Background: an optimization exercise with open tools, aiming at small area and a short achievable clock period. Do not read the settings as production practice. RTL that was checked went through simulation tests only; none was proved equivalent to the original. The series may have gaps, and a smaller design here may also do less where the tests do not look. For run 14, only the layout was checked, not whether the RTL still works.

run_1/cell_density.png
17 x 17 tiles, from white (low) to dark blue (high), 0 to 100% covered.
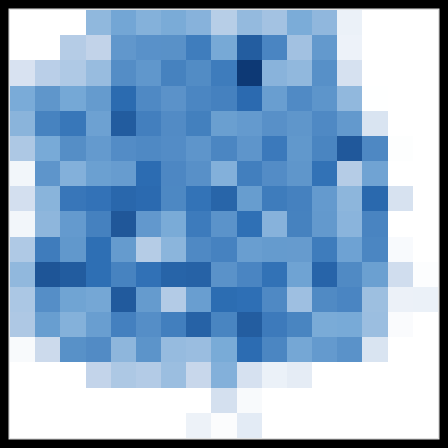
run_1/clocks.png
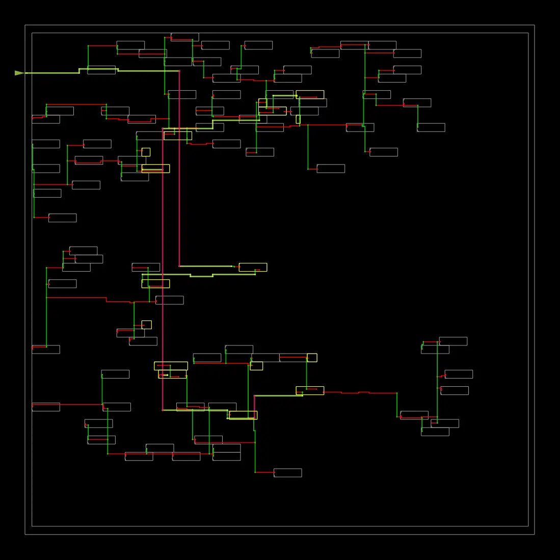
run_1/io_fan.png
The bar under the picture is 50 um long.
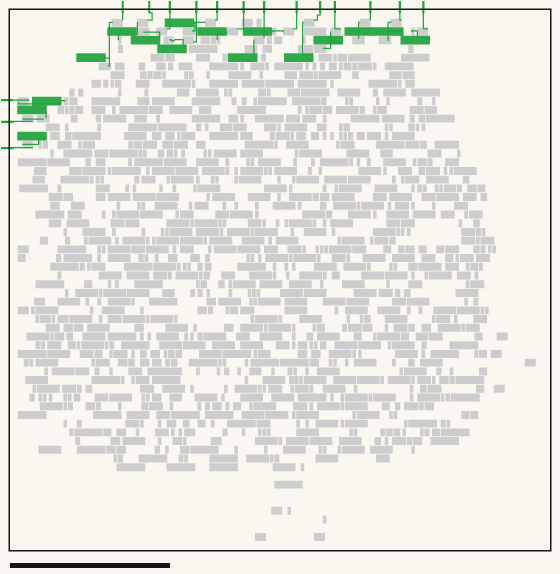
--- flow/design.v: outline only ---
// module IIR: 1168 lines
module IIR
          (clk,
           reset,
           clk_enable,
           In1,
           ce_out,
           Out1);
  // ...
==> flow/run.sh <==
#!/bin/bash
# synth_recipe.tcl (not shown) runs the flow's synth.tcl, then flattens the netlist and writes it again
# the make line also repeats each setting of config.mk as NAME=value (left out here)
make -C /OpenROAD-flow-scripts/flow DESIGN_CONFIG=/design/flow/config.mk WORK_HOME=/design/flow/orfs CLKGATE_MAP_FILE= SYNTH_SCRIPT=/design/flow/synth_recipe.tcl finish
==> flow/config.mk <==
export PLATFORM = sky130hd
export DESIGN_NAME = IIR
export DESIGN_NICKNAME = IIR
export VERILOG_FILES = /design/flow/design.v
export SDC_FILE = /design/flow/constraint.sdc
export NUM_CORES = 4
export LEC_CHECK = 0
export CAP_MARGIN = 20
export CORE_MARGIN = 2
export CORE_UTILIZATION = 40
export SLEW_MARGIN = 20
==> flow/constraint.sdc <==
create_clock -name core_clock -period 10.0 [get_ports {clk}]
set_input_delay 2.0000 -clock core_clock [delete_from_list [all_inputs] [get_ports {clk}]]
set_output_delay 2.0000 -clock core_clock [all_outputs]
set_load 0.01 [all_outputs]
==> impl_metrics.yaml, run 1 <==
layout:
  area_growth_pct: 9.88
  inv_count: 289
  comb.multi_input.count: 642
  layout_common_cells: "inv_1, fa_1, ha_1, dfrtp_1, nor2_1"
  final_util: 0.444
  fin_area_um2: 11900
  nonClockBufferCount: 44
critical_path:
  arrival_ns: 7.32
  crit_chain: "inv_1 > fa_1 > fa_1 > inv_1 > fa_1 > fa_1 > inv_1 > fa_1 > fa_1 > inv_1 > fa_1 > inv_1 > fa_1 > ha_1 > nand3_1 > o31ai_1 > nand4_1 > a21oi_1 > fa_1 > xnor2_1 > xnor2_1 > xnor2_1 > a21oi_1"
  cp_top_family: "adder cells"
global_routing:
  gr-max-usage-layer: "met2"
  antenna_found_initial: 0
  grt_pass1_vias: 7606
  gr-usage-met1: 0.260
drt:
  drt-met1-wl_mm: 10.9
  vias_per_cell: 4.95
synth:
  synth_top_area_frac: 0.386
  postSynthAreaPerCell_um2: 10.5
  synth_fa_ha_area_frac: 0.509
  synth_edf_count: 0
floorplan:
  std_cell_rows: 60
  taps: 341
placed_design:
  dpl-instance-area_um2: 11600
run_status:
  outcome: "complete, no violations"
timing:
  final_max_slew_viol_count: 0
clock_network:
  insertion_delay_ns: 0.36
-- cell_density.png (at the start) --
The emptiest ninth of the die: bottom right. 24% of the tiles are nearly empty. The fullest tile reaches 97%. 7.6% of the tiles are over 75% full.

-- clocks.png (at the start) --
clk sinks: 83
clock buffers: 10

-- io_fan.png (at the start) --
Green shows `Out1`, bits 16, direction output, edge 13 top, 3 left, end cells 16, wire 249 um.

==> run 2: changes to the inputs <==
--- a/flow/config.mk
+++ b/flow/config.mk
@@ -8,4 +8,5 @@
 export CAP_MARGIN = 20
 export CORE_MARGIN = 2
 export CORE_UTILIZATION = 40
+export SETUP_SLACK_MARGIN = 5
 export SLEW_MARGIN = 20
run_2/layer_met3.png
The bar under the picture is 50 um long.
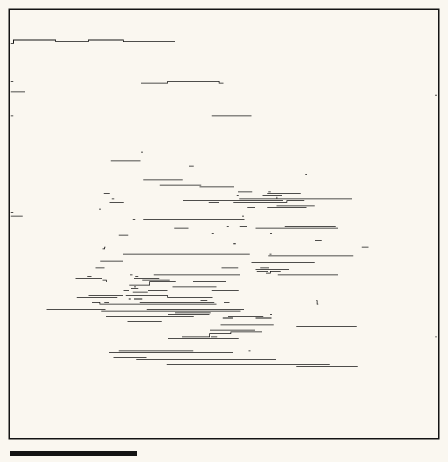
71 nets have wire on it. The wires run mostly horizontal. The layer carries 1530 um of wire. The layer holds 5.7% of the routed length. The longest straight run is 63.9 um.

run_2/cell_density.png
17 x 17 tiles, from white (low) to dark blue (high), 0 to 100% covered.
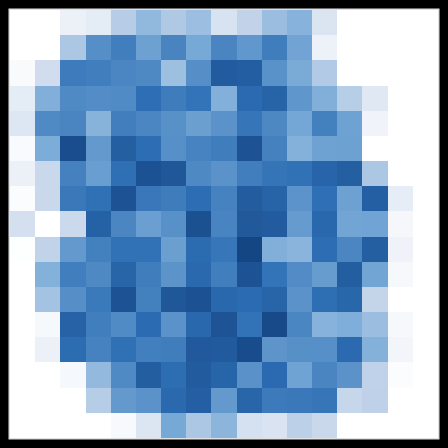
19% of the tiles are nearly empty. The mean over all tiles is 46%. 19% of the tiles are over 75% full. The emptiest ninth of the die: top right. The fullest tile reaches 91%.

run_2/logic_types.png
The bar under the picture is 50 um long.
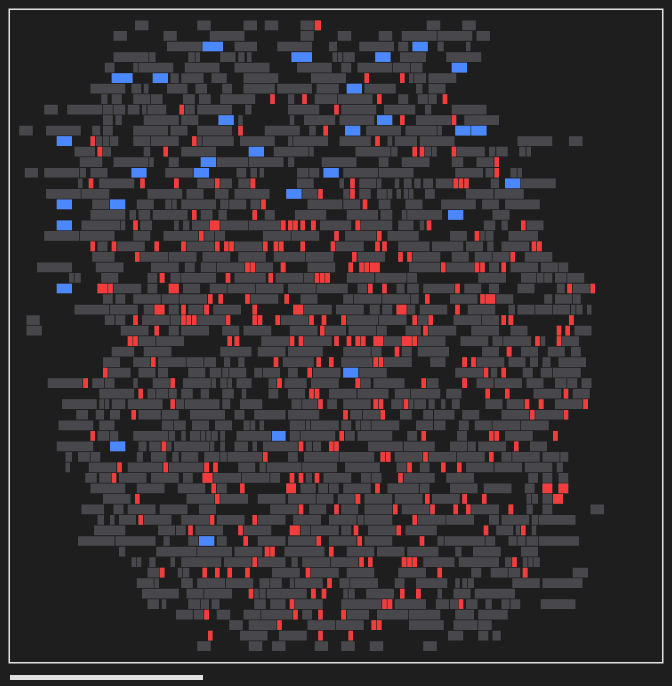
Red shows inverters, cells 289. Blue shows multiplexers, cells 30.

==> impl_metrics.yaml, run 2 <==
placed_design:
  port_buffers: 30
  dpl-instance-area_um2: 11700
layout:
  fin_area_um2: 13400
  layout_common_cells: "inv_1, fa_1, ha_1, buf_4, dfrtp_1"
  inv_count: 289
  final_util: 0.500
  seq_cells: 83
  nonClockBufferCount: 135
  area_growth_pct: 23.8
  nClkBuffers: 10
  comb.multi_input.count: 642
clock_network:
  clock_sinks: 83
  cts_hold_buf: 0
  insertion_delay_ns: 0.35
  cts_buffer_depth: 2
synth:
  synth-compound-area-share: 0.0697
  synth_fa_ha_area_frac: 0.509
  synth_top_area_frac: 0.386
  synth_edf_count: 0
  yosys-top-cells-area: "fa_1, dfrtp_1, ha_1, inv_1, mux2_2"
  postSynthAreaPerCell_um2: 10.5
  synth_xor_area_frac: 0.0307
  synthSimpleGateAreaFrac: 0.0620
global_routing:
  gr-usage-met1: 0.257
  gr-total-overflow: 0
  gr-max-usage-layer: "met2"
  antenna_found_initial: 0
  grt_pass1_vias: 8061
timing:
  tightest_slew_ns: 0.979
  final_max_slew_viol_count: 0
  max_freq_ghz: 0.168
floorplan:
  std_cell_rows: 60
  num_io_pins: 36
critical_path:
  arrival_ns: 6.14
  end_kind: "flop"
  ff2ff_path_depth: 21
  setup.worst_path.class: "flop to flop"
  cp.depth: 21
  cp_top_family: "adder cells"
  crit_chain: "buf_12 > clkinvlp_4 > buf_6 > fa_2 > fa_1 > inv_2 > fa_2 > fa_2 > fa_2 > fa_1 > or3_4 > or2_4 > o31ai_4 > nand3_2 > and3_4 > fa_2 > xnor2_1 > nor3_1 > nand4_1 > a222oi_1 > o211ai_1"
drt:
  vias_per_cell: 4.98
  drt-met1-wl_mm: 11.0
run_status:
  outcome: "complete, no violations"
==> run 3: changes to the inputs <==
--- a/flow/config.mk
+++ b/flow/config.mk
@@ -5,6 +5,7 @@
 export SDC_FILE = /design/flow/constraint.sdc
 export NUM_CORES = 4
 export LEC_CHECK = 0
+export ABC_CLOCK_PERIOD_IN_PS = 4500
 export CAP_MARGIN = 20
 export CORE_MARGIN = 2
 export CORE_UTILIZATION = 40
run_3/io_fan.png
The bar under the picture is 50 um long.
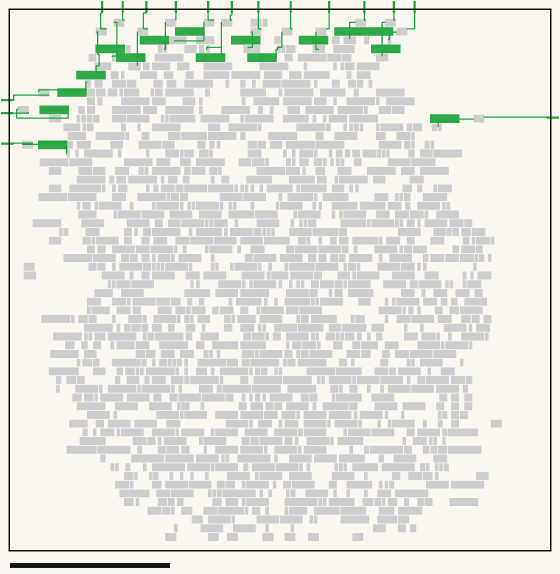
IO Pins: 36
I/O Buffers: 30

run_3/clocks.png
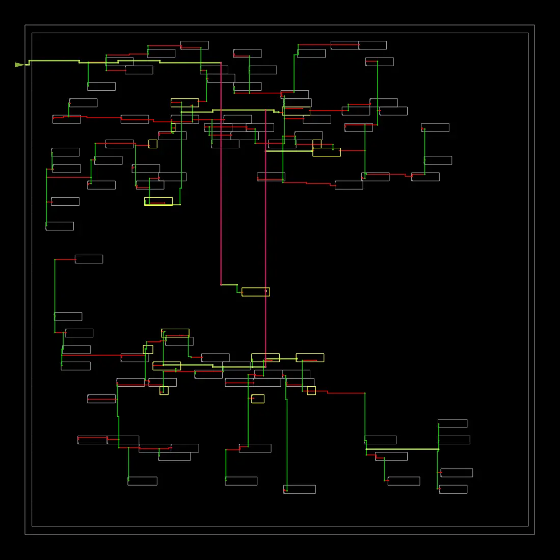
FF+latch count: 83
Num CTS Buffers: 9

run_3/clock_tree.png
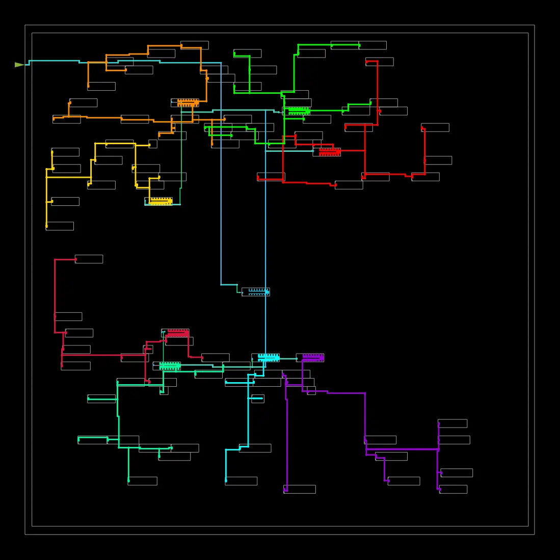
CTS H-tree depth: 3
Clock Tree Root: clkbuf_16

==> impl_metrics.yaml, run 3 <==
run_status:
  outcome: "complete, no violations"
synth:
  synth_fa_ha_area_frac: 0.509
  synth_xor_area_frac: 0.0307
  synth_edf_count: 0
  synth-compound-area-share: 0.0697
  postSynthAreaPerCell_um2: 10.5
  synthSimpleGateAreaFrac: 0.0620
clock_network:
  clock_sinks: 83
  insertion_delay_ns: 0.35
  cts_hold_buf: 0
global_routing:
  gr-total-overflow: 0
  antenna_found_initial: 0
  grt_pass1_vias: 8061
  gr-max-usage-layer: "met2"
layout:
  layout_common_cells: "inv_1, fa_1, ha_1, buf_4, dfrtp_1"
  inv_count: 289
  final_util: 0.500
  nonClockBufferCount: 135
timing:
  final_max_slew_viol_count: 0
  tightest_slew_ns: 0.979
placed_design:
  dpl-instance-area_um2: 11700
critical_path:
  crit_chain: "buf_12 > clkinvlp_4 > buf_6 > fa_2 > fa_1 > inv_2 > fa_2 > fa_2 > fa_2 > fa_1 > or3_4 > or2_4 > o31ai_4 > nand3_2 > and3_4 > fa_2 > xnor2_1 > nor3_1 > nand4_1 > a222oi_1 > o211ai_1"
  setup.worst_path.class: "flop to flop"
  cp_top_family: "adder cells"
  ff2ff_path_depth: 21
floorplan:
  std_cell_rows: 60
  taps: 341
==> run 4: too many edits to list; what changed since run 3 <==
flow/design.v: 1169 -> 1324 lines; modules unchanged: 0
  IIR: edited, 1168 -> 1315 lines
  IIR_fa: new, 4 lines
  IIR_ha: new, 4 lines
==> module IIR_fa as of run 4 <==
module IIR_fa(input a, input b, input c, output s, output co);
  assign s = a ^ b ^ c;
  assign co = (a & b) | (a & c) | (b & c);
endmodule
==> module IIR_ha as of run 4 <==
module IIR_ha(input a, input b, output s, output co);
  assign s = a ^ b;
  assign co = a & b;
endmodule
--- a/flow/config.mk
+++ b/flow/config.mk
@@ -6,8 +6,9 @@
 export NUM_CORES = 4
 export LEC_CHECK = 0
-export ABC_CLOCK_PERIOD_IN_PS = 4500
 export CAP_MARGIN = 20
 export CORE_MARGIN = 2
-export CORE_UTILIZATION = 40
+export CORE_UTILIZATION = 65
 export SETUP_SLACK_MARGIN = 5
 export SLEW_MARGIN = 20
+export SYNTH_HIERARCHICAL = 1
+export SYNTH_MINIMUM_KEEP_SIZE = 0
run_4/layer_met3.png
The bar under the picture is 50 um long.
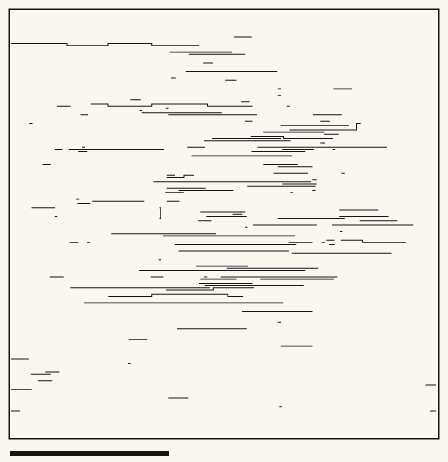
73 nets have wire on it. The longest straight run is 62.3 um.

run_4/clocks.png
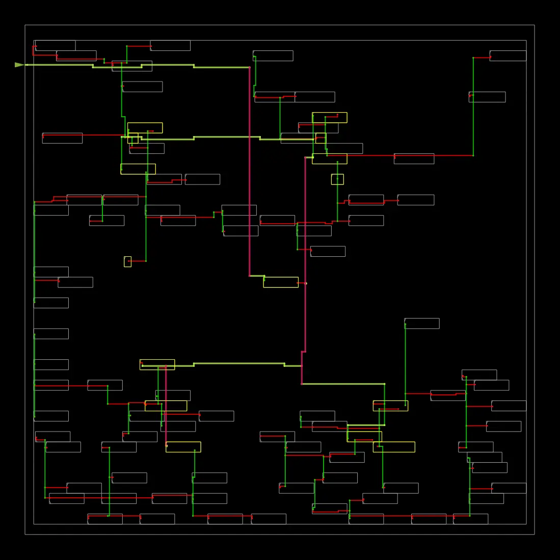
Clk Latency, worst-skew pair: 0.35 ns
clock buffers: 9
Fin Clk Skew: 0.0114 ns

run_4/clock_tree.png
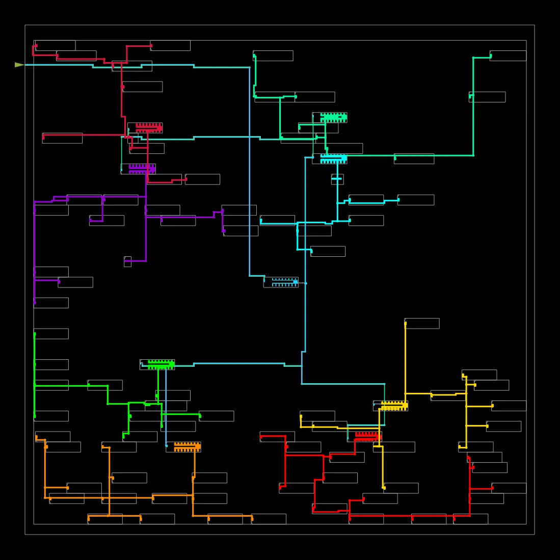

==> impl_metrics.yaml, run 4 <==
critical_path:
  ff2ff_path_depth: 15
  cp_top_family: "adder cells"
  setup.worst_path.class: "flop to flop"
  cp.depth: 15
  end_kind: "flop"
  crit_chain: "clkinvlp_4 > fa_2 > fa_1 > fa_2 > fa_1 > fa_1 > ha_4 > nand4_1 > or2_1 > a2111o_1 > a31o_1 > o211a_1 > a311oi_2 > xnor3_1 > mux2_4"
global_routing:
  gr-usage-met1: 0.427
  gr-total-overflow: 0
  grt_pass1_vias: 8530
  gr-max-usage-layer: "met2"
  antenna_found_initial: 0
layout:
  comb.multi_input.count: 765
  inv_count: 134
  layout_common_cells: "fa_1, ha_1, inv_1, dfrtp_1, buf_4"
  final_util: 0.777
  seq_cells: 83
  fin_area_um2: 12900
synth:
  synth_fa_ha_area_frac: 0.513
  synth-compound-area-share: 0.104
  yosys-top-cells-area: "fa_1, dfrtp_1, ha_1, inv_1, mux2_2"
  synth_edf_count: 0
  postSynthAreaPerCell_um2: 11.1
  synth_xor_area_frac: 0.0360
  synth_top_area_frac: 0.341
run_status:
  outcome: "complete, no violations"
clock_network:
  htree_levels: 3
  numCtsBuffers: 9
  clock_sinks: 83
  cts_hold_buf: 0
  root_buffer: "clkbuf_16"
placed_design:
  dpl-instance-area_um2: 11800
timing:
  max_freq_ghz: 0.189
floorplan:
  taps: 220
  num_io_pins: 36
  std_cell_rows: 47
drt:
  vias_per_cell: 5.96
  drt-met1-wl_mm: 11.2
==> run 5: changes to the inputs <==
--- a/flow/config.mk
+++ b/flow/config.mk
@@ -7,7 +7,7 @@
 export LEC_CHECK = 0
 export CAP_MARGIN = 20
 export CORE_MARGIN = 2
-export CORE_UTILIZATION = 65
+export CORE_UTILIZATION = 40
 export SETUP_SLACK_MARGIN = 5
 export SLEW_MARGIN = 20
 export SYNTH_HIERARCHICAL = 1
run_5/clock_tree.png
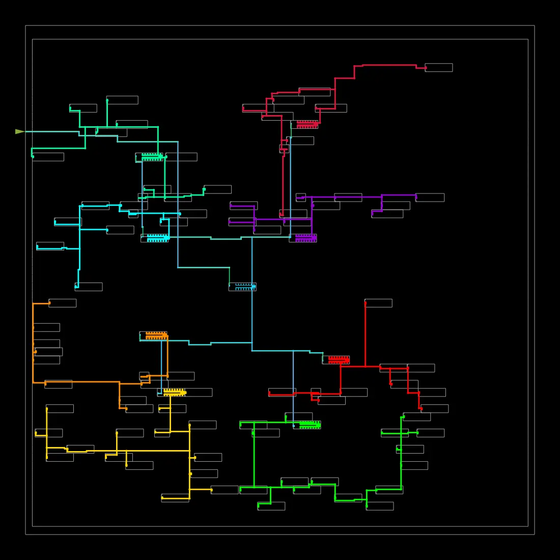

run_5/logic_types.png
The bar under the picture is 50 um long.
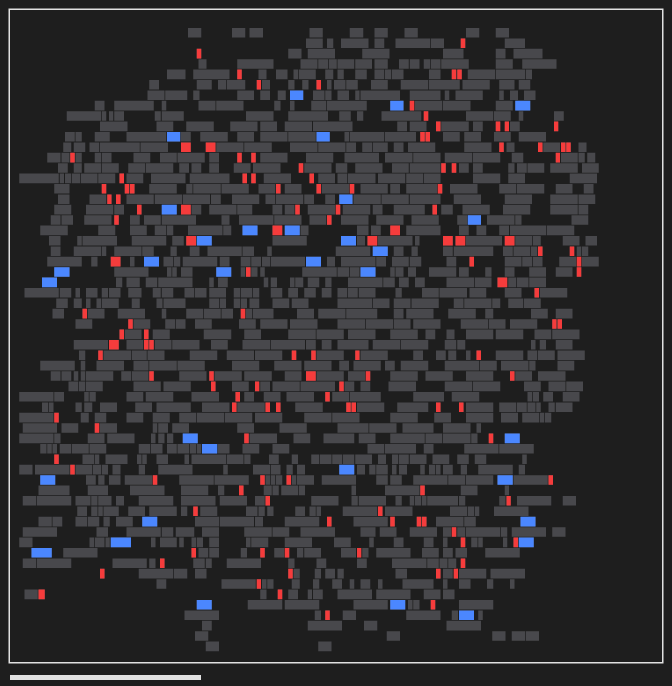
Red shows inverters, cells 134, where spread over the die. Blue shows multiplexers, cells 33, where spread over the die.

run_5/layer_met3.png
The bar under the picture is 50 um long.
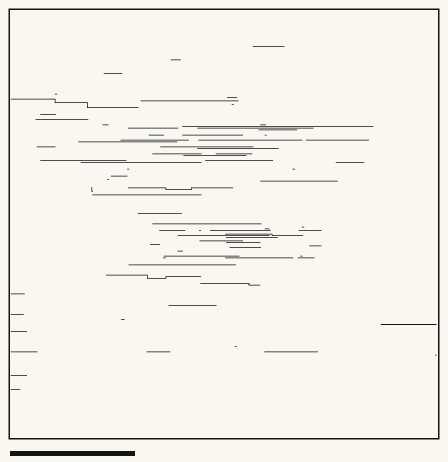
The wires run mostly horizontal. 54 nets have wire on it. The longest straight run is 75.9 um.

==> impl_metrics.yaml, run 5 <==
layout:
  diodes: 0
  layout_common_cells: "fa_1, ha_1, inv_1, buf_4, dfrtp_1"
  nClkBuffers: 10
  fin_area_um2: 13300
  final_util: 0.490
  comb.multi_input.count: 765
  seq_cells: 83
  area_growth_pct: 19.8
  nonClockBufferCount: 120
  inv_count: 134
floorplan:
  std_cell_rows: 60
  num_io_pins: 36
global_routing:
  gr-total-overflow: 0
  gr-max-usage-layer: "met2"
  grt_pass1_vias: 8266
  gr-usage-met1: 0.266
synth:
  postSynthAreaPerCell_um2: 11.1
  synthTopCellsByCount: "fa_1, ha_1, inv_1"
  synth_top_area_frac: 0.341
  synth_edf_count: 0
  synth_xor_area_frac: 0.0360
  synth_fa_ha_area_frac: 0.513
  syn_inst: 998
  ys_seq_area_frac: 0.187
  yosys-top-cells-area: "fa_1, dfrtp_1, ha_1, inv_1, mux2_2"
  synth-compound-area-share: 0.104
clock_network:
  cts_resized: 50
  insertion_delay_ns: 0.36
  htree_levels: 3
  postCtsSetupBuffers: 64
  root_buffer: "clkbuf_16"
  numCtsBuffers: 9
  clock_sinks: 83
  cts_buffer_depth: 2
critical_path:
  ff2ff_path_depth: 15
  crit_chain: "clkinvlp_4 > fa_2 > fa_1 > fa_2 > fa_2 > fa_1 > ha_4 > nand4_1 > or2_1 > a2111o_1 > a31o_4 > o211a_1 > a311oi_2 > xnor3_1 > mux2_4"
  cp.depth: 15
  crit_buf_inv: 1
  arrival_ns: 5.53
  crit_slowest_cell: "fa_1"
  crit_fanout: 3
  end_kind: "flop"
  setup.worst_path.class: "flop to flop"
drt:
  ant_nets: 0
  drt-met1-wl_mm: 11.6
  vias_per_cell: 5.21
  top_layer_used: "met4"
placed_design:
  dpl-instance-area_um2: 12000
  port_buffers: 30
timing:
  tightest_slew_ns: 0.908
  final_max_slew_viol_count: 0
  max_freq_ghz: 0.189
run_status:
  outcome: "complete, no violations"
==> run 6: changes to the inputs <==
--- a/flow/design.v
+++ b/flow/design.v
@@ -248,33 +248,33 @@
   wire m_s223, m_c224;
   IIR_ha um_s223 (.a(m_c190), .b(m_s191), .s(m_s223), .co(m_c224));
   wire m_g225 = s[0] & 1'b1;
-  wire m_p226 = s[0] ^ 1'b1;
+  wire m_p226 = s[0] | 1'b1;
   wire m_g227 = s[1] & 1'b1;
-  wire m_p228 = s[1] ^ 1'b1;
+  wire m_p228 = s[1] | 1'b1;
   wire m_g229 = m_s137 & 1'b1;
-  wire m_p230 = m_s137 ^ 1'b1;
+  wire m_p230 = m_s137 | 1'b1;
   wire m_g231 = m_c138 & m_s139;
-  wire m_p232 = m_c138 ^ m_s139;
+  wire m_p232 = m_c138 | m_s139;
   wire m_g233 = m_c140 & m_s141;
-  wire m_p234 = m_c140 ^ m_s141;
+  wire m_p234 = m_c140 | m_s141;
   wire m_g235 = m_c142 & m_s143;
-  wire m_p236 = m_c142 ^ m_s143;
+  wire m_p236 = m_c142 | m_s143;
   wire m_g237 = m_c144 & m_s145;
-  wire m_p238 = m_c144 ^ m_s145;
+  wire m_p238 = m_c144 | m_s145;
   wire m_g239 = m_c146 & m_s147;
-  wire m_p240 = m_c146 ^ m_s147;
+  wire m_p240 = m_c146 | m_s147;
   wire m_g241 = m_c148 & m_s149;
-  wire m_p242 = m_c148 ^ m_s149;
+  wire m_p242 = m_c148 | m_s149;
   wire m_g243 = m_c150 & m_s151;
-  wire m_p244 = m_c150 ^ m_s151;
+  wire m_p244 = m_c150 | m_s151;
   wire m_g245 = m_c152 & m_s153;
-  wire m_p246 = m_c152 ^ m_s153;
+  wire m_p246 = m_c152 | m_s153;
   wire m_g247 = m_c154 & m_s155;
-  wire m_p248 = m_c154 ^ m_s155;
+  wire m_p248 = m_c154 | m_s155;
   wire m_g249 = m_c156 & m_s157;
-  wire m_p250 = m_c156 ^ m_s157;
+  wire m_p250 = m_c156 | m_s157;
   wire m_g251 = m_c158 & m_s159;
-  wire m_p252 = m_c158 ^ m_s159;
+  wire m_p252 = m_c158 | m_s159;
   wire m_g253 = m_s193 & In1s[0];
   wire m_p254 = m_s193 ^ In1s[0];
   wire m_g255 = m_c194 & m_s195;
@@ -563,23 +563,23 @@
   wire n_s538 = ~(s_n[13] ^ s_n[12]);
   wire n_c539 = s_n[13] | s_n[12];
   wire n_g540 = s_n[2] & s[0];
-  wire n_p541 = s_n[2] ^ s[0];
+  wire n_p541 = s_n[2] | s[0];
   wire n_g542 = s_n[3] & s[1];
-  wire n_p543 = s_n[3] ^ s[1];
+  wire n_p543 = s_n[3] | s[1];
   wire n_g544 = s_n[0] & n_s414;
-  wire n_p545 = s_n[0] ^ n_s414;
+  wire n_p545 = s_n[0] | n_s414;
   wire n_g546 = n_c415 & n_s416;
-  wire n_p547 = n_c415 ^ n_s416;
+  wire n_p547 = n_c415 | n_s416;
   wire n_g548 = n_c417 & n_s420;
-  wire n_p549 = n_c417 ^ n_s420;
+  wire n_p549 = n_c417 | n_s420;
   wire n_g550 = n_c421 & n_s424;
-  wire n_p551 = n_c421 ^ n_s424;
+  wire n_p551 = n_c421 | n_s424;
   wire n_g552 = n_c425 & n_s428;
-  wire n_p553 = n_c425 ^ n_s428;
+  wire n_p553 = n_c425 | n_s428;
   wire n_g554 = n_c435 & n_s440;
-  wire n_p555 = n_c435 ^ n_s440;
+  wire n_p555 = n_c435 | n_s440;
   wire n_g556 = n_c441 & n_s446;
-  wire n_p557 = n_c441 ^ n_s446;
+  wire n_p557 = n_c441 | n_s446;
   wire n_g558 = n_c447 & n_s454;
   wire n_p559 = n_c447 ^ n_s454;
   wire n_g560 = n_c465 & n_s474;
@@ -885,25 +885,25 @@
   wire q_s860 = ~(s[14] ^ s[13]);
   wire q_c861 = s[14] | s[13];
   wire q_g862 = s_n[0] & ~s[2];
-  wire q_p863 = s_n[0] ^ ~s[2];
+  wire q_p863 = s_n[0] | ~s[2];
   wire q_g864 = s_n[1] & q_s734;
-  wire q_p865 = s_n[1] ^ q_s734;
+  wire q_p865 = s_n[1] | q_s734;
   wire q_g866 = q_c735 & q_s736;
-  wire q_p867 = q_c735 ^ q_s736;
+  wire q_p867 = q_c735 | q_s736;
   wire q_g868 = q_c737 & q_s738;
-  wire q_p869 = q_c737 ^ q_s738;
+  wire q_p869 = q_c737 | q_s738;
   wire q_g870 = q_c739 & q_s740;
-  wire q_p871 = q_c739 ^ q_s740;
+  wire q_p871 = q_c739 | q_s740;
   wire q_g872 = q_c741 & q_s742;
-  wire q_p873 = q_c741 ^ q_s742;
+  wire q_p873 = q_c741 | q_s742;
   wire q_g874 = q_c743 & q_s746;
-  wire q_p875 = q_c743 ^ q_s746;
+  wire q_p875 = q_c743 | q_s746;
   wire q_g876 = q_c747 & q_s750;
-  wire q_p877 = q_c747 ^ q_s750;
+  wire q_p877 = q_c747 | q_s750;
   wire q_g878 = q_c751 & q_s756;
-  wire q_p879 = q_c751 ^ q_s756;
+  wire q_p879 = q_c751 | q_s756;
   wire q_g880 = q_c757 & q_s762;
-  wire q_p881 = q_c757 ^ q_s762;
+  wire q_p881 = q_c757 | q_s762;
   wire q_g882 = q_c763 & q_s768;
   wire q_p883 = q_c763 ^ q_s768;
   wire q_g884 = q_c769 & q_s776;
@@ -1098,27 +1098,27 @@
   wire x_s1073, x_c1074;
   IIR_ha ux_s1073 (.a(q_c861), .b(x_s1071), .s(x_s1073), .co(x_c1074));
   wire x_g1075 = s_n[0] & s_n[2];
-  wire x_p1076 = s_n[0] ^ s_n[2];
+  wire x_p1076 = s_n[0] | s_n[2];
   wire x_g1077 = s_n[1] & q_s734;
-  wire x_p1078 = s_n[1] ^ q_s734;
+  wire x_p1078 = s_n[1] | q_s734;
   wire x_g1079 = q_c735 & q_s736;
-  wire x_p1080 = q_c735 ^ q_s736;
+  wire x_p1080 = q_c735 | q_s736;
   wire x_g1081 = q_c737 & q_s738;
-  wire x_p1082 = q_c737 ^ q_s738;
+  wire x_p1082 = q_c737 | q_s738;
   wire x_g1083 = q_c739 & q_s740;
-  wire x_p1084 = q_c739 ^ q_s740;
+  wire x_p1084 = q_c739 | q_s740;
   wire x_g1085 = q_c741 & q_s742;
-  wire x_p1086 = q_c741 ^ q_s742;
+  wire x_p1086 = q_c741 | q_s742;
   wire x_g1087 = q_c743 & q_s746;
-  wire x_p1088 = q_c743 ^ q_s746;
+  wire x_p1088 = q_c743 | q_s746;
   wire x_g1089 = q_c747 & q_s750;
-  wire x_p1090 = q_c747 ^ q_s750;
+  wire x_p1090 = q_c747 | q_s750;
   wire x_g1091 = q_c751 & q_s756;
-  wire x_p1092 = q_c751 ^ q_s756;
+  wire x_p1092 = q_c751 | q_s756;
   wire x_g1093 = q_c757 & q_s762;
-  wire x_p1094 = q_c757 ^ q_s762;
+  wire x_p1094 = q_c757 | q_s762;
   wire x_g1095 = q_s768 & x_s1039;
-  wire x_p1096 = q_s768 ^ x_s1039;
+  wire x_p1096 = q_s768 | x_s1039;
   wire x_g1097 = x_c1040 & x_s1041;
   wire x_p1098 = x_c1040 ^ x_s1041;
   wire x_g1099 = x_c1042 & x_s1043;
==> flow/flow/run.sh (new file) <==
#!/bin/bash
# Standard ORFS layout, with port buffers of a plain buffer cell and timing
# repair aimed below the clock period (the SDC is unchanged).
set -euo pipefail
bash standard.sh SETUP_SLACK_MARGIN=5.6 "BUFFER_PORTS_ARGS=-buffer_cell sky130_fd_sc_hd__buf_2" finish > flow_make.log 2>&1
==> flow/standard.sh (new file) <==
#!/bin/bash
# synth_recipe.tcl (not shown) runs the flow's synth.tcl, then flattens the netlist and writes it again
# the make line also repeats each setting of config.mk as NAME=value (left out here)
make -C /OpenROAD-flow-scripts/flow DESIGN_CONFIG=/design/flow/config.mk WORK_HOME=/design/flow/orfs CLKGATE_MAP_FILE= SYNTH_SCRIPT=/design/flow/synth_recipe.tcl "${@:-finish}"
--- a/flow/config.mk
+++ b/flow/config.mk
@@ -8,7 +8,6 @@
 export CAP_MARGIN = 20
 export CORE_MARGIN = 2
 export CORE_UTILIZATION = 40
-export SETUP_SLACK_MARGIN = 5
 export SLEW_MARGIN = 20
 export SYNTH_HIERARCHICAL = 1
 export SYNTH_MINIMUM_KEEP_SIZE = 0
removed: flow/run.sh
run_6/logic_types.png
The bar under the picture is 50 um long.
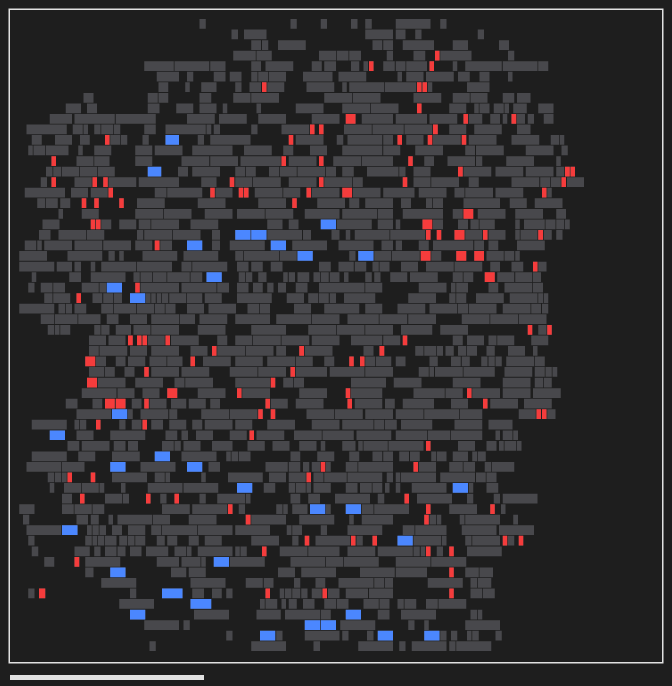
Blue shows multiplexers, cells 34. Red shows inverters, cells 124, where spread over the die.

run_6/clocks.png
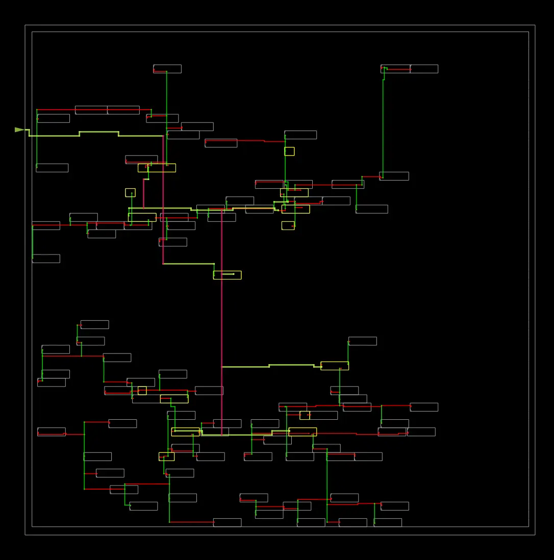
clock buffers: 10
Clk Latency, worst-skew pair: 0.36 ns
Fin Clk Skew: 0.0119 ns

run_6/layer_met3.png
The bar under the picture is 50 um long.
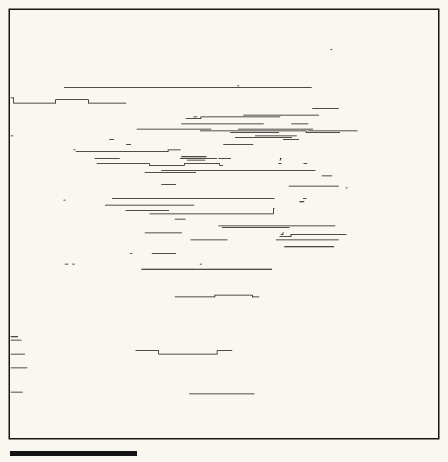
GRT met3 Usage: 0.0393
Total Routed Length: 25.8 mm
Vias: 7624

==> impl_metrics.yaml, run 6 <==
clock_network:
  cts_hold_buf: 0
  root_buffer: "clkbuf_16"
  cts_resized: 92
  cts_buffer_depth: 2
  numCtsBuffers: 9
  clock_sinks: 83
  postCtsSetupBuffers: 89
synth:
  synthSimpleGateAreaFrac: 0.0644
  synth_edf_count: 0
  synth_xor_area_frac: 0.0479
  postSynthAreaPerCell_um2: 11.1
  synth-compound-area-share: 0.110
  synthTopCellsByCount: "fa_1, ha_1, inv_1"
  synth_top_area_frac: 0.351
  synth_fa_ha_area_frac: 0.501
  syn_inst: 969
drt:
  ant_nets: 0
  wl_met3_mm: 1.26
  vias_per_cell: 5.26
  routedWlPerCell_um: 17.8
  top_layer_used: "met4"
critical_path:
  setup.worst_path.class: "flop to flop"
  arrival_ns: 5.13
  crit_chain: "buf_6 > buf_6 > fa_2 > fa_2 > fa_1 > fa_1 > fa_1 > ha_4 > a21o_1 > a21o_1 > a21oi_2 > o211ai_4 > nand4_4 > a211oi_2 > or3_1 > a31oi_1"
  crit_fanout: 5
  cp_top_family: "adder cells"
  ff2ff_path_depth: 16
  crit_slowest_cell: "dfrtp_4"
  end_kind: "flop"
floorplan:
  std_cell_rows: 60
  num_io_pins: 36
  taps: 341
global_routing:
  gr-max-usage-layer: "met2"
  antenna_found_initial: 0
  gr-usage-met1: 0.260
  gr-total-overflow: 0
  grt_pass1_vias: 8036
layout:
  comb.multi_input.count: 747
  seq_cells: 83
  diodes: 0
  area_growth_pct: 23.9
  inv_count: 124
  nonClockBufferCount: 138
  final_util: 0.500
  buf_share: 0.0837
  fin_area_um2: 13400
  layout_common_cells: "fa_1, inv_1, ha_1, buf_4, dfrtp_1"
timing:
  rsz0062_at_grt: "yes"
  tightest_slew_ns: 0.875
  holdWs_ns: 0.483
  max_freq_ghz: 0.206
  final_max_slew_viol_count: 0
placed_design:
  dpl-instance-area_um2: 11600
  pre_cts_ws_ns: 4.38
run_status:
  outcome: "complete, no violations"
run_6/clock_tree.png
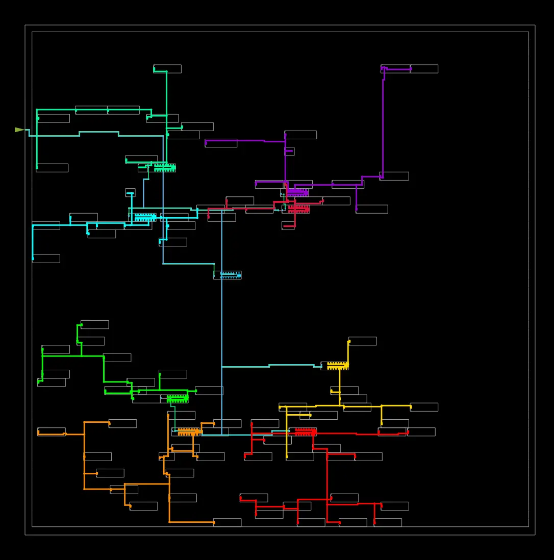

==> run 7: changes to the inputs <==
==> flow/flow/run.sh (replaced) <==
#!/bin/bash
# Standard ORFS layout, with port buffers of a plain buffer cell and timing
# repair aimed below the clock period (the SDC is unchanged).
set -euo pipefail
bash standard.sh SETUP_SLACK_MARGIN=5.3 "BUFFER_PORTS_ARGS=-buffer_cell sky130_fd_sc_hd__buf_2" finish > flow_make.log 2>&1
--- a/flow/config.mk
+++ b/flow/config.mk
@@ -7,7 +7,8 @@
 export LEC_CHECK = 0
 export CAP_MARGIN = 20
 export CORE_MARGIN = 2
-export CORE_UTILIZATION = 40
+export CORE_UTILIZATION = 65
 export SLEW_MARGIN = 20
 export SYNTH_HIERARCHICAL = 1
 export SYNTH_MINIMUM_KEEP_SIZE = 0
+export TNS_END_PERCENT = 0
run_7/clock_tree.png
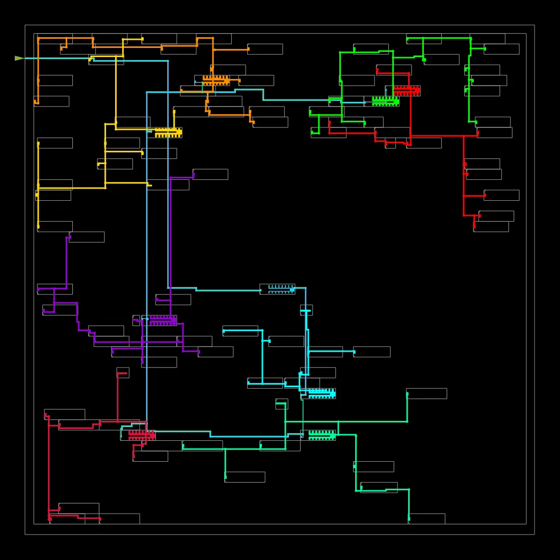

run_7/flops_by_reg.png
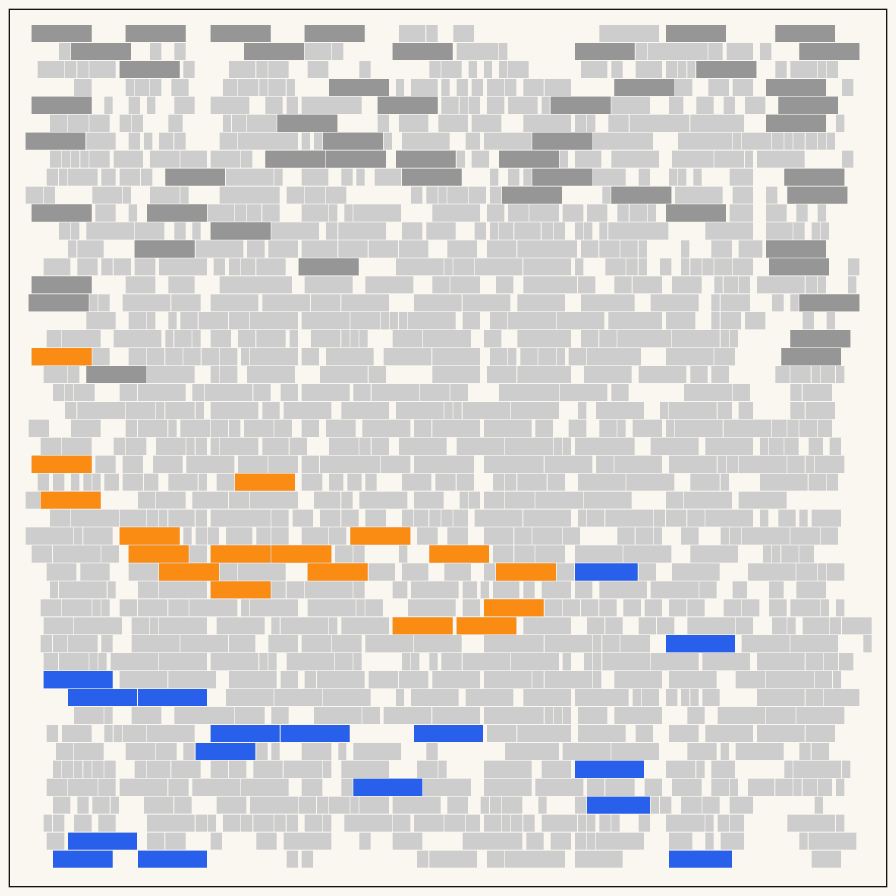
Orange shows `t`, sequential cells 17. Blue shows `s`, sequential cells 16.
Another 50 sequential cells are not coloured.

run_7/logic_types.png
The bar under the picture is 50 um long.
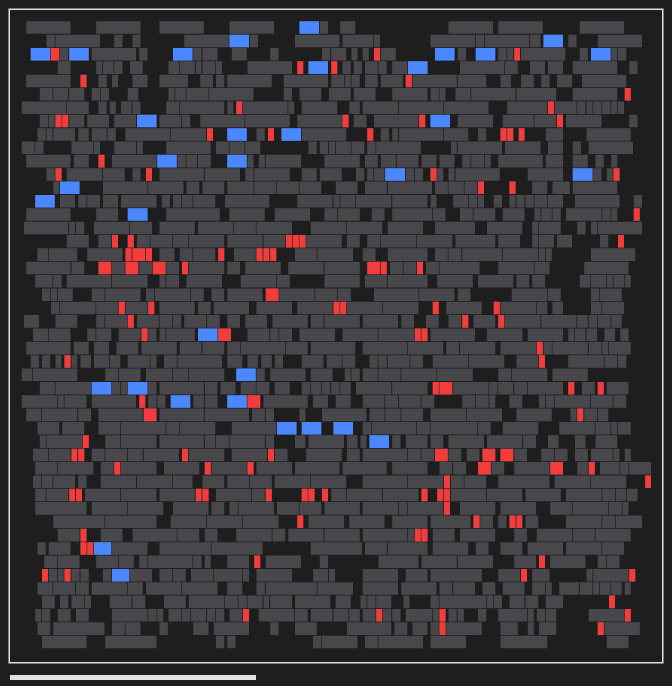
most common cell after layout, fill and taps aside: fa_1
post-route insts no fill: 1319
multi-input gate share of total cell area: 0.666

==> impl_metrics.yaml, run 7 <==
clock_network:
  cts_hold_buf: 0
  clock_sinks: 83
layout:
  buf_share: 0.0794
  nonClockBufferCount: 129
  fin_area_um2: 12700
  comb.multi_input.count: 747
  inv_count: 124
  final_util: 0.773
run_status:
  outcome: "complete, no violations"
placed_design:
  dpl-instance-area_um2: 11300
  pre_cts_ws_ns: 4.12
drt:
  totalWireLength_mm: 27.6
  wl_met3_mm: 1.72
  vias: 7937
  drt-met1-wl_mm: 10.9
synth:
  ys_seq_area_frac: 0.193
  synth_xor_area_frac: 0.0479
  synthTopCellsByCount: "fa_1, ha_1, inv_1"
  syn_inst: 969
critical_path:
  cp.depth: 19
  cp_top_family: "adder cells"
  crit_chain: "clkinvlp_4 > buf_4 > buf_4 > buf_4 > fa_1 > fa_1 > ha_1 > fa_1 > ha_1 > a21o_1 > a21oi_1 > o21ai_1 > a21o_1 > a31o_4 > a41oi_2 > nor2b_1 > nor2_1 > xnor2_1 > mux2_2"
  arrival_ns: 5.15
timing:
  rsz0062_at_grt: "yes"
global_routing:
  grt_pass1_vias: 8878
  grt_use_met3: 0.0782
floorplan:
  num_io_pins: 36
run_7/clocks.png
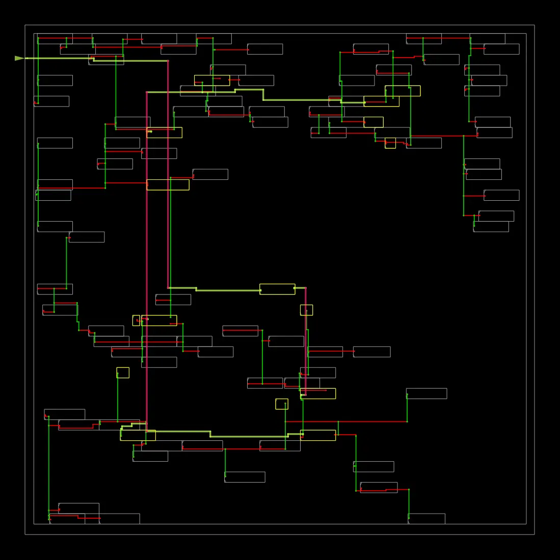

==> run 8: changes to the inputs <==
--- a/flow/config.mk
+++ b/flow/config.mk
@@ -7,7 +7,7 @@
 export LEC_CHECK = 0
 export CAP_MARGIN = 20
 export CORE_MARGIN = 2
-export CORE_UTILIZATION = 65
+export CORE_UTILIZATION = 40
 export SLEW_MARGIN = 20
 export SYNTH_HIERARCHICAL = 1
 export SYNTH_MINIMUM_KEEP_SIZE = 0
run_8/clocks.png
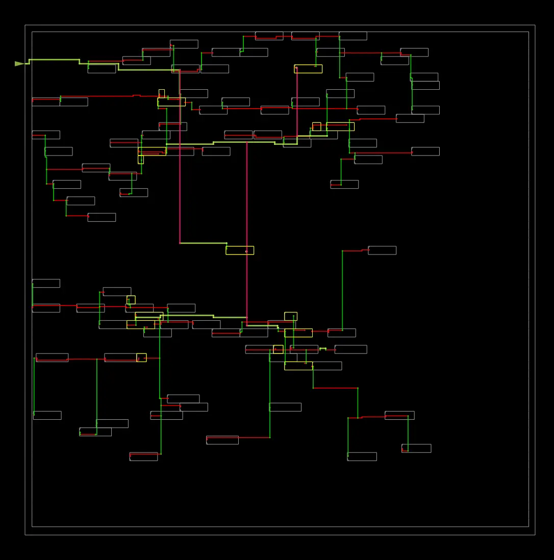
Fin Clk Skew: 0.0126 ns
Clk Latency, worst-skew pair: 0.35 ns
clock buffers: 9

run_8/io_fan.png
The bar under the picture is 50 um long.
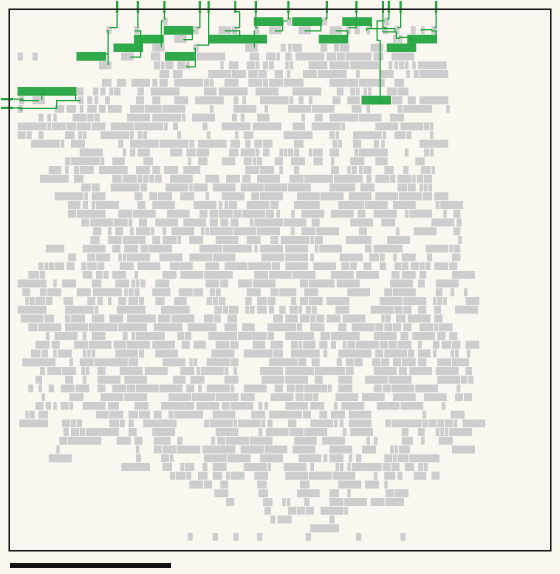
Green shows `Out1`, bits 16, direction output, edge 14 top, 2 left, end cells 16, wire 277 um.

==> impl_metrics.yaml, run 8 <==
run_status:
  outcome: "complete, no violations"
global_routing:
  gr-usage-met1: 0.261
  grt_use_met3: 0.0249
  gr-total-overflow: 0
  grt_pass1_vias: 7982
layout:
  fin_cells: 1426
  nonClockBufferCount: 115
  area_growth_pct: 16.9
  comb.multi_input.count: 747
  final_util: 0.472
  seq_cells: 83
synth:
  ys_seq_area_frac: 0.193
  synth_top_area_frac: 0.351
  postSynthAreaPerCell_um2: 11.1
  synth_xor_area_frac: 0.0479
drt:
  vias: 7440
  top_layer_used: "met4"
  totalWireLength_mm: 25.3
  routedWlPerCell_um: 17.8
  wl_met3_um: 673
  drt-met1-wl_mm: 11.6
critical_path:
  cp.depth: 18
  arrival_ns: 5.16
  crit_slowest_cell: "fa_1"
  crit_fanout: 11
  end_kind: "flop"
  cp_top_family: "adder cells"
  crit_chain: "buf_12 > clkinvlp_4 > fa_1 > fa_1 > fa_1 > fa_1 > ha_2 > a21o_1 > a21oi_2 > o21ai_0 > a21oi_1 > o21ai_1 > a21o_1 > a41oi_2 > nand2b_1 > a21oi_2 > xnor2_1 > mux2_2"
clock_network:
  htree_levels: 3
  cts_hold_buf: 0
timing:
  max_freq_ghz: 0.203
  holdWs_ns: 0.479
  tightest_slew_ns: 0.749
placed_design:
  dpl-instance-area_um2: 11500
run_8/flops_by_reg.png
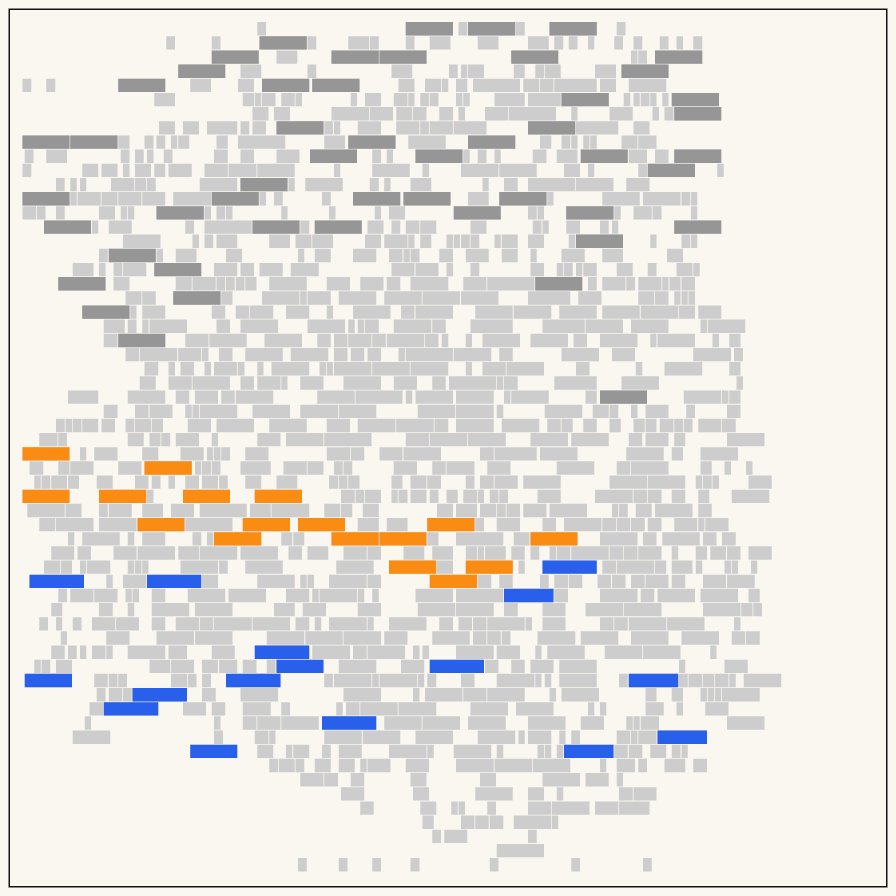
Blue shows `s`, sequential cells 16. Orange shows `t`, sequential cells 17.

==> run 9: changes to the inputs <==
--- a/flow/config.mk
+++ b/flow/config.mk
@@ -11,4 +11,3 @@
 export SLEW_MARGIN = 20
 export SYNTH_HIERARCHICAL = 1
 export SYNTH_MINIMUM_KEEP_SIZE = 0
-export TNS_END_PERCENT = 0
==> impl_metrics.yaml, run 9 <==
synth:
  synth-compound-area-share: 0.110
  synth_xor_area_frac: 0.0479
  postSynthAreaPerCell_um2: 11.1
  synth_fa_ha_area_frac: 0.501
  synth_edf_count: 0
  synth_top_area_frac: 0.351
  synthSimpleGateAreaFrac: 0.0644
drt:
  totalWireLength_mm: 26.5
  wl_met3_mm: 1.08
  routedWlPerCell_um: 18.3
  top_layer_used: "met4"
  drt-met1-wl_mm: 11.6
critical_path:
  cp.depth: 16
  end_kind: "flop"
  crit_buf_inv: 2
  arrival_ns: 5.13
  ff2ff_path_depth: 16
run_status:
  outcome: "complete, no violations"
timing:
  final_max_slew_viol_count: 0
  holdWs_ns: 0.475
  finClkSkew_ns: 0.0113
global_routing:
  gr-max-usage-layer: "met2"
  grt_pass1_vias: 8140
  grt_use_met3: 0.0282
  antenna_found_initial: 0
clock_network:
  clock_sinks: 83
  htree_levels: 3
  insertion_delay_ns: 0.36
  cts_hold_buf: 0
layout:
  fin_area_um2: 13200
  final_common_cell: "fa_1"
run_9/io_fan.png
The bar under the picture is 50 um long.
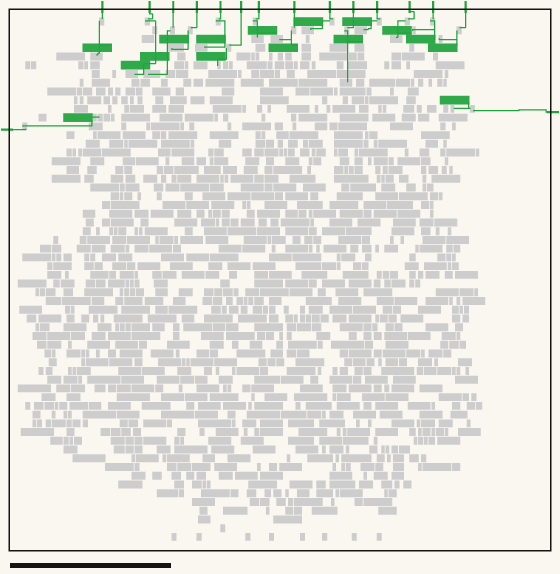
Green shows `Out1`, bits 16, direction output, edge 14 top, 1 right, 1 left, end cells 16, wire 331 um.

run_9/logic_types.png
The bar under the picture is 50 um long.
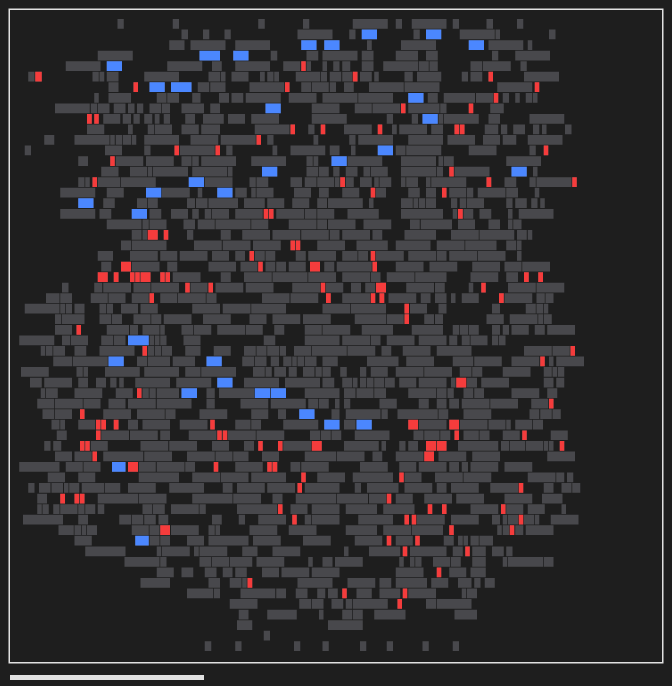
multi-input gate share of total cell area: 0.663
post-route insts no fill: 1444

run_9/clock_tree.png
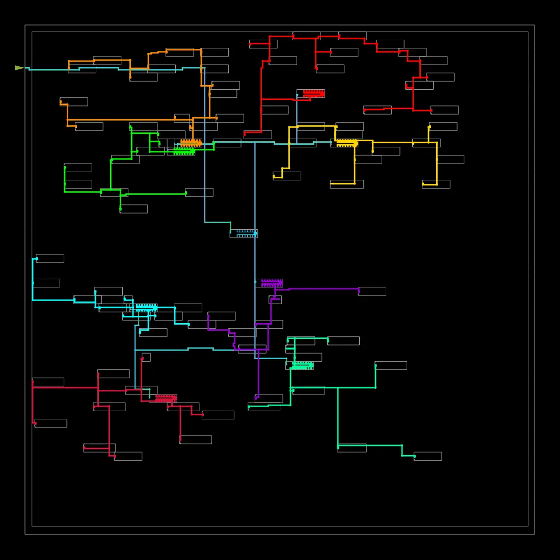

==> run 10: changes to the inputs <==
==> flow/flow/run.sh (replaced) <==
#!/bin/bash
# Standard ORFS layout, with port buffers of a plain buffer cell and timing
# repair aimed below the clock period (the SDC is unchanged).
set -euo pipefail
bash standard.sh SETUP_SLACK_MARGIN=5.3 "BUFFER_PORTS_ARGS=-buffer_cell sky130_fd_sc_hd__buf_2" MATCH_CELL_FOOTPRINT=0 finish > flow_make.log 2>&1
--- a/flow/config.mk
+++ b/flow/config.mk
@@ -11,3 +11,4 @@
 export SLEW_MARGIN = 20
 export SYNTH_HIERARCHICAL = 1
 export SYNTH_MINIMUM_KEEP_SIZE = 0
+export TNS_END_PERCENT = 0
==> impl_metrics.yaml, run 10 <==
timing:
  tightest_slew_ns: 0.749
  final_max_slew_viol_count: 0
  finClkSkew_ns: 0.0126
  holdWs_ns: 0.479
  max_freq_ghz: 0.203
layout:
  buf_share: 0.0709
  layout_common_cells: "fa_1, ha_1, inv_1, buf_4, dfrtp_1"
  comb.multi_input.count: 747
  diodes: 0
  fin_area_um2: 12600
  area_growth_pct: 16.9
  nClkBuffers: 9
  inv_count: 124
  final_common_cell: "fa_1"
  final_util: 0.472
placed_design:
  pre_cts_ws_ns: 4.28
  dpl-instance-area_um2: 11500
  port_buffers: 30
global_routing:
  gr-total-overflow: 0
  antenna_found_initial: 0
  gr-usage-met1: 0.261
  grt_pass1_vias: 7982
  gr-max-usage-layer: "met2"
critical_path:
  crit_buf_inv: 2
  end_kind: "flop"
  setup.worst_path.class: "flop to flop"
  crit_fanout: 11
  crit_chain: "buf_12 > clkinvlp_4 > fa_1 > fa_1 > fa_1 > fa_1 > ha_2 > a21o_1 > a21oi_2 > o21ai_0 > a21oi_1 > o21ai_1 > a21o_1 > a41oi_2 > nand2b_1 > a21oi_2 > xnor2_1 > mux2_2"
  ff2ff_path_depth: 18
drt:
  routedWlPerCell_um: 17.8
  top_layer_used: "met4"
  vias_per_cell: 5.22
  drt-met1-wl_mm: 11.6
  ant_nets: 0
  wl_met3_um: 673
synth:
  synthTopCellsByCount: "fa_1, ha_1, inv_1"
  ys_seq_area_frac: 0.193
  synth_fa_ha_area_frac: 0.501
  yosys-top-cells-area: "fa_1, dfrtp_1, ha_1, inv_1, mux2_2"
  postSynthAreaPerCell_um2: 11.1
  synth-compound-area-share: 0.110
  syn_inst: 969
  synth_xor_area_frac: 0.0479
  synthSimpleGateAreaFrac: 0.0644
  synth_edf_count: 0
clock_network:
  htree_levels: 3
  cts_resized: 29
  insertion_delay_ns: 0.35
  root_buffer: "clkbuf_16"
  cts_hold_buf: 0
  clock_sinks: 83
  postCtsSetupBuffers: 69
floorplan:
  num_io_pins: 36
  std_cell_rows: 60
  taps: 341
run_status:
  outcome: "complete, no violations"
run_10/layer_met3.png
The bar under the picture is 50 um long.
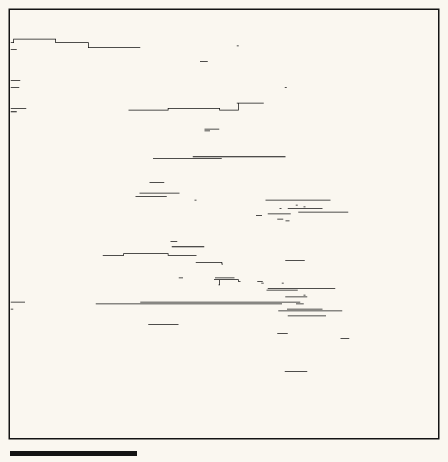
GRT met3 Usage: 0.0249
Vias: 7440
Total Routed Length: 25.3 mm

run_10/clock_tree.png
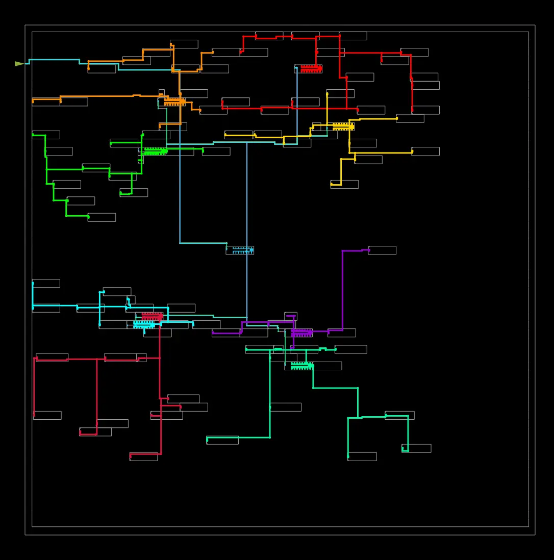

run_10/logic_types.png
The bar under the picture is 50 um long.
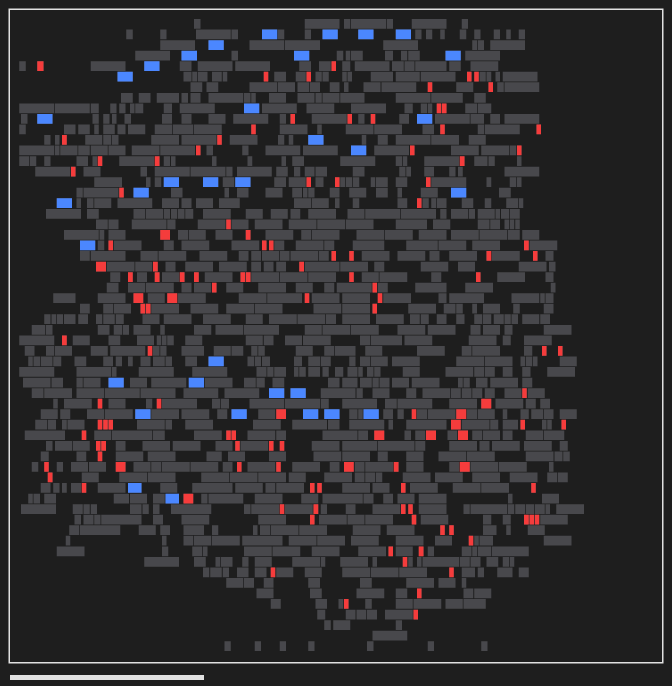
post-route insts no fill: 1426
multi-input gate share of total cell area: 0.664

==> run 11: changes to the inputs <==
==> flow/flow/run.sh (replaced) <==
#!/bin/bash
# Standard ORFS layout, with port buffers of a plain buffer cell and timing
# repair aimed below the clock period (the SDC is unchanged).
set -euo pipefail
bash standard.sh SETUP_SLACK_MARGIN=5.6 "BUFFER_PORTS_ARGS=-buffer_cell sky130_fd_sc_hd__buf_2"  finish > flow_make.log 2>&1
==> impl_metrics.yaml, run 11 <==
synth:
  postSynthAreaPerCell_um2: 11.1
  ys_seq_area_frac: 0.193
  yosys-top-cells-area: "fa_1, dfrtp_1, ha_1, inv_1, mux2_2"
  synth_edf_count: 0
  synth_fa_ha_area_frac: 0.501
clock_network:
  clock_sinks: 83
  numCtsBuffers: 9
  insertion_delay_ns: 0.35
  htree_levels: 3
  cts_buffer_depth: 2
  cts_resized: 29
  postCtsSetupBuffers: 69
  root_buffer: "clkbuf_16"
floorplan:
  taps: 341
  std_cell_rows: 60
layout:
  final_common_cell: "fa_1"
  fin_area_um2: 12600
  fin_cells: 1426
  layout_common_cells: "fa_1, ha_1, inv_1, buf_4, dfrtp_1"
  area_growth_pct: 16.9
  nonClockBufferCount: 115
  final_util: 0.472
critical_path:
  setup.worst_path.class: "flop to flop"
  crit_fanout: 11
  end_kind: "flop"
  ff2ff_path_depth: 18
  arrival_ns: 5.16
  crit_buf_inv: 2
  crit_chain: "buf_12 > clkinvlp_4 > fa_1 > fa_1 > fa_1 > fa_1 > ha_2 > a21o_1 > a21oi_2 > o21ai_0 > a21oi_1 > o21ai_1 > a21o_1 > a41oi_2 > nand2b_1 > a21oi_2 > xnor2_1 > mux2_2"
timing:
  max_freq_ghz: 0.203
  rsz0062_at_grt: "yes"
  final_max_slew_viol_count: 0
run_status:
  outcome: "complete, no violations"
drt:
  wl_met3_um: 673
  drt-met1-wl_mm: 11.6
  routedWlPerCell_um: 17.8
  ant_nets: 0
  totalWireLength_mm: 25.3
  vias: 7440
  top_layer_used: "met4"
placed_design:
  port_buffers: 30
  pre_cts_ws_ns: 4.28
global_routing:
  gr-max-usage-layer: "met2"
==> run 12: changes to the inputs <==
==> flow/flow/run.sh (replaced) <==
#!/bin/bash
# Standard ORFS layout, with port buffers of a plain buffer cell and timing
# repair aimed below the clock period (the SDC is unchanged).
set -euo pipefail
bash standard.sh SETUP_SLACK_MARGIN=5.6 "BUFFER_PORTS_ARGS=-buffer_cell sky130_fd_sc_hd__buf_2" ABC_AREA=1 finish > flow_make.log 2>&1
run_12/clock_tree.png
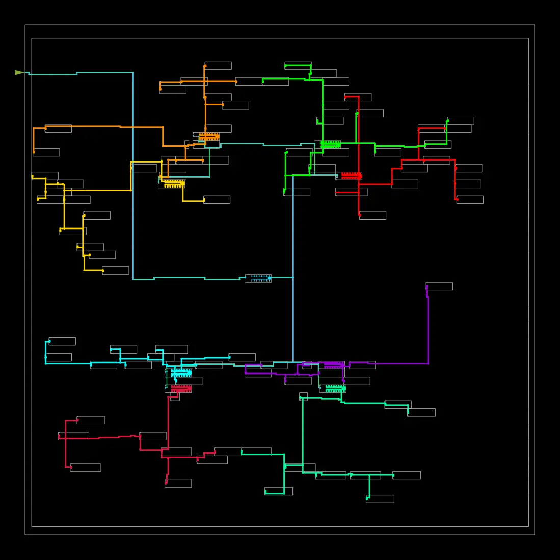

run_12/layer_met3.png
The bar under the picture is 50 um long.
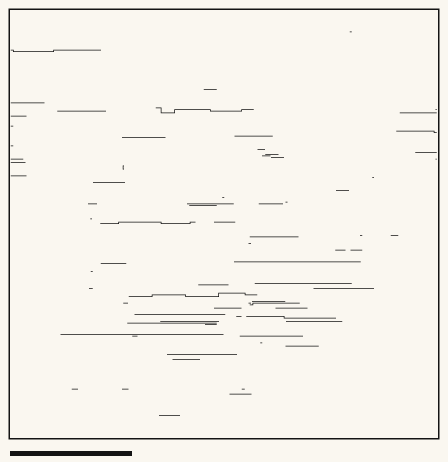
Vias: 9415
GRT met3 Usage: 0.0318
Total Routed Length: 29.9 mm

run_12/clocks.png
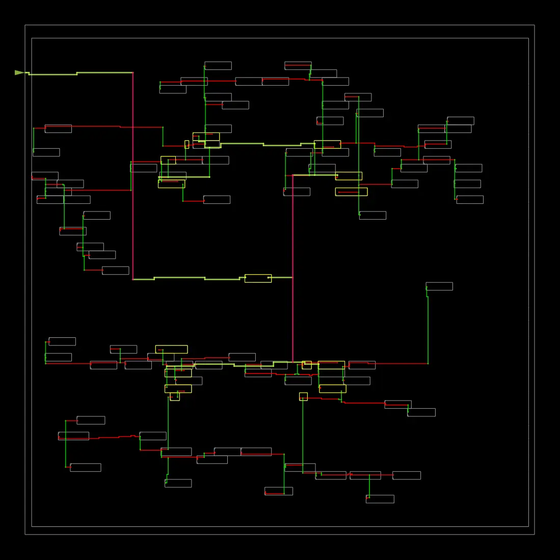
Fin Clk Skew: 0.00896 ns

==> impl_metrics.yaml, run 12 <==
drt:
  routedWlPerCell_um: 15.9
  wl_met3_um: 970
  vias_per_cell: 5.01
  ant_nets: 0
  top_layer_used: "met5"
clock_network:
  root_buffer: "clkbuf_16"
  cts_buffer_depth: 2
  insertion_delay_ns: 0.35
  htree_levels: 3
  cts_resized: 77
  cts_hold_buf: 0
  postCtsSetupBuffers: 65
timing:
  holdWs_ns: 0.478
  max_freq_ghz: 0.221
layout:
  nonClockBufferCount: 121
  seq_cells: 83
  inv_count: 206
  fin_area_um2: 13800
  layout_common_cells: "nand2_1, inv_1, fa_1, ha_1, nand3_1"
  final_common_cell: "nand2_1"
  comb.multi_input.count: 1068
  nClkBuffers: 11
  area_growth_pct: 17.1
critical_path:
  crit_chain: "buf_12 > fa_2 > fa_1 > fa_1 > fa_1 > fa_1 > ha_4 > nand2_1 > nor2_2 > nand3_1 > nand2_4 > inv_4 > fa_1 > xor2_1 > o21ai_1"
  crit_slowest_cell: "fa_1"
  end_kind: "flop"
  ff2ff_path_depth: 15
  crit_buf_inv: 2
  arrival_ns: 4.75
  cp.depth: 15
  cp_top_family: "adder cells"
global_routing:
  gr-total-overflow: 0
  antenna_found_initial: 1
  gr-max-usage-layer: "met2"
  gr-usage-met1: 0.285
synth:
  yosys-top-cells-area: "fa_1, dfrtp_1, ha_1, nand2_1, inv_1"
  ys_seq_area_frac: 0.176
  postSynthAreaPerCell_um2: 8.58
  syn_inst: 1378
  synth_top_area_frac: 0.320
  synth_edf_count: 0
  synthTopCellsByCount: "nand2_1, inv_1, fa_1"
  synth_xor_area_frac: 0.0119
run_status:
  outcome: "complete, no violations"
floorplan:
  taps: 384
placed_design:
  port_buffers: 30
run_12/logic_types.png
The bar under the picture is 50 um long.
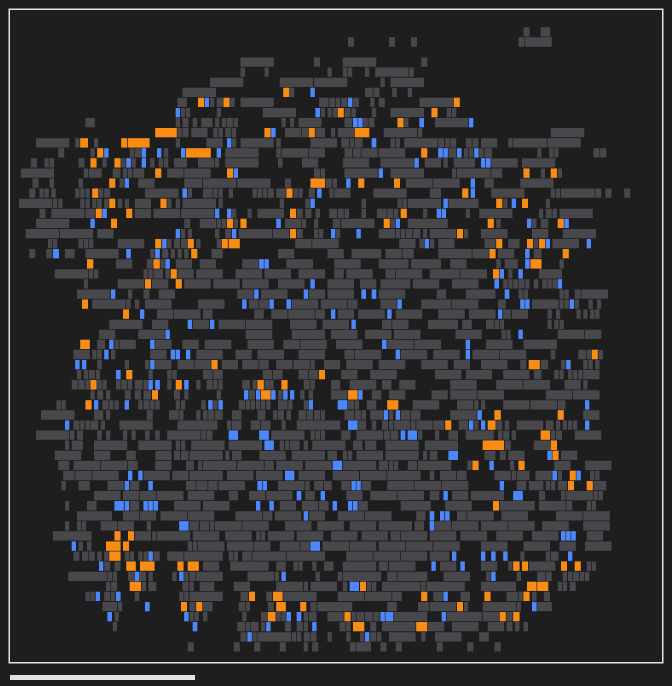

==> run 13: changes to the inputs <==
==> flow/flow/run.sh (replaced) <==
#!/bin/bash
# Standard ORFS layout, with port buffers of a plain buffer cell and timing
# repair aimed below the clock period (the SDC is unchanged).
set -euo pipefail
bash standard.sh SETUP_SLACK_MARGIN=5.3 "BUFFER_PORTS_ARGS=-buffer_cell sky130_fd_sc_hd__buf_2"  finish > flow_make.log 2>&1
--- a/flow/config.mk
+++ b/flow/config.mk
@@ -5,6 +5,7 @@
 export SDC_FILE = /design/flow/constraint.sdc
 export NUM_CORES = 4
 export LEC_CHECK = 0
+export ABC_AREA = 1
 export CAP_MARGIN = 20
 export CORE_MARGIN = 2
 export CORE_UTILIZATION = 40
run_13/logic_types.png
The bar under the picture is 50 um long.
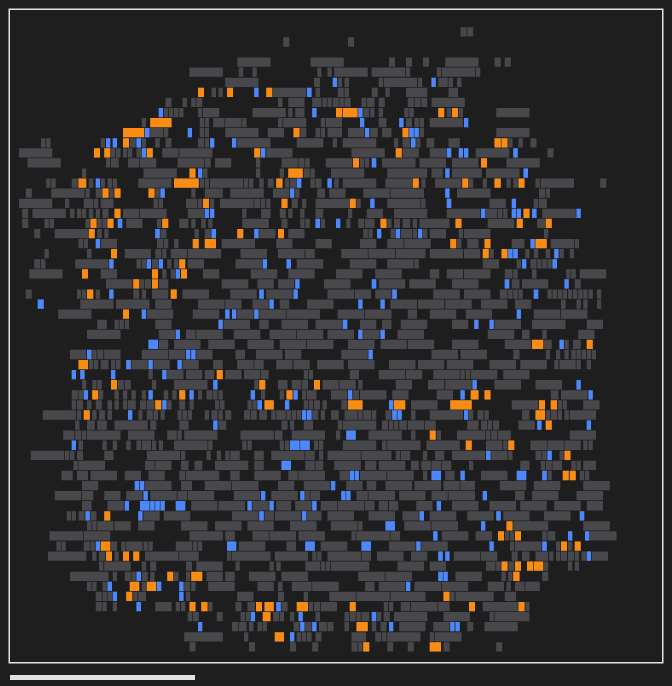
Blue shows inverters, cells 206. Orange shows inverting AOI/OAI gates, cells 127, where spread over the die.

run_13/clocks.png
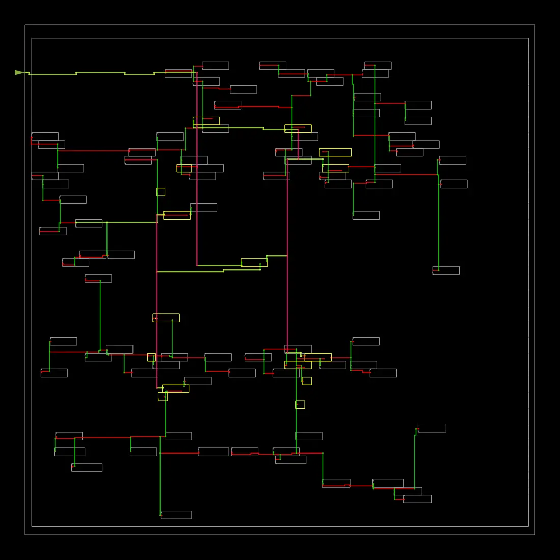
Fin Clk Skew: 0.0121 ns

run_13/layer_met3.png
The bar under the picture is 50 um long.
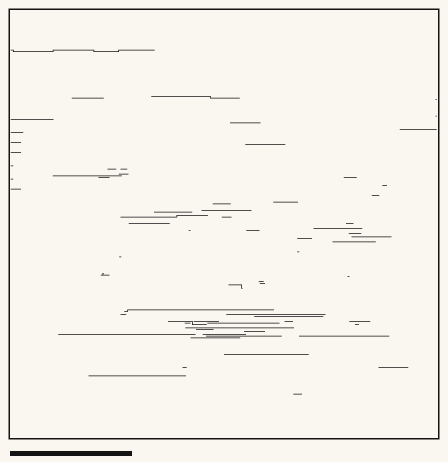
50 nets have wire on it. The longest straight run is 60.0 um. The layer holds 3.4% of the routed length.

==> impl_metrics.yaml, run 13 <==
global_routing:
  grt_pass1_vias: 9421
  gr-max-usage-layer: "met2"
  gr-usage-met1: 0.265
  antenna_found_initial: 0
  gr-total-overflow: 0
  grt_use_met3: 0.0277
placed_design:
  port_buffers: 30
  pre_cts_ws_ns: 4.32
  dpl-instance-area_um2: 12400
critical_path:
  crit_slowest_cell: "fa_1"
  ff2ff_path_depth: 14
  crit_fanout: 11
  arrival_ns: 4.84
  crit_chain: "buf_8 > fa_1 > fa_1 > fa_1 > fa_1 > fa_1 > ha_4 > a21oi_1 > o21ai_0 > a21oi_1 > nand2_4 > inv_2 > fa_1 > o21ai_0"
  cp.depth: 14
layout:
  buf_share: 0.0478
  multi_input_area_share: 0.674
  final_util: 0.463
  final_common_cell: "nand2_1"
  area_growth_pct: 13.3
  nClkBuffers: 10
  fin_cells: 1846
  fin_area_um2: 13400
  seq_cells: 83
  layout_common_cells: "nand2_1, fa_1, inv_1, ha_1, nand3_1"
  inv_count: 206
synth:
  synthTopCellsByCount: "nand2_1, inv_1, fa_1"
  yosys-top-cells-area: "fa_1, dfrtp_1, ha_1, nand2_1, inv_1"
  synthSimpleGateAreaFrac: 0.220
  synth_edf_count: 0
  ys_seq_area_frac: 0.176
  synth_xor_area_frac: 0.0119
  syn_inst: 1378
  synth_top_area_frac: 0.320
clock_network:
  root_buffer: "clkbuf_16"
  postCtsSetupBuffers: 37
  insertion_delay_ns: 0.36
  cts_hold_buf: 0
drt:
  routedWlPerCell_um: 15.3
  drt-met1-wl_mm: 13.0
  vias_per_cell: 4.97
  vias: 9176
  wl_met3_um: 953
  top_layer_used: "met4"
  totalWireLength_mm: 28.2
floorplan:
  taps: 384
  std_cell_rows: 62
  num_io_pins: 36
timing:
  tightest_slew_ns: 0.989
  final_max_slew_viol_count: 0
  rsz0062_at_grt: "yes"
  max_freq_ghz: 0.219
  holdWs_ns: 0.481
run_status:
  outcome: "complete, no violations"
## Run 14: large edit since run 13, in outline
flow/design.v: 1324 -> 1235 lines; modules unchanged: 2
  IIR: edited, 1315 -> 1226 lines
==> flow/flow/run.sh (replaced) <==
#!/bin/bash
# Standard ORFS layout, with port buffers of a plain buffer cell and timing
# repair aimed below the clock period (the SDC is unchanged).
set -euo pipefail
bash standard.sh SETUP_SLACK_MARGIN=5.3 "BUFFER_PORTS_ARGS=-buffer_cell sky130_fd_sc_hd__buf_2" finish > flow_make.log 2>&1
--- a/flow/config.mk
+++ b/flow/config.mk
@@ -6,5 +6,4 @@
 export NUM_CORES = 4
 export LEC_CHECK = 0
-export ABC_AREA = 1
 export CAP_MARGIN = 20
 export CORE_MARGIN = 2
@@ -13,3 +12,2 @@
 export SYNTH_HIERARCHICAL = 1
 export SYNTH_MINIMUM_KEEP_SIZE = 0
-export TNS_END_PERCENT = 0
==> impl_metrics.yaml, run 14 <==
global_routing:
  grt_pass1_vias: 7984
  gr-usage-met1: 0.242
  gr-total-overflow: 0
synth:
  synthSimpleGateAreaFrac: 0.0676
  synth_xor_area_frac: 0.0395
  synth-compound-area-share: 0.101
  ys_seq_area_frac: 0.193
  synth_fa_ha_area_frac: 0.491
  synth_edf_count: 0
  yosys-top-cells-area: "fa_1, dfrtp_1, ha_1, inv_1, mux2_2"
  synth_top_area_frac: 0.326
  syn_inst: 978
  synthTopCellsByCount: "fa_1, ha_1, inv_1"
layout:
  final_util: 0.495
  area_growth_pct: 22.1
  nClkBuffers: 9
  fin_area_um2: 13300
  comb.multi_input.count: 726
  final_common_cell: "fa_1"
  multi_input_area_share: 0.655
  seq_cells: 84
  inv_count: 137
clock_network:
  insertion_delay_ns: 0.35
  htree_levels: 3
  cts_buffer_depth: 2
  root_buffer: "clkbuf_16"
  postCtsSetupBuffers: 97
placed_design:
  pre_cts_ws_ns: 4.24
  dpl-instance-area_um2: 11400
drt:
  routedWlPerCell_um: 17.2
  top_layer_used: "met4"
  wl_met3_um: 971
  totalWireLength_mm: 24.9
  drt-met1-wl_mm: 10.8
critical_path:
  setup.worst_path.class: "flop to primary output"
  crit_buf_inv: 3
  arrival_ns: 3.18
  end_kind: "primary output"
  crit_slowest_cell: "fa_2"
  cp.depth: 15
  crit_chain: "inv_2 > fa_2 > ha_4 > a21o_1 > a21oi_2 > o21bai_1 > a21o_1 > a21oi_2 > o21ai_2 > a2111oi_4 > buf_4 > o311ai_4 > a21oi_2 > xnor2_1 > buf_2"
timing:
  holdWs_ns: 0.477
  max_freq_ghz: 0.193
  tightest_slew_ns: 0.912
  rsz0062_at_grt: "yes"
  final_max_slew_viol_count: 0
floorplan:
  std_cell_rows: 60
  num_io_pins: 36
run_status:
  outcome: "complete, no violations"
run_14/io_fan.png
The bar under the picture is 50 um long.
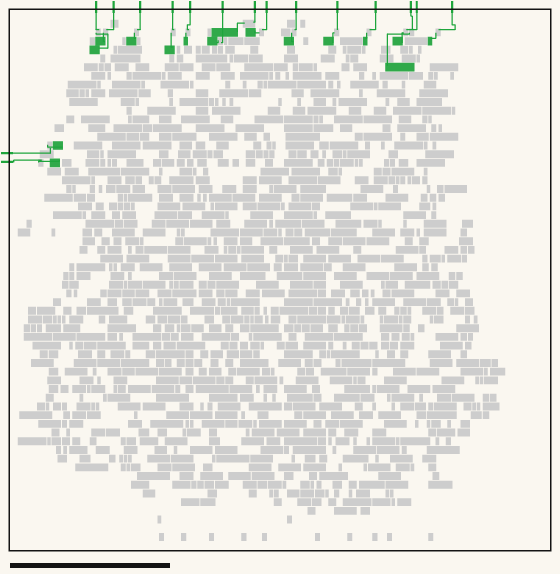
Green shows `Out1`, bits 16, direction output, edge 14 top, 2 left, end cells 16, wire 205 um.

run_14/layer_met3.png
The bar under the picture is 50 um long.
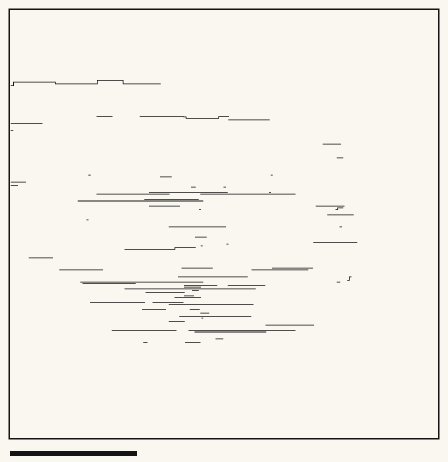
The layer carries 971 um of wire. The wires run mostly horizontal. The layer holds 3.9% of the routed length. The longest straight run is 51.5 um.

run_14/logic_types.png
The bar under the picture is 50 um long.
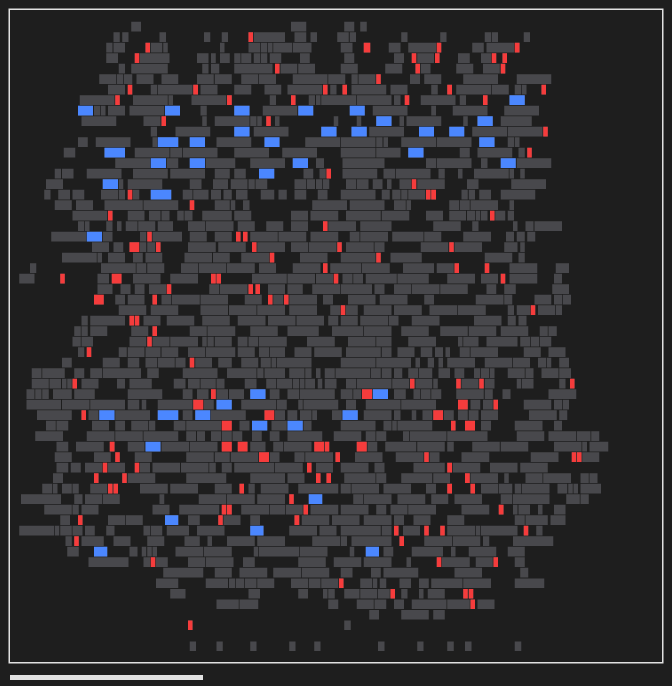
Red shows inverters, cells 137. Blue shows multiplexers, cells 42.

## Run 15: large edit since run 14, in outline
flow/design.v: 1235 -> 1307 lines; modules unchanged: 2
  IIR: edited, 1226 -> 1298 lines
==> flow/flow/run.sh (replaced) <==
#!/bin/bash
# Standard ORFS layout, with port buffers of a plain buffer cell and timing
# repair aimed below the clock period (the SDC is unchanged).
set -euo pipefail
bash standard.sh SETUP_SLACK_MARGIN=5.0 "BUFFER_PORTS_ARGS=-buffer_cell sky130_fd_sc_hd__buf_2" ABC_AREA=1 finish > flow_make.log 2>&1
--- a/flow/config.mk
+++ b/flow/config.mk
@@ -12,2 +12,3 @@
 export SYNTH_HIERARCHICAL = 1
 export SYNTH_MINIMUM_KEEP_SIZE = 0
+export TNS_END_PERCENT = 0
run_15/layer_met3.png
The bar under the picture is 50 um long.
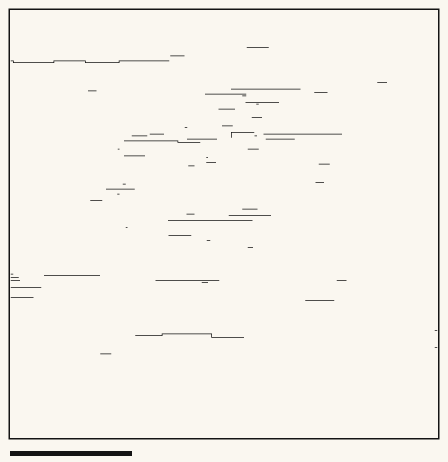
The wires run mostly horizontal. 43 nets have wire on it.

run_15/logic_types.png
The bar under the picture is 50 um long.
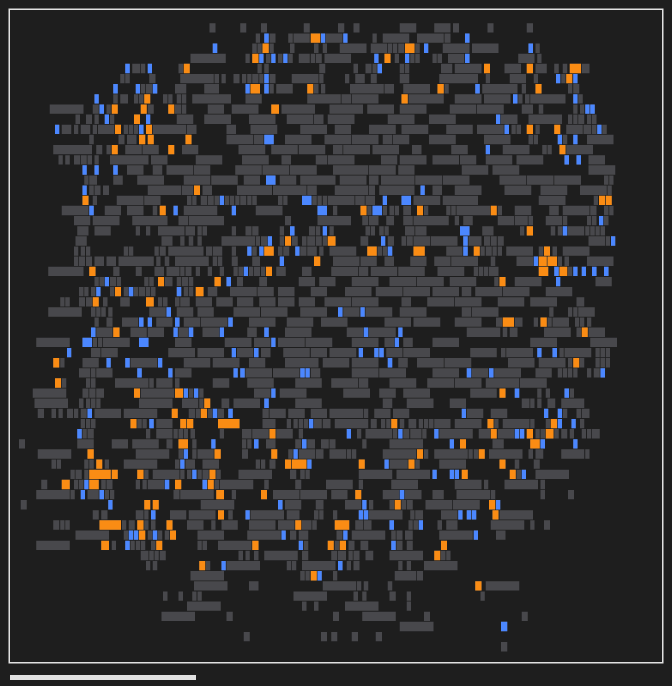
Blue shows inverters, cells 196, where spread over the die. Orange shows inverting AOI/OAI gates, cells 135, where spread over the die.

run_15/clocks.png
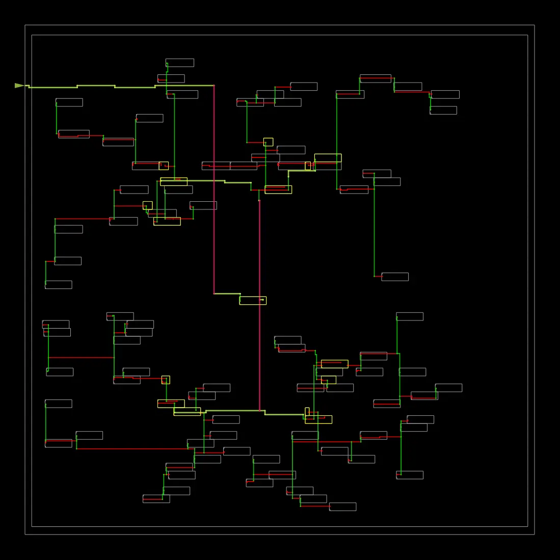
Fin Clk Skew: 0.00917 ns
clock buffers: 11

==> impl_metrics.yaml, run 15 <==
global_routing:
  gr-total-overflow: 0
  grt_pass1_vias: 9252
  gr-max-usage-layer: "met2"
  grt_use_met3: 0.0235
layout:
  final_common_cell: "nand2_1"
  nonClockBufferCount: 77
  seq_cells: 83
  multi_input_area_share: 0.677
  fin_cells: 1811
  comb.multi_input.count: 1055
  inv_count: 196
  final_util: 0.451
run_status:
  outcome: "complete, no violations"
timing:
  holdWs_ns: 0.476
  rsz0062_at_grt: "yes"
  max_freq_ghz: 0.211
clock_network:
  cts_buffer_depth: 2
  root_buffer: "clkbuf_16"
  cts_hold_buf: 0
  clock_sinks: 83
  postCtsSetupBuffers: 20
  cts_resized: 12
  htree_levels: 3
synth:
  synthTopCellsByCount: "nand2_1, inv_1, fa_1"
  synth_top_area_frac: 0.319
  synth_edf_count: 0
  synth-compound-area-share: 0.0707
  synthSimpleGateAreaFrac: 0.217
  synth_fa_ha_area_frac: 0.450
  synth_xor_area_frac: 0.0120
  yosys-top-cells-area: "fa_1, dfrtp_1, ha_1, nand2_1, inv_1"
  ys_seq_area_frac: 0.179
floorplan:
  taps: 384
  num_io_pins: 36
  std_cell_rows: 62
drt:
  drt-met1-wl_mm: 13.0
  vias: 8974
  totalWireLength_mm: 27.2
  wl_met3_um: 540
  top_layer_used: "met4"
  vias_per_cell: 4.96
  ant_nets: 0
placed_design:
  dpl-instance-area_um2: 12300
critical_path:
  cp.depth: 17
  crit_chain: "buf_4 > fa_1 > fa_1 > fa_1 > fa_1 > fa_1 > ha_1 > nand2_1 > inv_1 > nand2_1 > nor2_1 > nand2_1 > nand2_2 > inv_1 > fa_1 > xor2_1 > o21ai_0"
  setup.worst_path.class: "flop to flop"
  crit_slowest_cell: "fa_1"
  cp_top_family: "adder cells"
  ff2ff_path_depth: 17
==> run 16: changes to the inputs <==
==> flow/flow/run.sh (replaced) <==
#!/bin/bash
# Standard ORFS layout, with port buffers of a plain buffer cell and timing
# repair aimed below the clock period (the SDC is unchanged).
set -euo pipefail
bash standard.sh SETUP_SLACK_MARGIN=5.3 "BUFFER_PORTS_ARGS=-buffer_cell sky130_fd_sc_hd__buf_2" ABC_AREA=1 CORE_UTILIZATION=55 finish > flow_make.log 2>&1
run_16/clocks.png
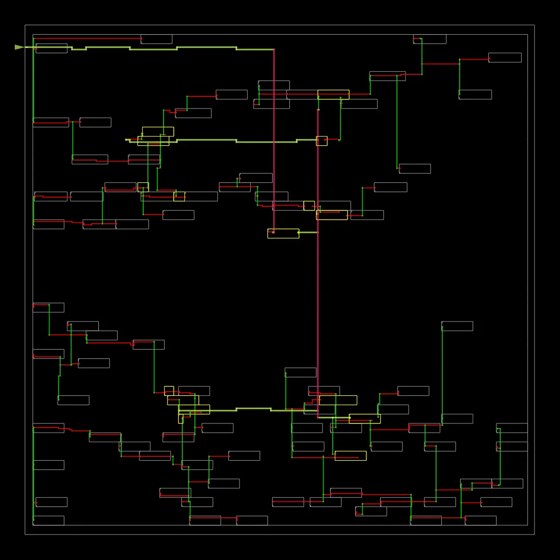
Fin Clk Skew: 0.0152 ns
clock buffers: 10

run_16/logic_types.png
The bar under the picture is 50 um long.
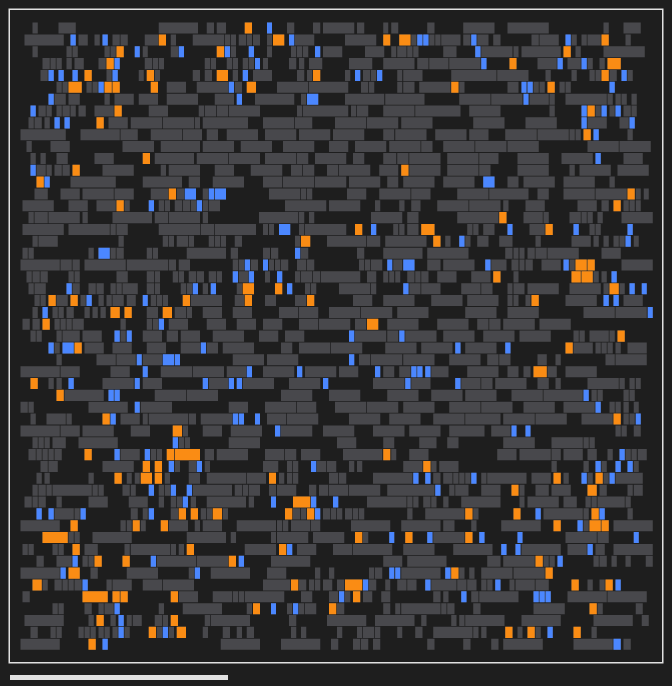
multi-input gate share of total cell area: 0.673
post-route insts no fill: 1723
most common cell after layout, fill and taps aside: nand2_1

run_16/flops_by_reg.png
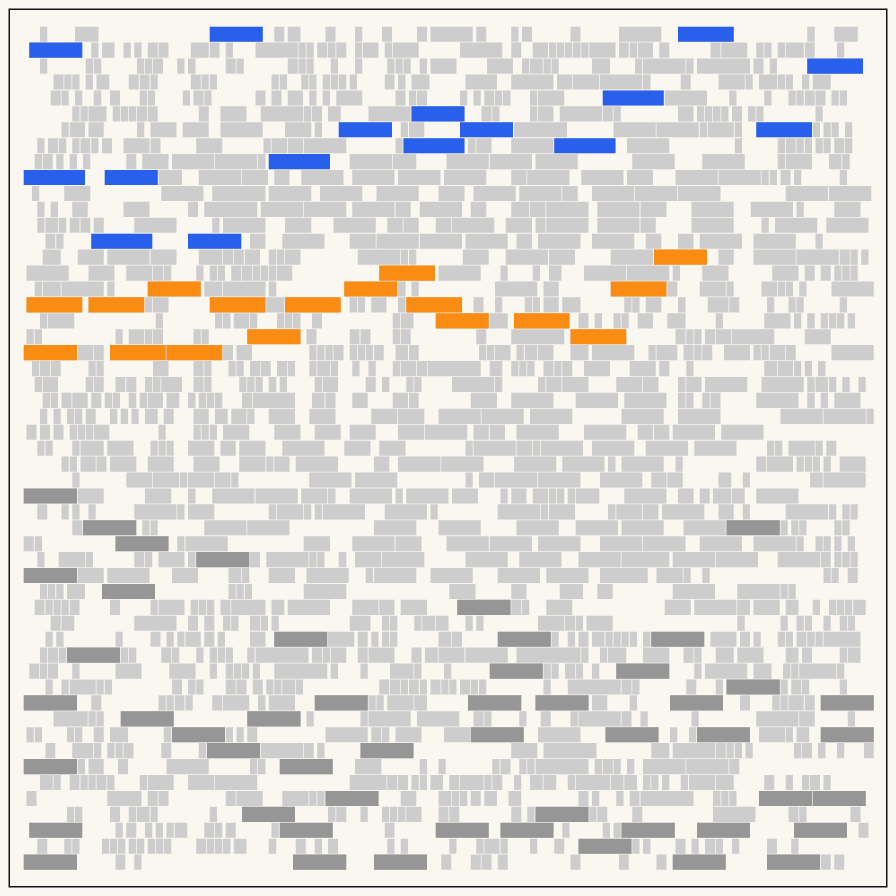
Blue shows `s`, sequential cells 16. Orange shows `t`, sequential cells 17.
Another 50 sequential cells are not coloured.

==> impl_metrics.yaml, run 16 <==
layout:
  layout_common_cells: "nand2_1, fa_1, inv_1, ha_1, nand3_1"
  final_util: 0.626
  nonClockBufferCount: 98
  buf_share: 0.0577
  diodes: 0
  fin_area_um2: 13100
  comb.multi_input.count: 1055
  inv_count: 196
critical_path:
  end_kind: "flop"
  cp_top_family: "adder cells"
  setup.worst_path.class: "flop to flop"
  ff2ff_path_depth: 20
  cp.depth: 20
  crit_buf_inv: 3
  crit_slowest_cell: "fa_1"
  crit_chain: "buf_12 > buf_4 > fa_1 > fa_1 > fa_1 > fa_1 > fa_1 > ha_1 > nand2_1 > o21bai_1 > nand2_1 > nand2_1 > nand2_2 > inv_1 > nand2_2 > nand2_2 > nand2_1 > nand2_1 > nand3_1 > nand2_1"
placed_design:
  dpl-instance-area_um2: 12200
  pre_cts_ws_ns: 4.67
  port_buffers: 30
clock_network:
  root_buffer: "clkbuf_16"
  htree_levels: 3
  numCtsBuffers: 9
  cts_resized: 29
  insertion_delay_ns: 0.35
  postCtsSetupBuffers: 22
  cts_hold_buf: 0
synth:
  yosys-top-cells-area: "fa_1, dfrtp_1, ha_1, nand2_1, inv_1"
  synth_edf_count: 0
  synth-compound-area-share: 0.0707
  synthSimpleGateAreaFrac: 0.217
  syn_inst: 1354
  synth_top_area_frac: 0.319
  synth_xor_area_frac: 0.0120
global_routing:
  gr-max-usage-layer: "met2"
  antenna_found_initial: 0
  gr-usage-met1: 0.378
  gr-total-overflow: 0
  grt_pass1_vias: 9054
  grt_use_met3: 0.0341
drt:
  top_layer_used: "met4"
  wl_met3_mm: 1.18
  routedWlPerCell_um: 15.8
  vias_per_cell: 5.19
  vias: 8949
  drt-met1-wl_mm: 12.9
floorplan:
  std_cell_rows: 53
timing:
  rsz0062_at_grt: "yes"
  final_max_slew_viol_count: 0
run_status:
  outcome: "complete, no violations"
==> run 17: changes to the inputs <==
==> flow/flow/run.sh (replaced) <==
#!/bin/bash
# Standard ORFS layout, with port buffers of a plain buffer cell and timing
# repair aimed below the clock period (the SDC is unchanged).
set -euo pipefail
bash standard.sh SETUP_SLACK_MARGIN=5.3 "BUFFER_PORTS_ARGS=-buffer_cell sky130_fd_sc_hd__buf_2" ABC_AREA=1 finish > flow_make.log 2>&1
run_17/flops_by_reg.png
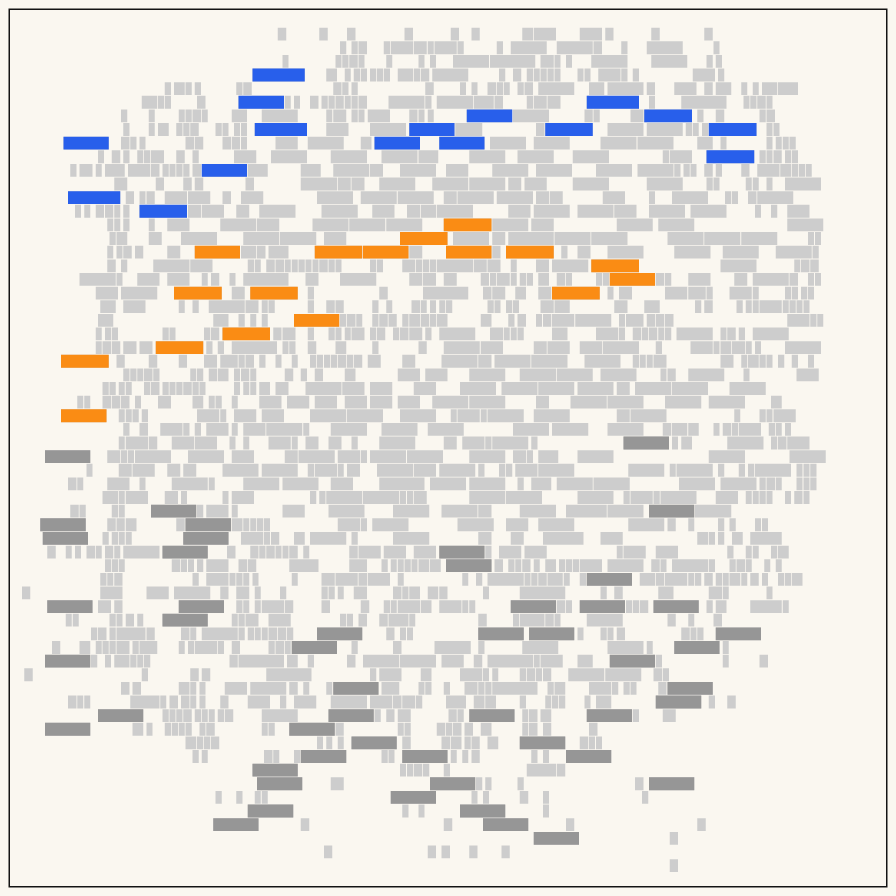
Orange shows `t`, sequential cells 17. Blue shows `s`, sequential cells 16.
Another 50 sequential cells are not coloured.

run_17/layer_met3.png
The bar under the picture is 50 um long.
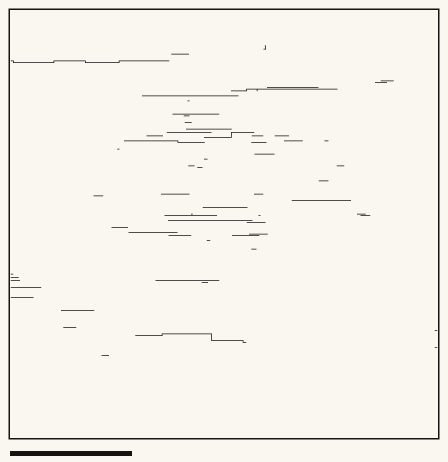
Vias: 9040
Total Routed Length: 27.6 mm

==> impl_metrics.yaml, run 17 <==
run_status:
  outcome: "complete, no violations"
clock_network:
  cts_buffer_depth: 2
  cts_resized: 26
  insertion_delay_ns: 0.35
  numCtsBuffers: 9
  htree_levels: 3
  cts_hold_buf: 0
  postCtsSetupBuffers: 32
layout:
  comb.multi_input.count: 1055
  buf_share: 0.0572
  fin_cells: 1828
  nClkBuffers: 11
  diodes: 0
  multi_input_area_share: 0.667
  seq_cells: 83
  layout_common_cells: "nand2_1, fa_1, inv_1, ha_1, nand3_1"
  area_growth_pct: 13.3
global_routing:
  gr-max-usage-layer: "met2"
  gr-usage-met1: 0.266
  gr-total-overflow: 0
  grt_pass1_vias: 9326
synth:
  yosys-top-cells-area: "fa_1, dfrtp_1, ha_1, nand2_1, inv_1"
  synthTopCellsByCount: "nand2_1, inv_1, fa_1"
  syn_inst: 1354
  synth_edf_count: 0
  synth_top_area_frac: 0.319
critical_path:
  cp_top_family: "adder cells"
  crit_chain: "buf_6 > fa_1 > fa_1 > fa_1 > fa_1 > fa_1 > ha_4 > nand2_1 > o21bai_1 > nand2_1 > nand2_1 > nand2_2 > inv_1 > nand2_2 > nand2_2 > nand2_1 > nand2_1 > nand3_1 > nand2_1"
  cp.depth: 19
  end_kind: "flop"
  ff2ff_path_depth: 19
  crit_slowest_cell: "fa_1"
timing:
  holdWs_ns: 0.476
drt:
  vias_per_cell: 4.95
  wl_met3_um: 672
floorplan:
  num_io_pins: 36
  std_cell_rows: 62
placed_design:
  pre_cts_ws_ns: 4.50
run_17/logic_types.png
The bar under the picture is 50 um long.
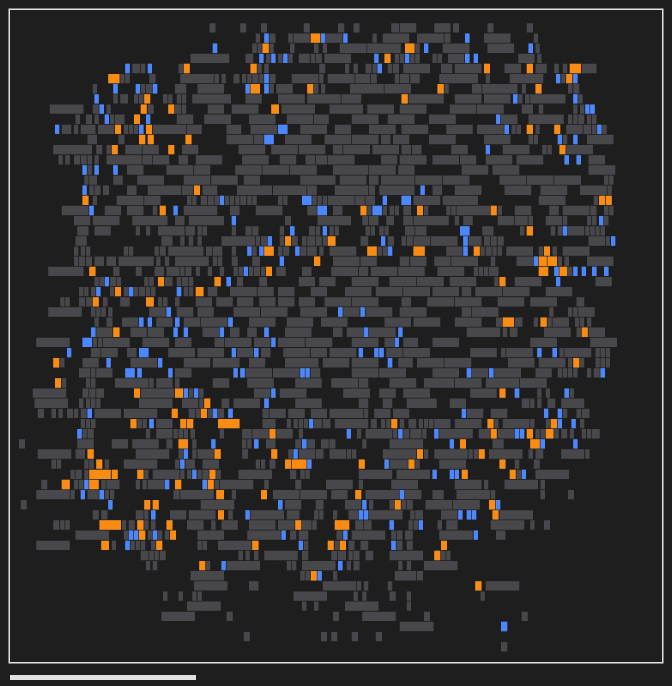
Orange shows inverting AOI/OAI gates, cells 135, where spread over the die. Blue shows inverters, cells 196, where spread over the die.

## Run 18: large edit since run 17, in outline
flow/design.v: 1307 -> 1218 lines; modules unchanged: 2
  IIR: edited, 1298 -> 1209 lines
==> flow/flow/run.sh (replaced) <==
#!/bin/bash
# Standard ORFS layout, with port buffers of a plain buffer cell and timing
# repair aimed below the clock period (the SDC is unchanged).
set -euo pipefail
bash standard.sh SETUP_SLACK_MARGIN=5.5 "BUFFER_PORTS_ARGS=-buffer_cell sky130_fd_sc_hd__buf_2" ABC_AREA=1 finish > flow_make.log 2>&1
==> impl_metrics.yaml, run 18 <==
synth:
  postSynthAreaPerCell_um2: 8.66
  synth_top_area_frac: 0.298
  synth_edf_count: 0
  synthTopCellsByCount: "nand2_1, fa_1, inv_1"
  synth_fa_ha_area_frac: 0.444
  synthSimpleGateAreaFrac: 0.214
  syn_inst: 1352
  synth-compound-area-share: 0.0724
critical_path:
  ff2ff_path_depth: 16
  arrival_ns: 2.48
  crit_slowest_cell: "buf_6"
  crit_fanout: 39
  crit_buf_inv: 2
  cp_top_family: "buffers and inverters"
  cp.depth: 2
  setup.worst_path.class: "input pin to primary output"
  end_kind: "primary output"
layout:
  nClkBuffers: 10
  fin_area_um2: 13000
  fin_cells: 1787
  buf_share: 0.0394
  layout_common_cells: "nand2_1, fa_1, inv_1, ha_1, nand3_1"
  area_growth_pct: 11.4
  inv_count: 177
  diodes: 0
  nonClockBufferCount: 72
  comb.multi_input.count: 1054
floorplan:
  taps: 384
  num_io_pins: 36
placed_design:
  port_buffers: 30
  pre_cts_ws_ns: 4.73
  dpl-instance-area_um2: 12200
global_routing:
  grt_pass1_vias: 9419
  grt_use_met3: 0.0311
  gr-max-usage-layer: "met2"
  gr-usage-met1: 0.244
  antenna_found_initial: 0
run_status:
  outcome: "complete, no violations"
clock_network:
  root_buffer: "clkbuf_16"
  insertion_delay_ns: 0.35
  clock_sinks: 84
  numCtsBuffers: 9
  cts_hold_buf: 0
  cts_resized: 39
timing:
  final_max_slew_viol_count: 0
  max_freq_ghz: 0.223
drt:
  wl_met3_mm: 1.08
  ant_nets: 0
  totalWireLength_mm: 27.3
  drt-met1-wl_mm: 12.1
  vias_per_cell: 5.00
  routedWlPerCell_um: 15.3
run_18/clocks.png
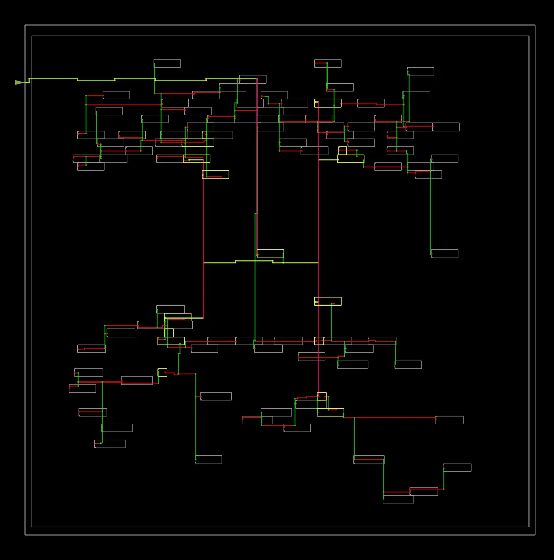
Fin Clk Skew: 0.00832 ns
FF+latch count: 84

run_18/logic_types.png
The bar under the picture is 50 um long.
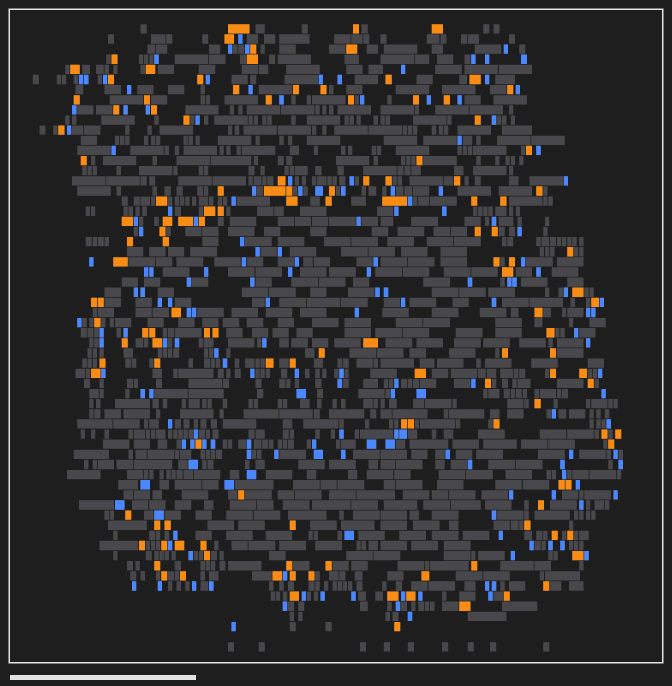
Orange shows inverting AOI/OAI gates, cells 133, where spread over the die. Blue shows inverters, cells 177, where spread over the die.

run_18/io_fan.png
The bar under the picture is 50 um long.
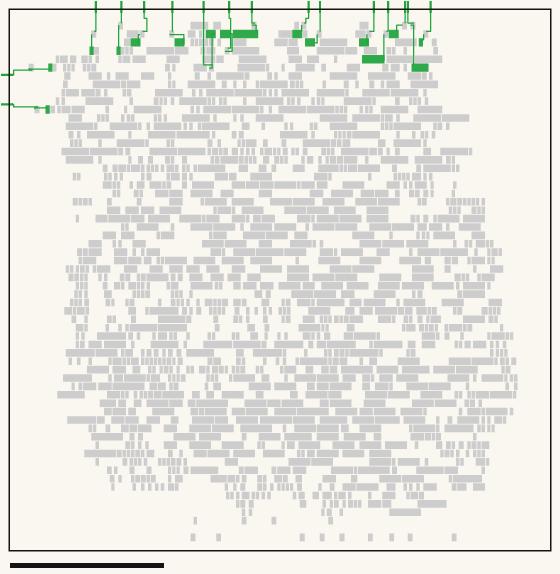
Green shows `Out1`, bits 16, direction output, edge 14 top, 2 left, end cells 16, wire 228 um.

==> run 19: changes to the inputs <==
==> flow/flow/run.sh (replaced) <==
#!/bin/bash
# Standard ORFS layout, with port buffers of a plain buffer cell and timing
# repair aimed below the clock period (the SDC is unchanged).
set -euo pipefail
bash standard.sh SETUP_SLACK_MARGIN=5.8 "BUFFER_PORTS_ARGS=-buffer_cell sky130_fd_sc_hd__buf_2" ABC_AREA=1 finish > flow_make.log 2>&1
run_19/clocks.png
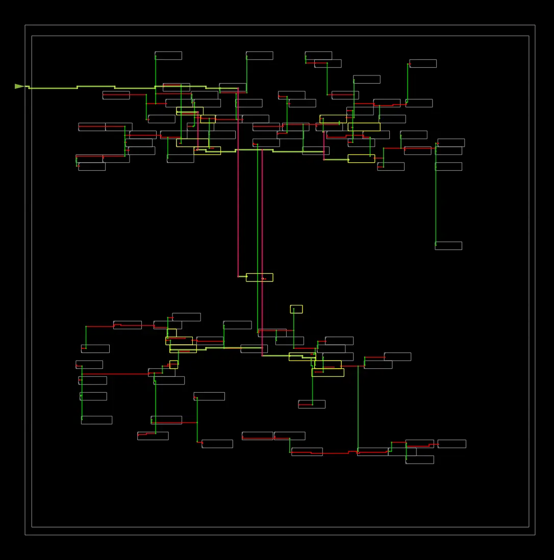
clk sinks: 84
Fin Clk Skew: 0.0117 ns

run_19/clock_tree.png
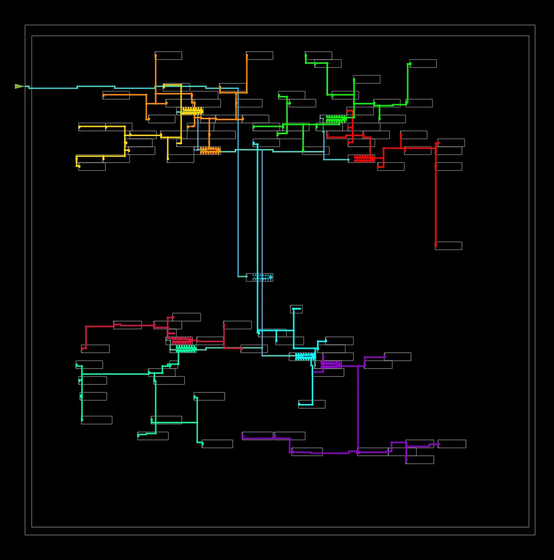

run_19/logic_types.png
The bar under the picture is 50 um long.
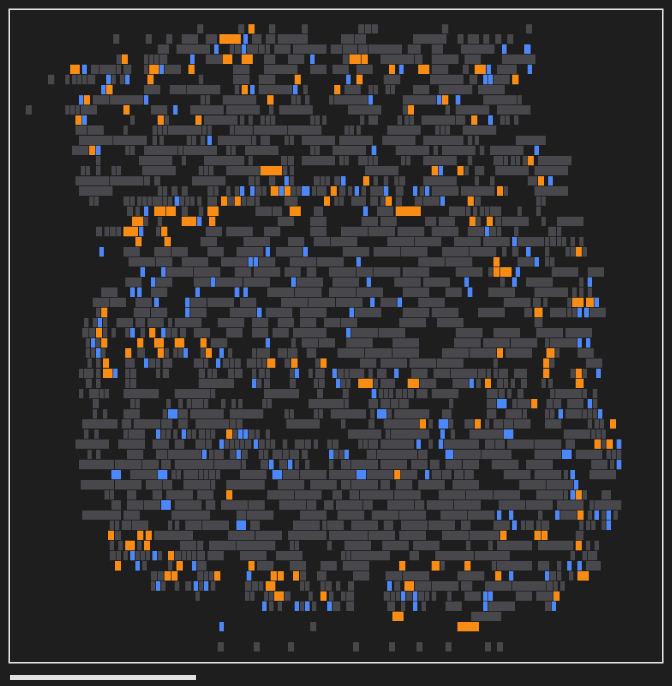
Blue shows inverters, cells 177, where spread over the die. Orange shows inverting AOI/OAI gates, cells 133, where spread over the die.

==> impl_metrics.yaml, run 19 <==
clock_network:
  numCtsBuffers: 9
  cts_resized: 45
  insertion_delay_ns: 0.35
  cts_hold_buf: 0
  root_buffer: "clkbuf_16"
layout:
  inv_count: 177
  diodes: 0
  nClkBuffers: 10
  final_util: 0.459
  final_common_cell: "nand2_1"
  layout_common_cells: "nand2_1, fa_1, inv_1, ha_1, nand3_1"
  comb.multi_input.count: 1054
  nonClockBufferCount: 92
  fin_area_um2: 13200
  fin_cells: 1807
timing:
  rsz0062_at_grt: "yes"
  tightest_slew_ns: 0.943
  holdWs_ns: 0.474
  final_max_slew_viol_count: 0
critical_path:
  cp_top_family: "adder cells"
  ff2ff_path_depth: 17
  arrival_ns: 4.67
  crit_fanout: 8
  crit_chain: "fa_1 > fa_1 > fa_1 > fa_1 > fa_1 > ha_1 > a21oi_1 > o21ai_2 > nand2_1 > nand2_1 > nand2_1 > nand2_1 > a21oi_1 > nand3_1 > nand2_1 > nand2_1 > nand2_1"
placed_design:
  dpl-instance-area_um2: 12200
  port_buffers: 30
floorplan:
  num_io_pins: 36
global_routing:
  gr-usage-met1: 0.251
  grt_pass1_vias: 9377
  grt_use_met3: 0.0322
  antenna_found_initial: 0
  gr-max-usage-layer: "met2"
drt:
  drt-met1-wl_mm: 12.3
  routedWlPerCell_um: 14.7
  totalWireLength_mm: 26.6
  wl_met3_um: 961
  ant_nets: 0
  top_layer_used: "met4"
  vias: 9028
synth:
  syn_inst: 1352
  ys_seq_area_frac: 0.181
  synth_top_area_frac: 0.298
  synth_edf_count: 0
  synthSimpleGateAreaFrac: 0.214
  synthTopCellsByCount: "nand2_1, fa_1, inv_1"
run_status:
  outcome: "complete, no violations"
==> run 20: changes to the inputs <==
==> flow/flow/run.sh (replaced) <==
#!/bin/bash
# Standard ORFS layout, with port buffers of a plain buffer cell and timing
# repair aimed below the clock period (the SDC is unchanged).
set -euo pipefail
bash standard.sh SETUP_SLACK_MARGIN=5.5 "BUFFER_PORTS_ARGS=-buffer_cell sky130_fd_sc_hd__buf_2" ABC_AREA=1 CAP_MARGIN=0 SLEW_MARGIN=0 finish > flow_make.log 2>&1
run_20/layer_met3.png
The bar under the picture is 50 um long.
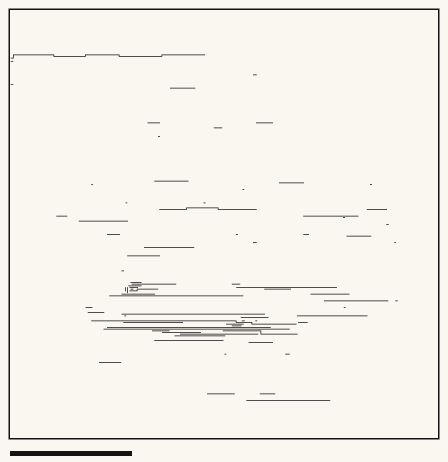
Total Routed Length: 27.3 mm
GRT met3 Usage: 0.0311
Vias: 8928

run_20/clock_tree.png
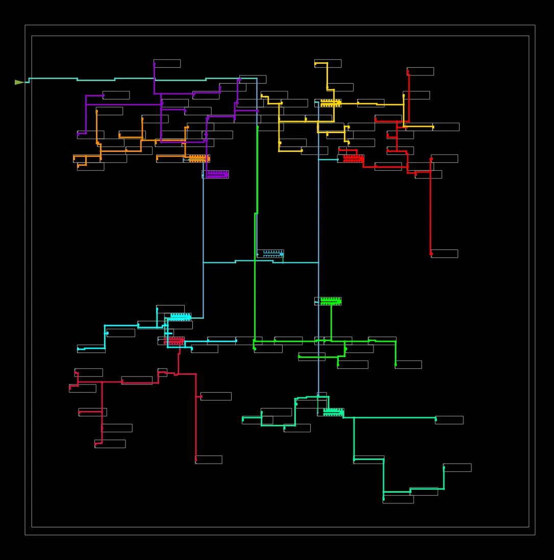

run_20/flops_by_reg.png
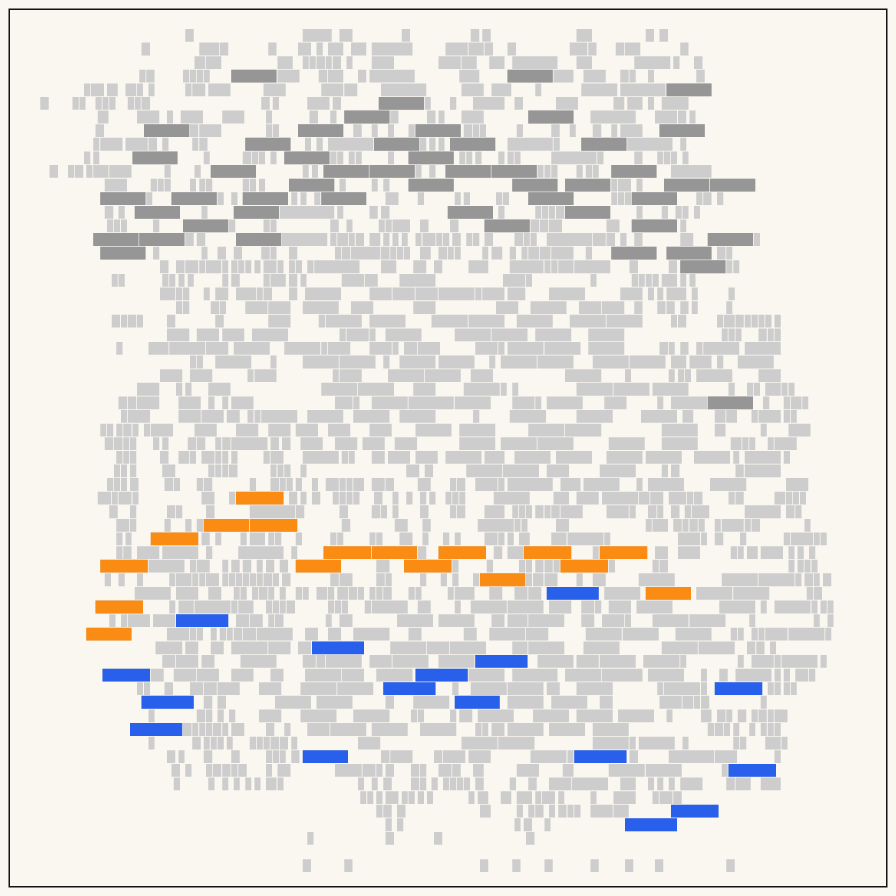
Blue shows `s`, sequential cells 16. Orange shows `t`, sequential cells 17.
Another 51 sequential cells are not coloured.

==> impl_metrics.yaml, run 20 <==
critical_path:
  crit_buf_inv: 2
  crit_slowest_cell: "buf_6"
  end_kind: "primary output"
  arrival_ns: 2.48
timing:
  tightest_slew_ns: 0.824
clock_network:
  cts_buffer_depth: 2
  root_buffer: "clkbuf_16"
  postCtsSetupBuffers: 22
  cts_hold_buf: 0
  htree_levels: 3
placed_design:
  port_buffers: 30
run_status:
  outcome: "complete, no violations"
synth:
  yosys-top-cells-area: "fa_1, dfrtp_1, ha_1, nand2_1, inv_1"
  synthTopCellsByCount: "nand2_1, fa_1, inv_1"
  synth_top_area_frac: 0.298
  syn_inst: 1352
global_routing:
  grt_pass1_vias: 9419
  gr-usage-met1: 0.244
layout:
  comb.multi_input.count: 1054
  fin_area_um2: 13000
  area_growth_pct: 11.4
  diodes: 0
drt:
  top_layer_used: "met4"
  routedWlPerCell_um: 15.3
  ant_nets: 0
floorplan:
  std_cell_rows: 62
  num_io_pins: 36

## Gallery

Register map, names as in the netlist.
image #1
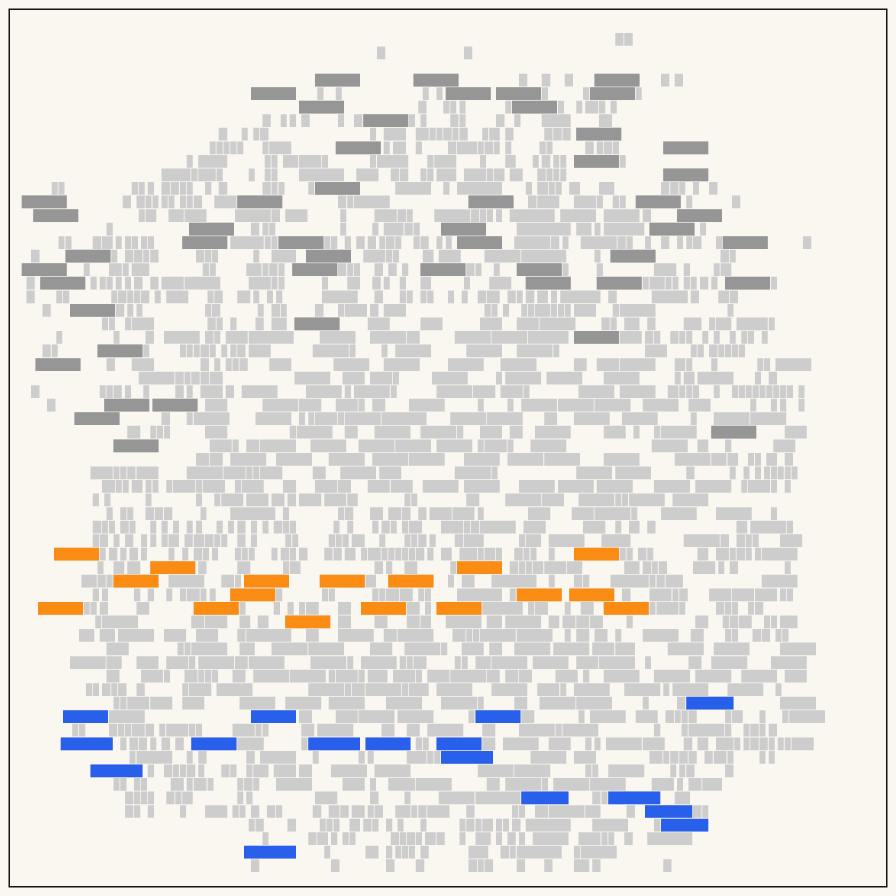
image #2
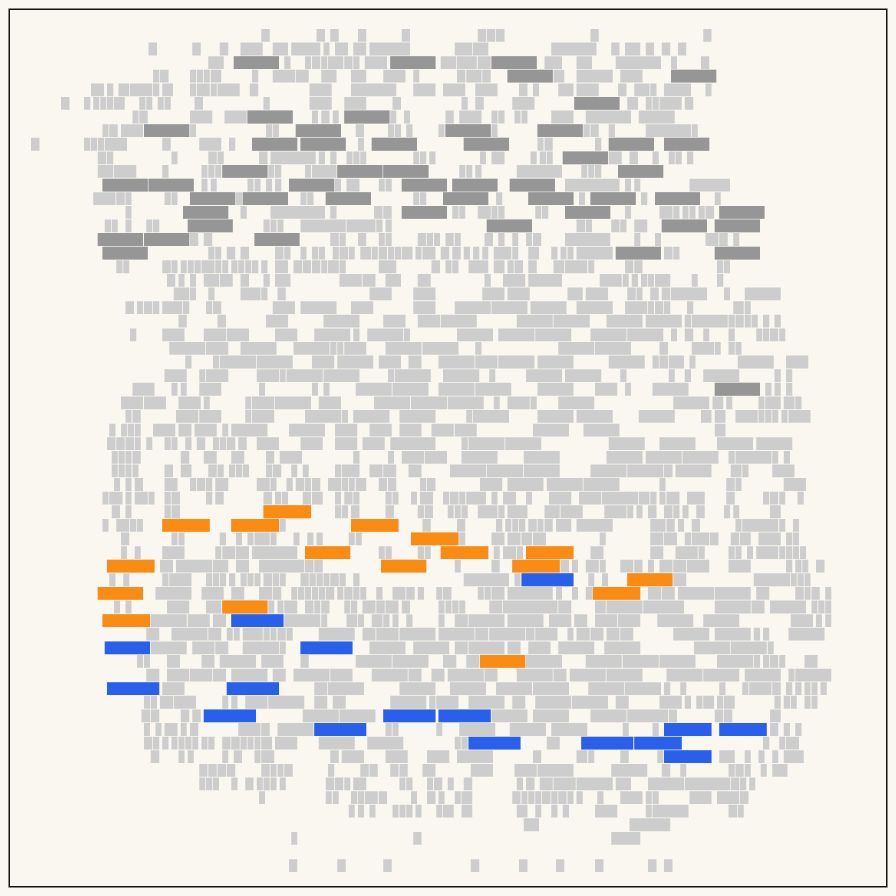
image #3
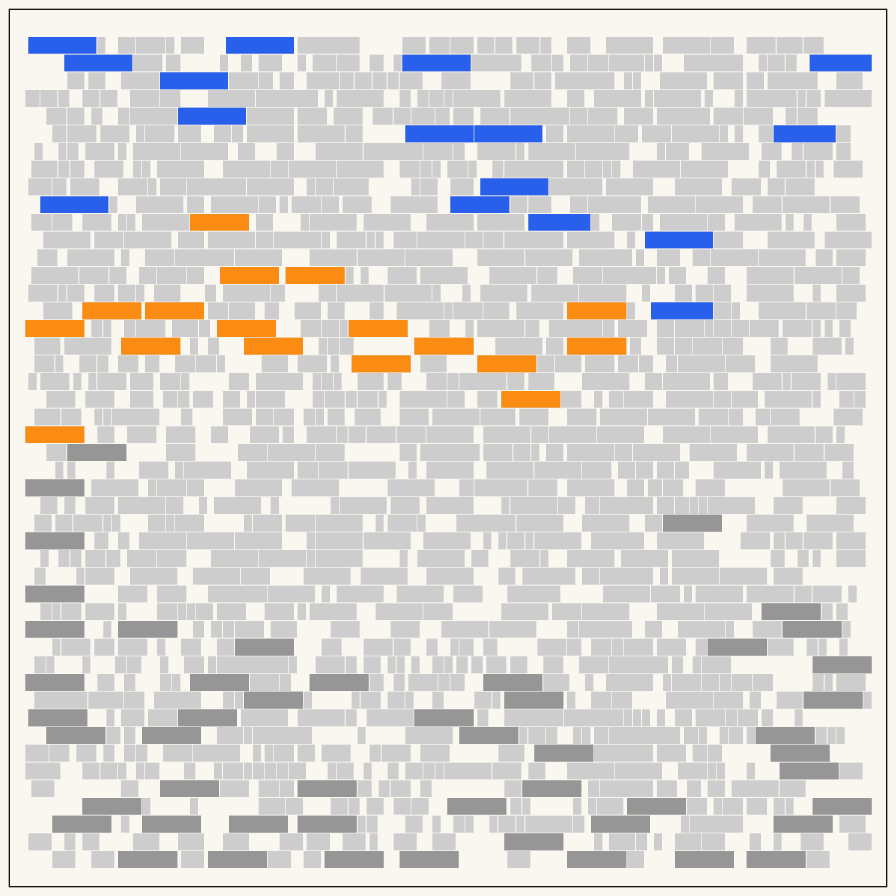
image #4
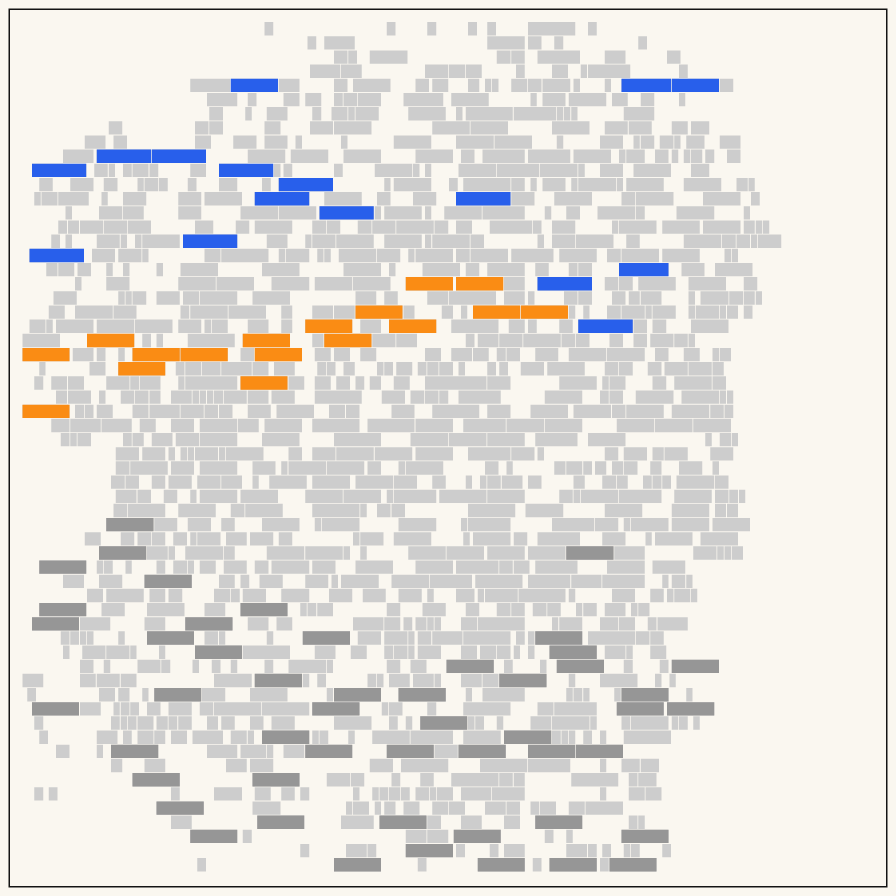
image #5
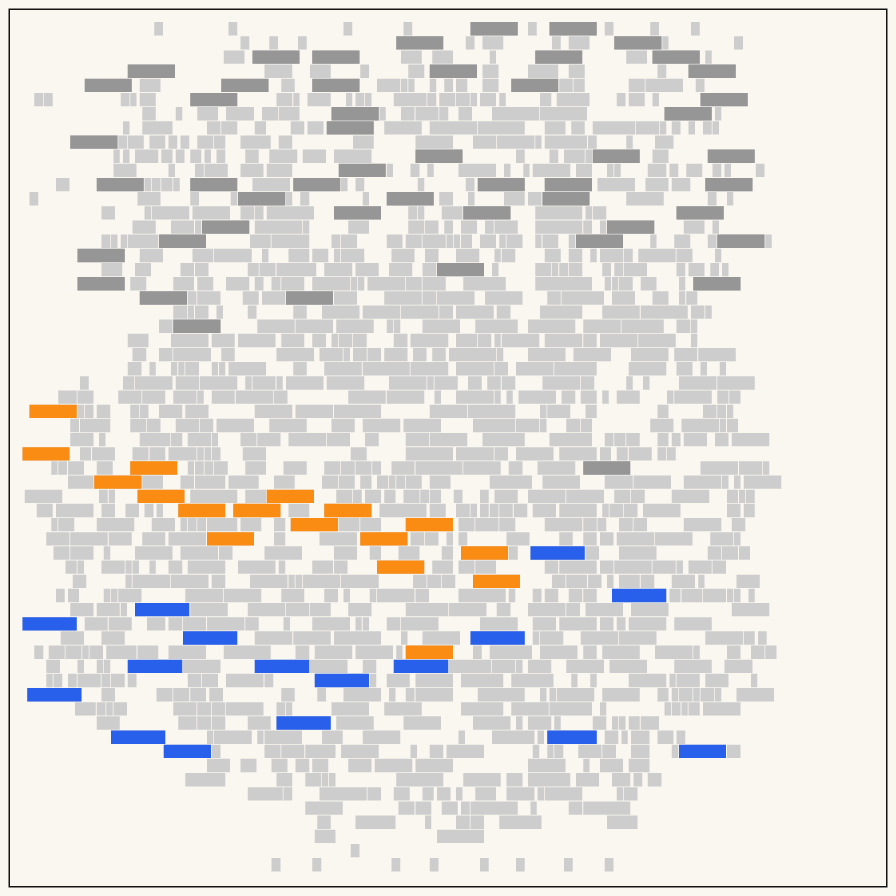
image #6
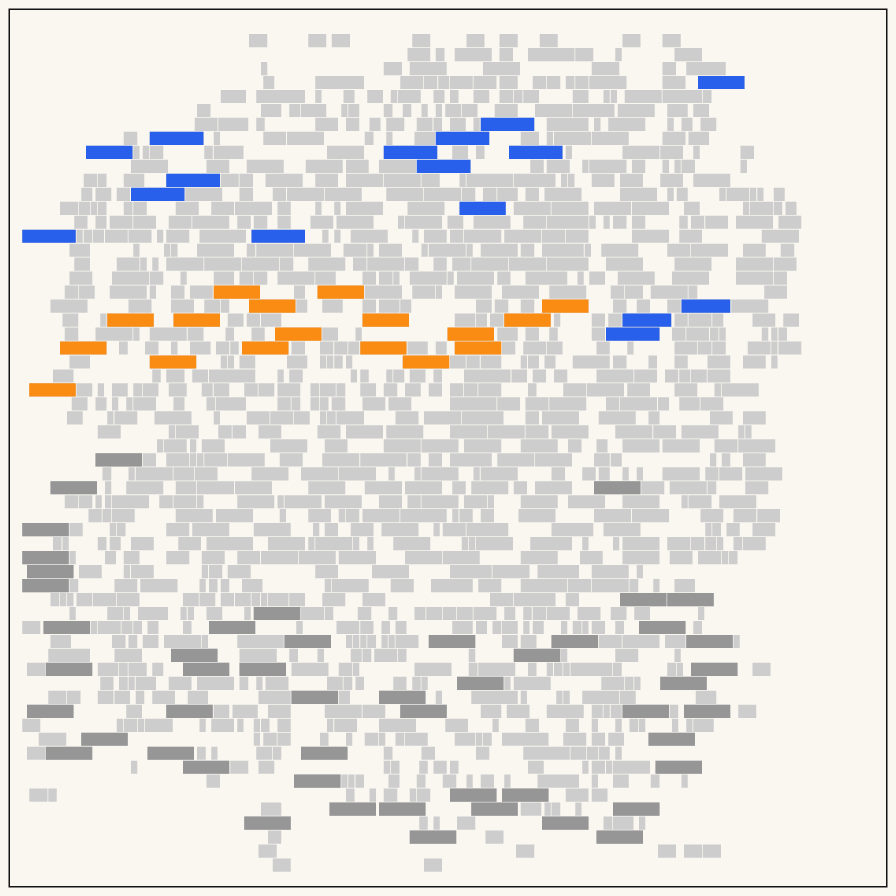
Run 13 is image #1.
Run 19 is image #2.
Run 4 is image #3.
Run 6 is image #4.
Run 9 is image #5.
Run 5 is image #6.

Key to image #2:
Blue shows `s`, sequential cells 16. Orange shows `t`, sequential cells 17.

==> port drivers added, routing unchanged <==
How much do the figures lean on ideal ports? The routed layouts below were timed once more, with nothing changed but the port constraints.
Step 1 sets driving cells, clkbuf_16 on the clock port and buf_2 on the other inputs (assumed; they add their load-dependent delay and slew).
Step 2 times the ports against the registers' clock, not the clock port: input delays grow and output delays shrink by t, the midpoint of the rising clock arrivals with the driver on.
Three values: no drivers, after step 1, after step 2; two values: the first two.
run | shift t [ns] | slack for setup (ns) | slew at the worst register clock pin (ns)
run 1 | 0.400 | 2.896 / 2.896 / 2.896 | 0.07 / 0.07
run 2 | 0.394 | 4.053 / 4.053 / 4.053 | 0.07 / 0.07
run 3 | 0.394 | 4.053 / 4.053 / 4.053 | 0.07 / 0.07
run 4 | 0.394 | 4.710 / 4.710 / 4.710 | 0.07 / 0.07
run 5 | 0.400 | 4.718 / 4.718 / 4.718 | 0.08 / 0.08
run 6 | 0.394 | 5.146 / 5.146 / 5.146 | 0.08 / 0.08
run 7 | 0.401 | 5.096 / 5.096 / 5.096 | 0.07 / 0.07
run 8 | 0.392 | 5.076 / 5.076 / 5.076 | 0.07 / 0.07
run 9 | 0.397 | 5.140 / 5.140 / 5.140 | 0.08 / 0.08
run 10 | 0.392 | 5.076 / 5.076 / 5.076 | 0.07 / 0.07
run 11 | 0.392 | 5.076 / 5.076 / 5.076 | 0.07 / 0.07
run 12 | 0.395 | 5.484 / 5.484 / 5.484 | 0.07 / 0.07
run 13 | 0.396 | 5.427 / 5.427 / 5.427 | 0.07 / 0.07
run 14 | 0.385 | 4.820 / 4.780 / 5.052 | 0.07 / 0.07
run 15 | 0.395 | 5.251 / 5.251 / 5.251 | 0.07 / 0.07
run 16 | 0.395 | 5.482 / 5.482 / 5.482 | 0.08 / 0.08
run 17 | 0.395 | 5.475 / 5.475 / 5.475 | 0.07 / 0.07
run 18 | 0.395 | 5.521 / 5.472 / 5.472 | 0.07 / 0.07
run 19 | 0.389 | 5.615 / 5.572 / 5.615 | 0.07 / 0.07
run 20 | 0.395 | 5.521 / 5.472 / 5.472 | 0.07 / 0.07
After both steps setup and hold are still met in every run listed.
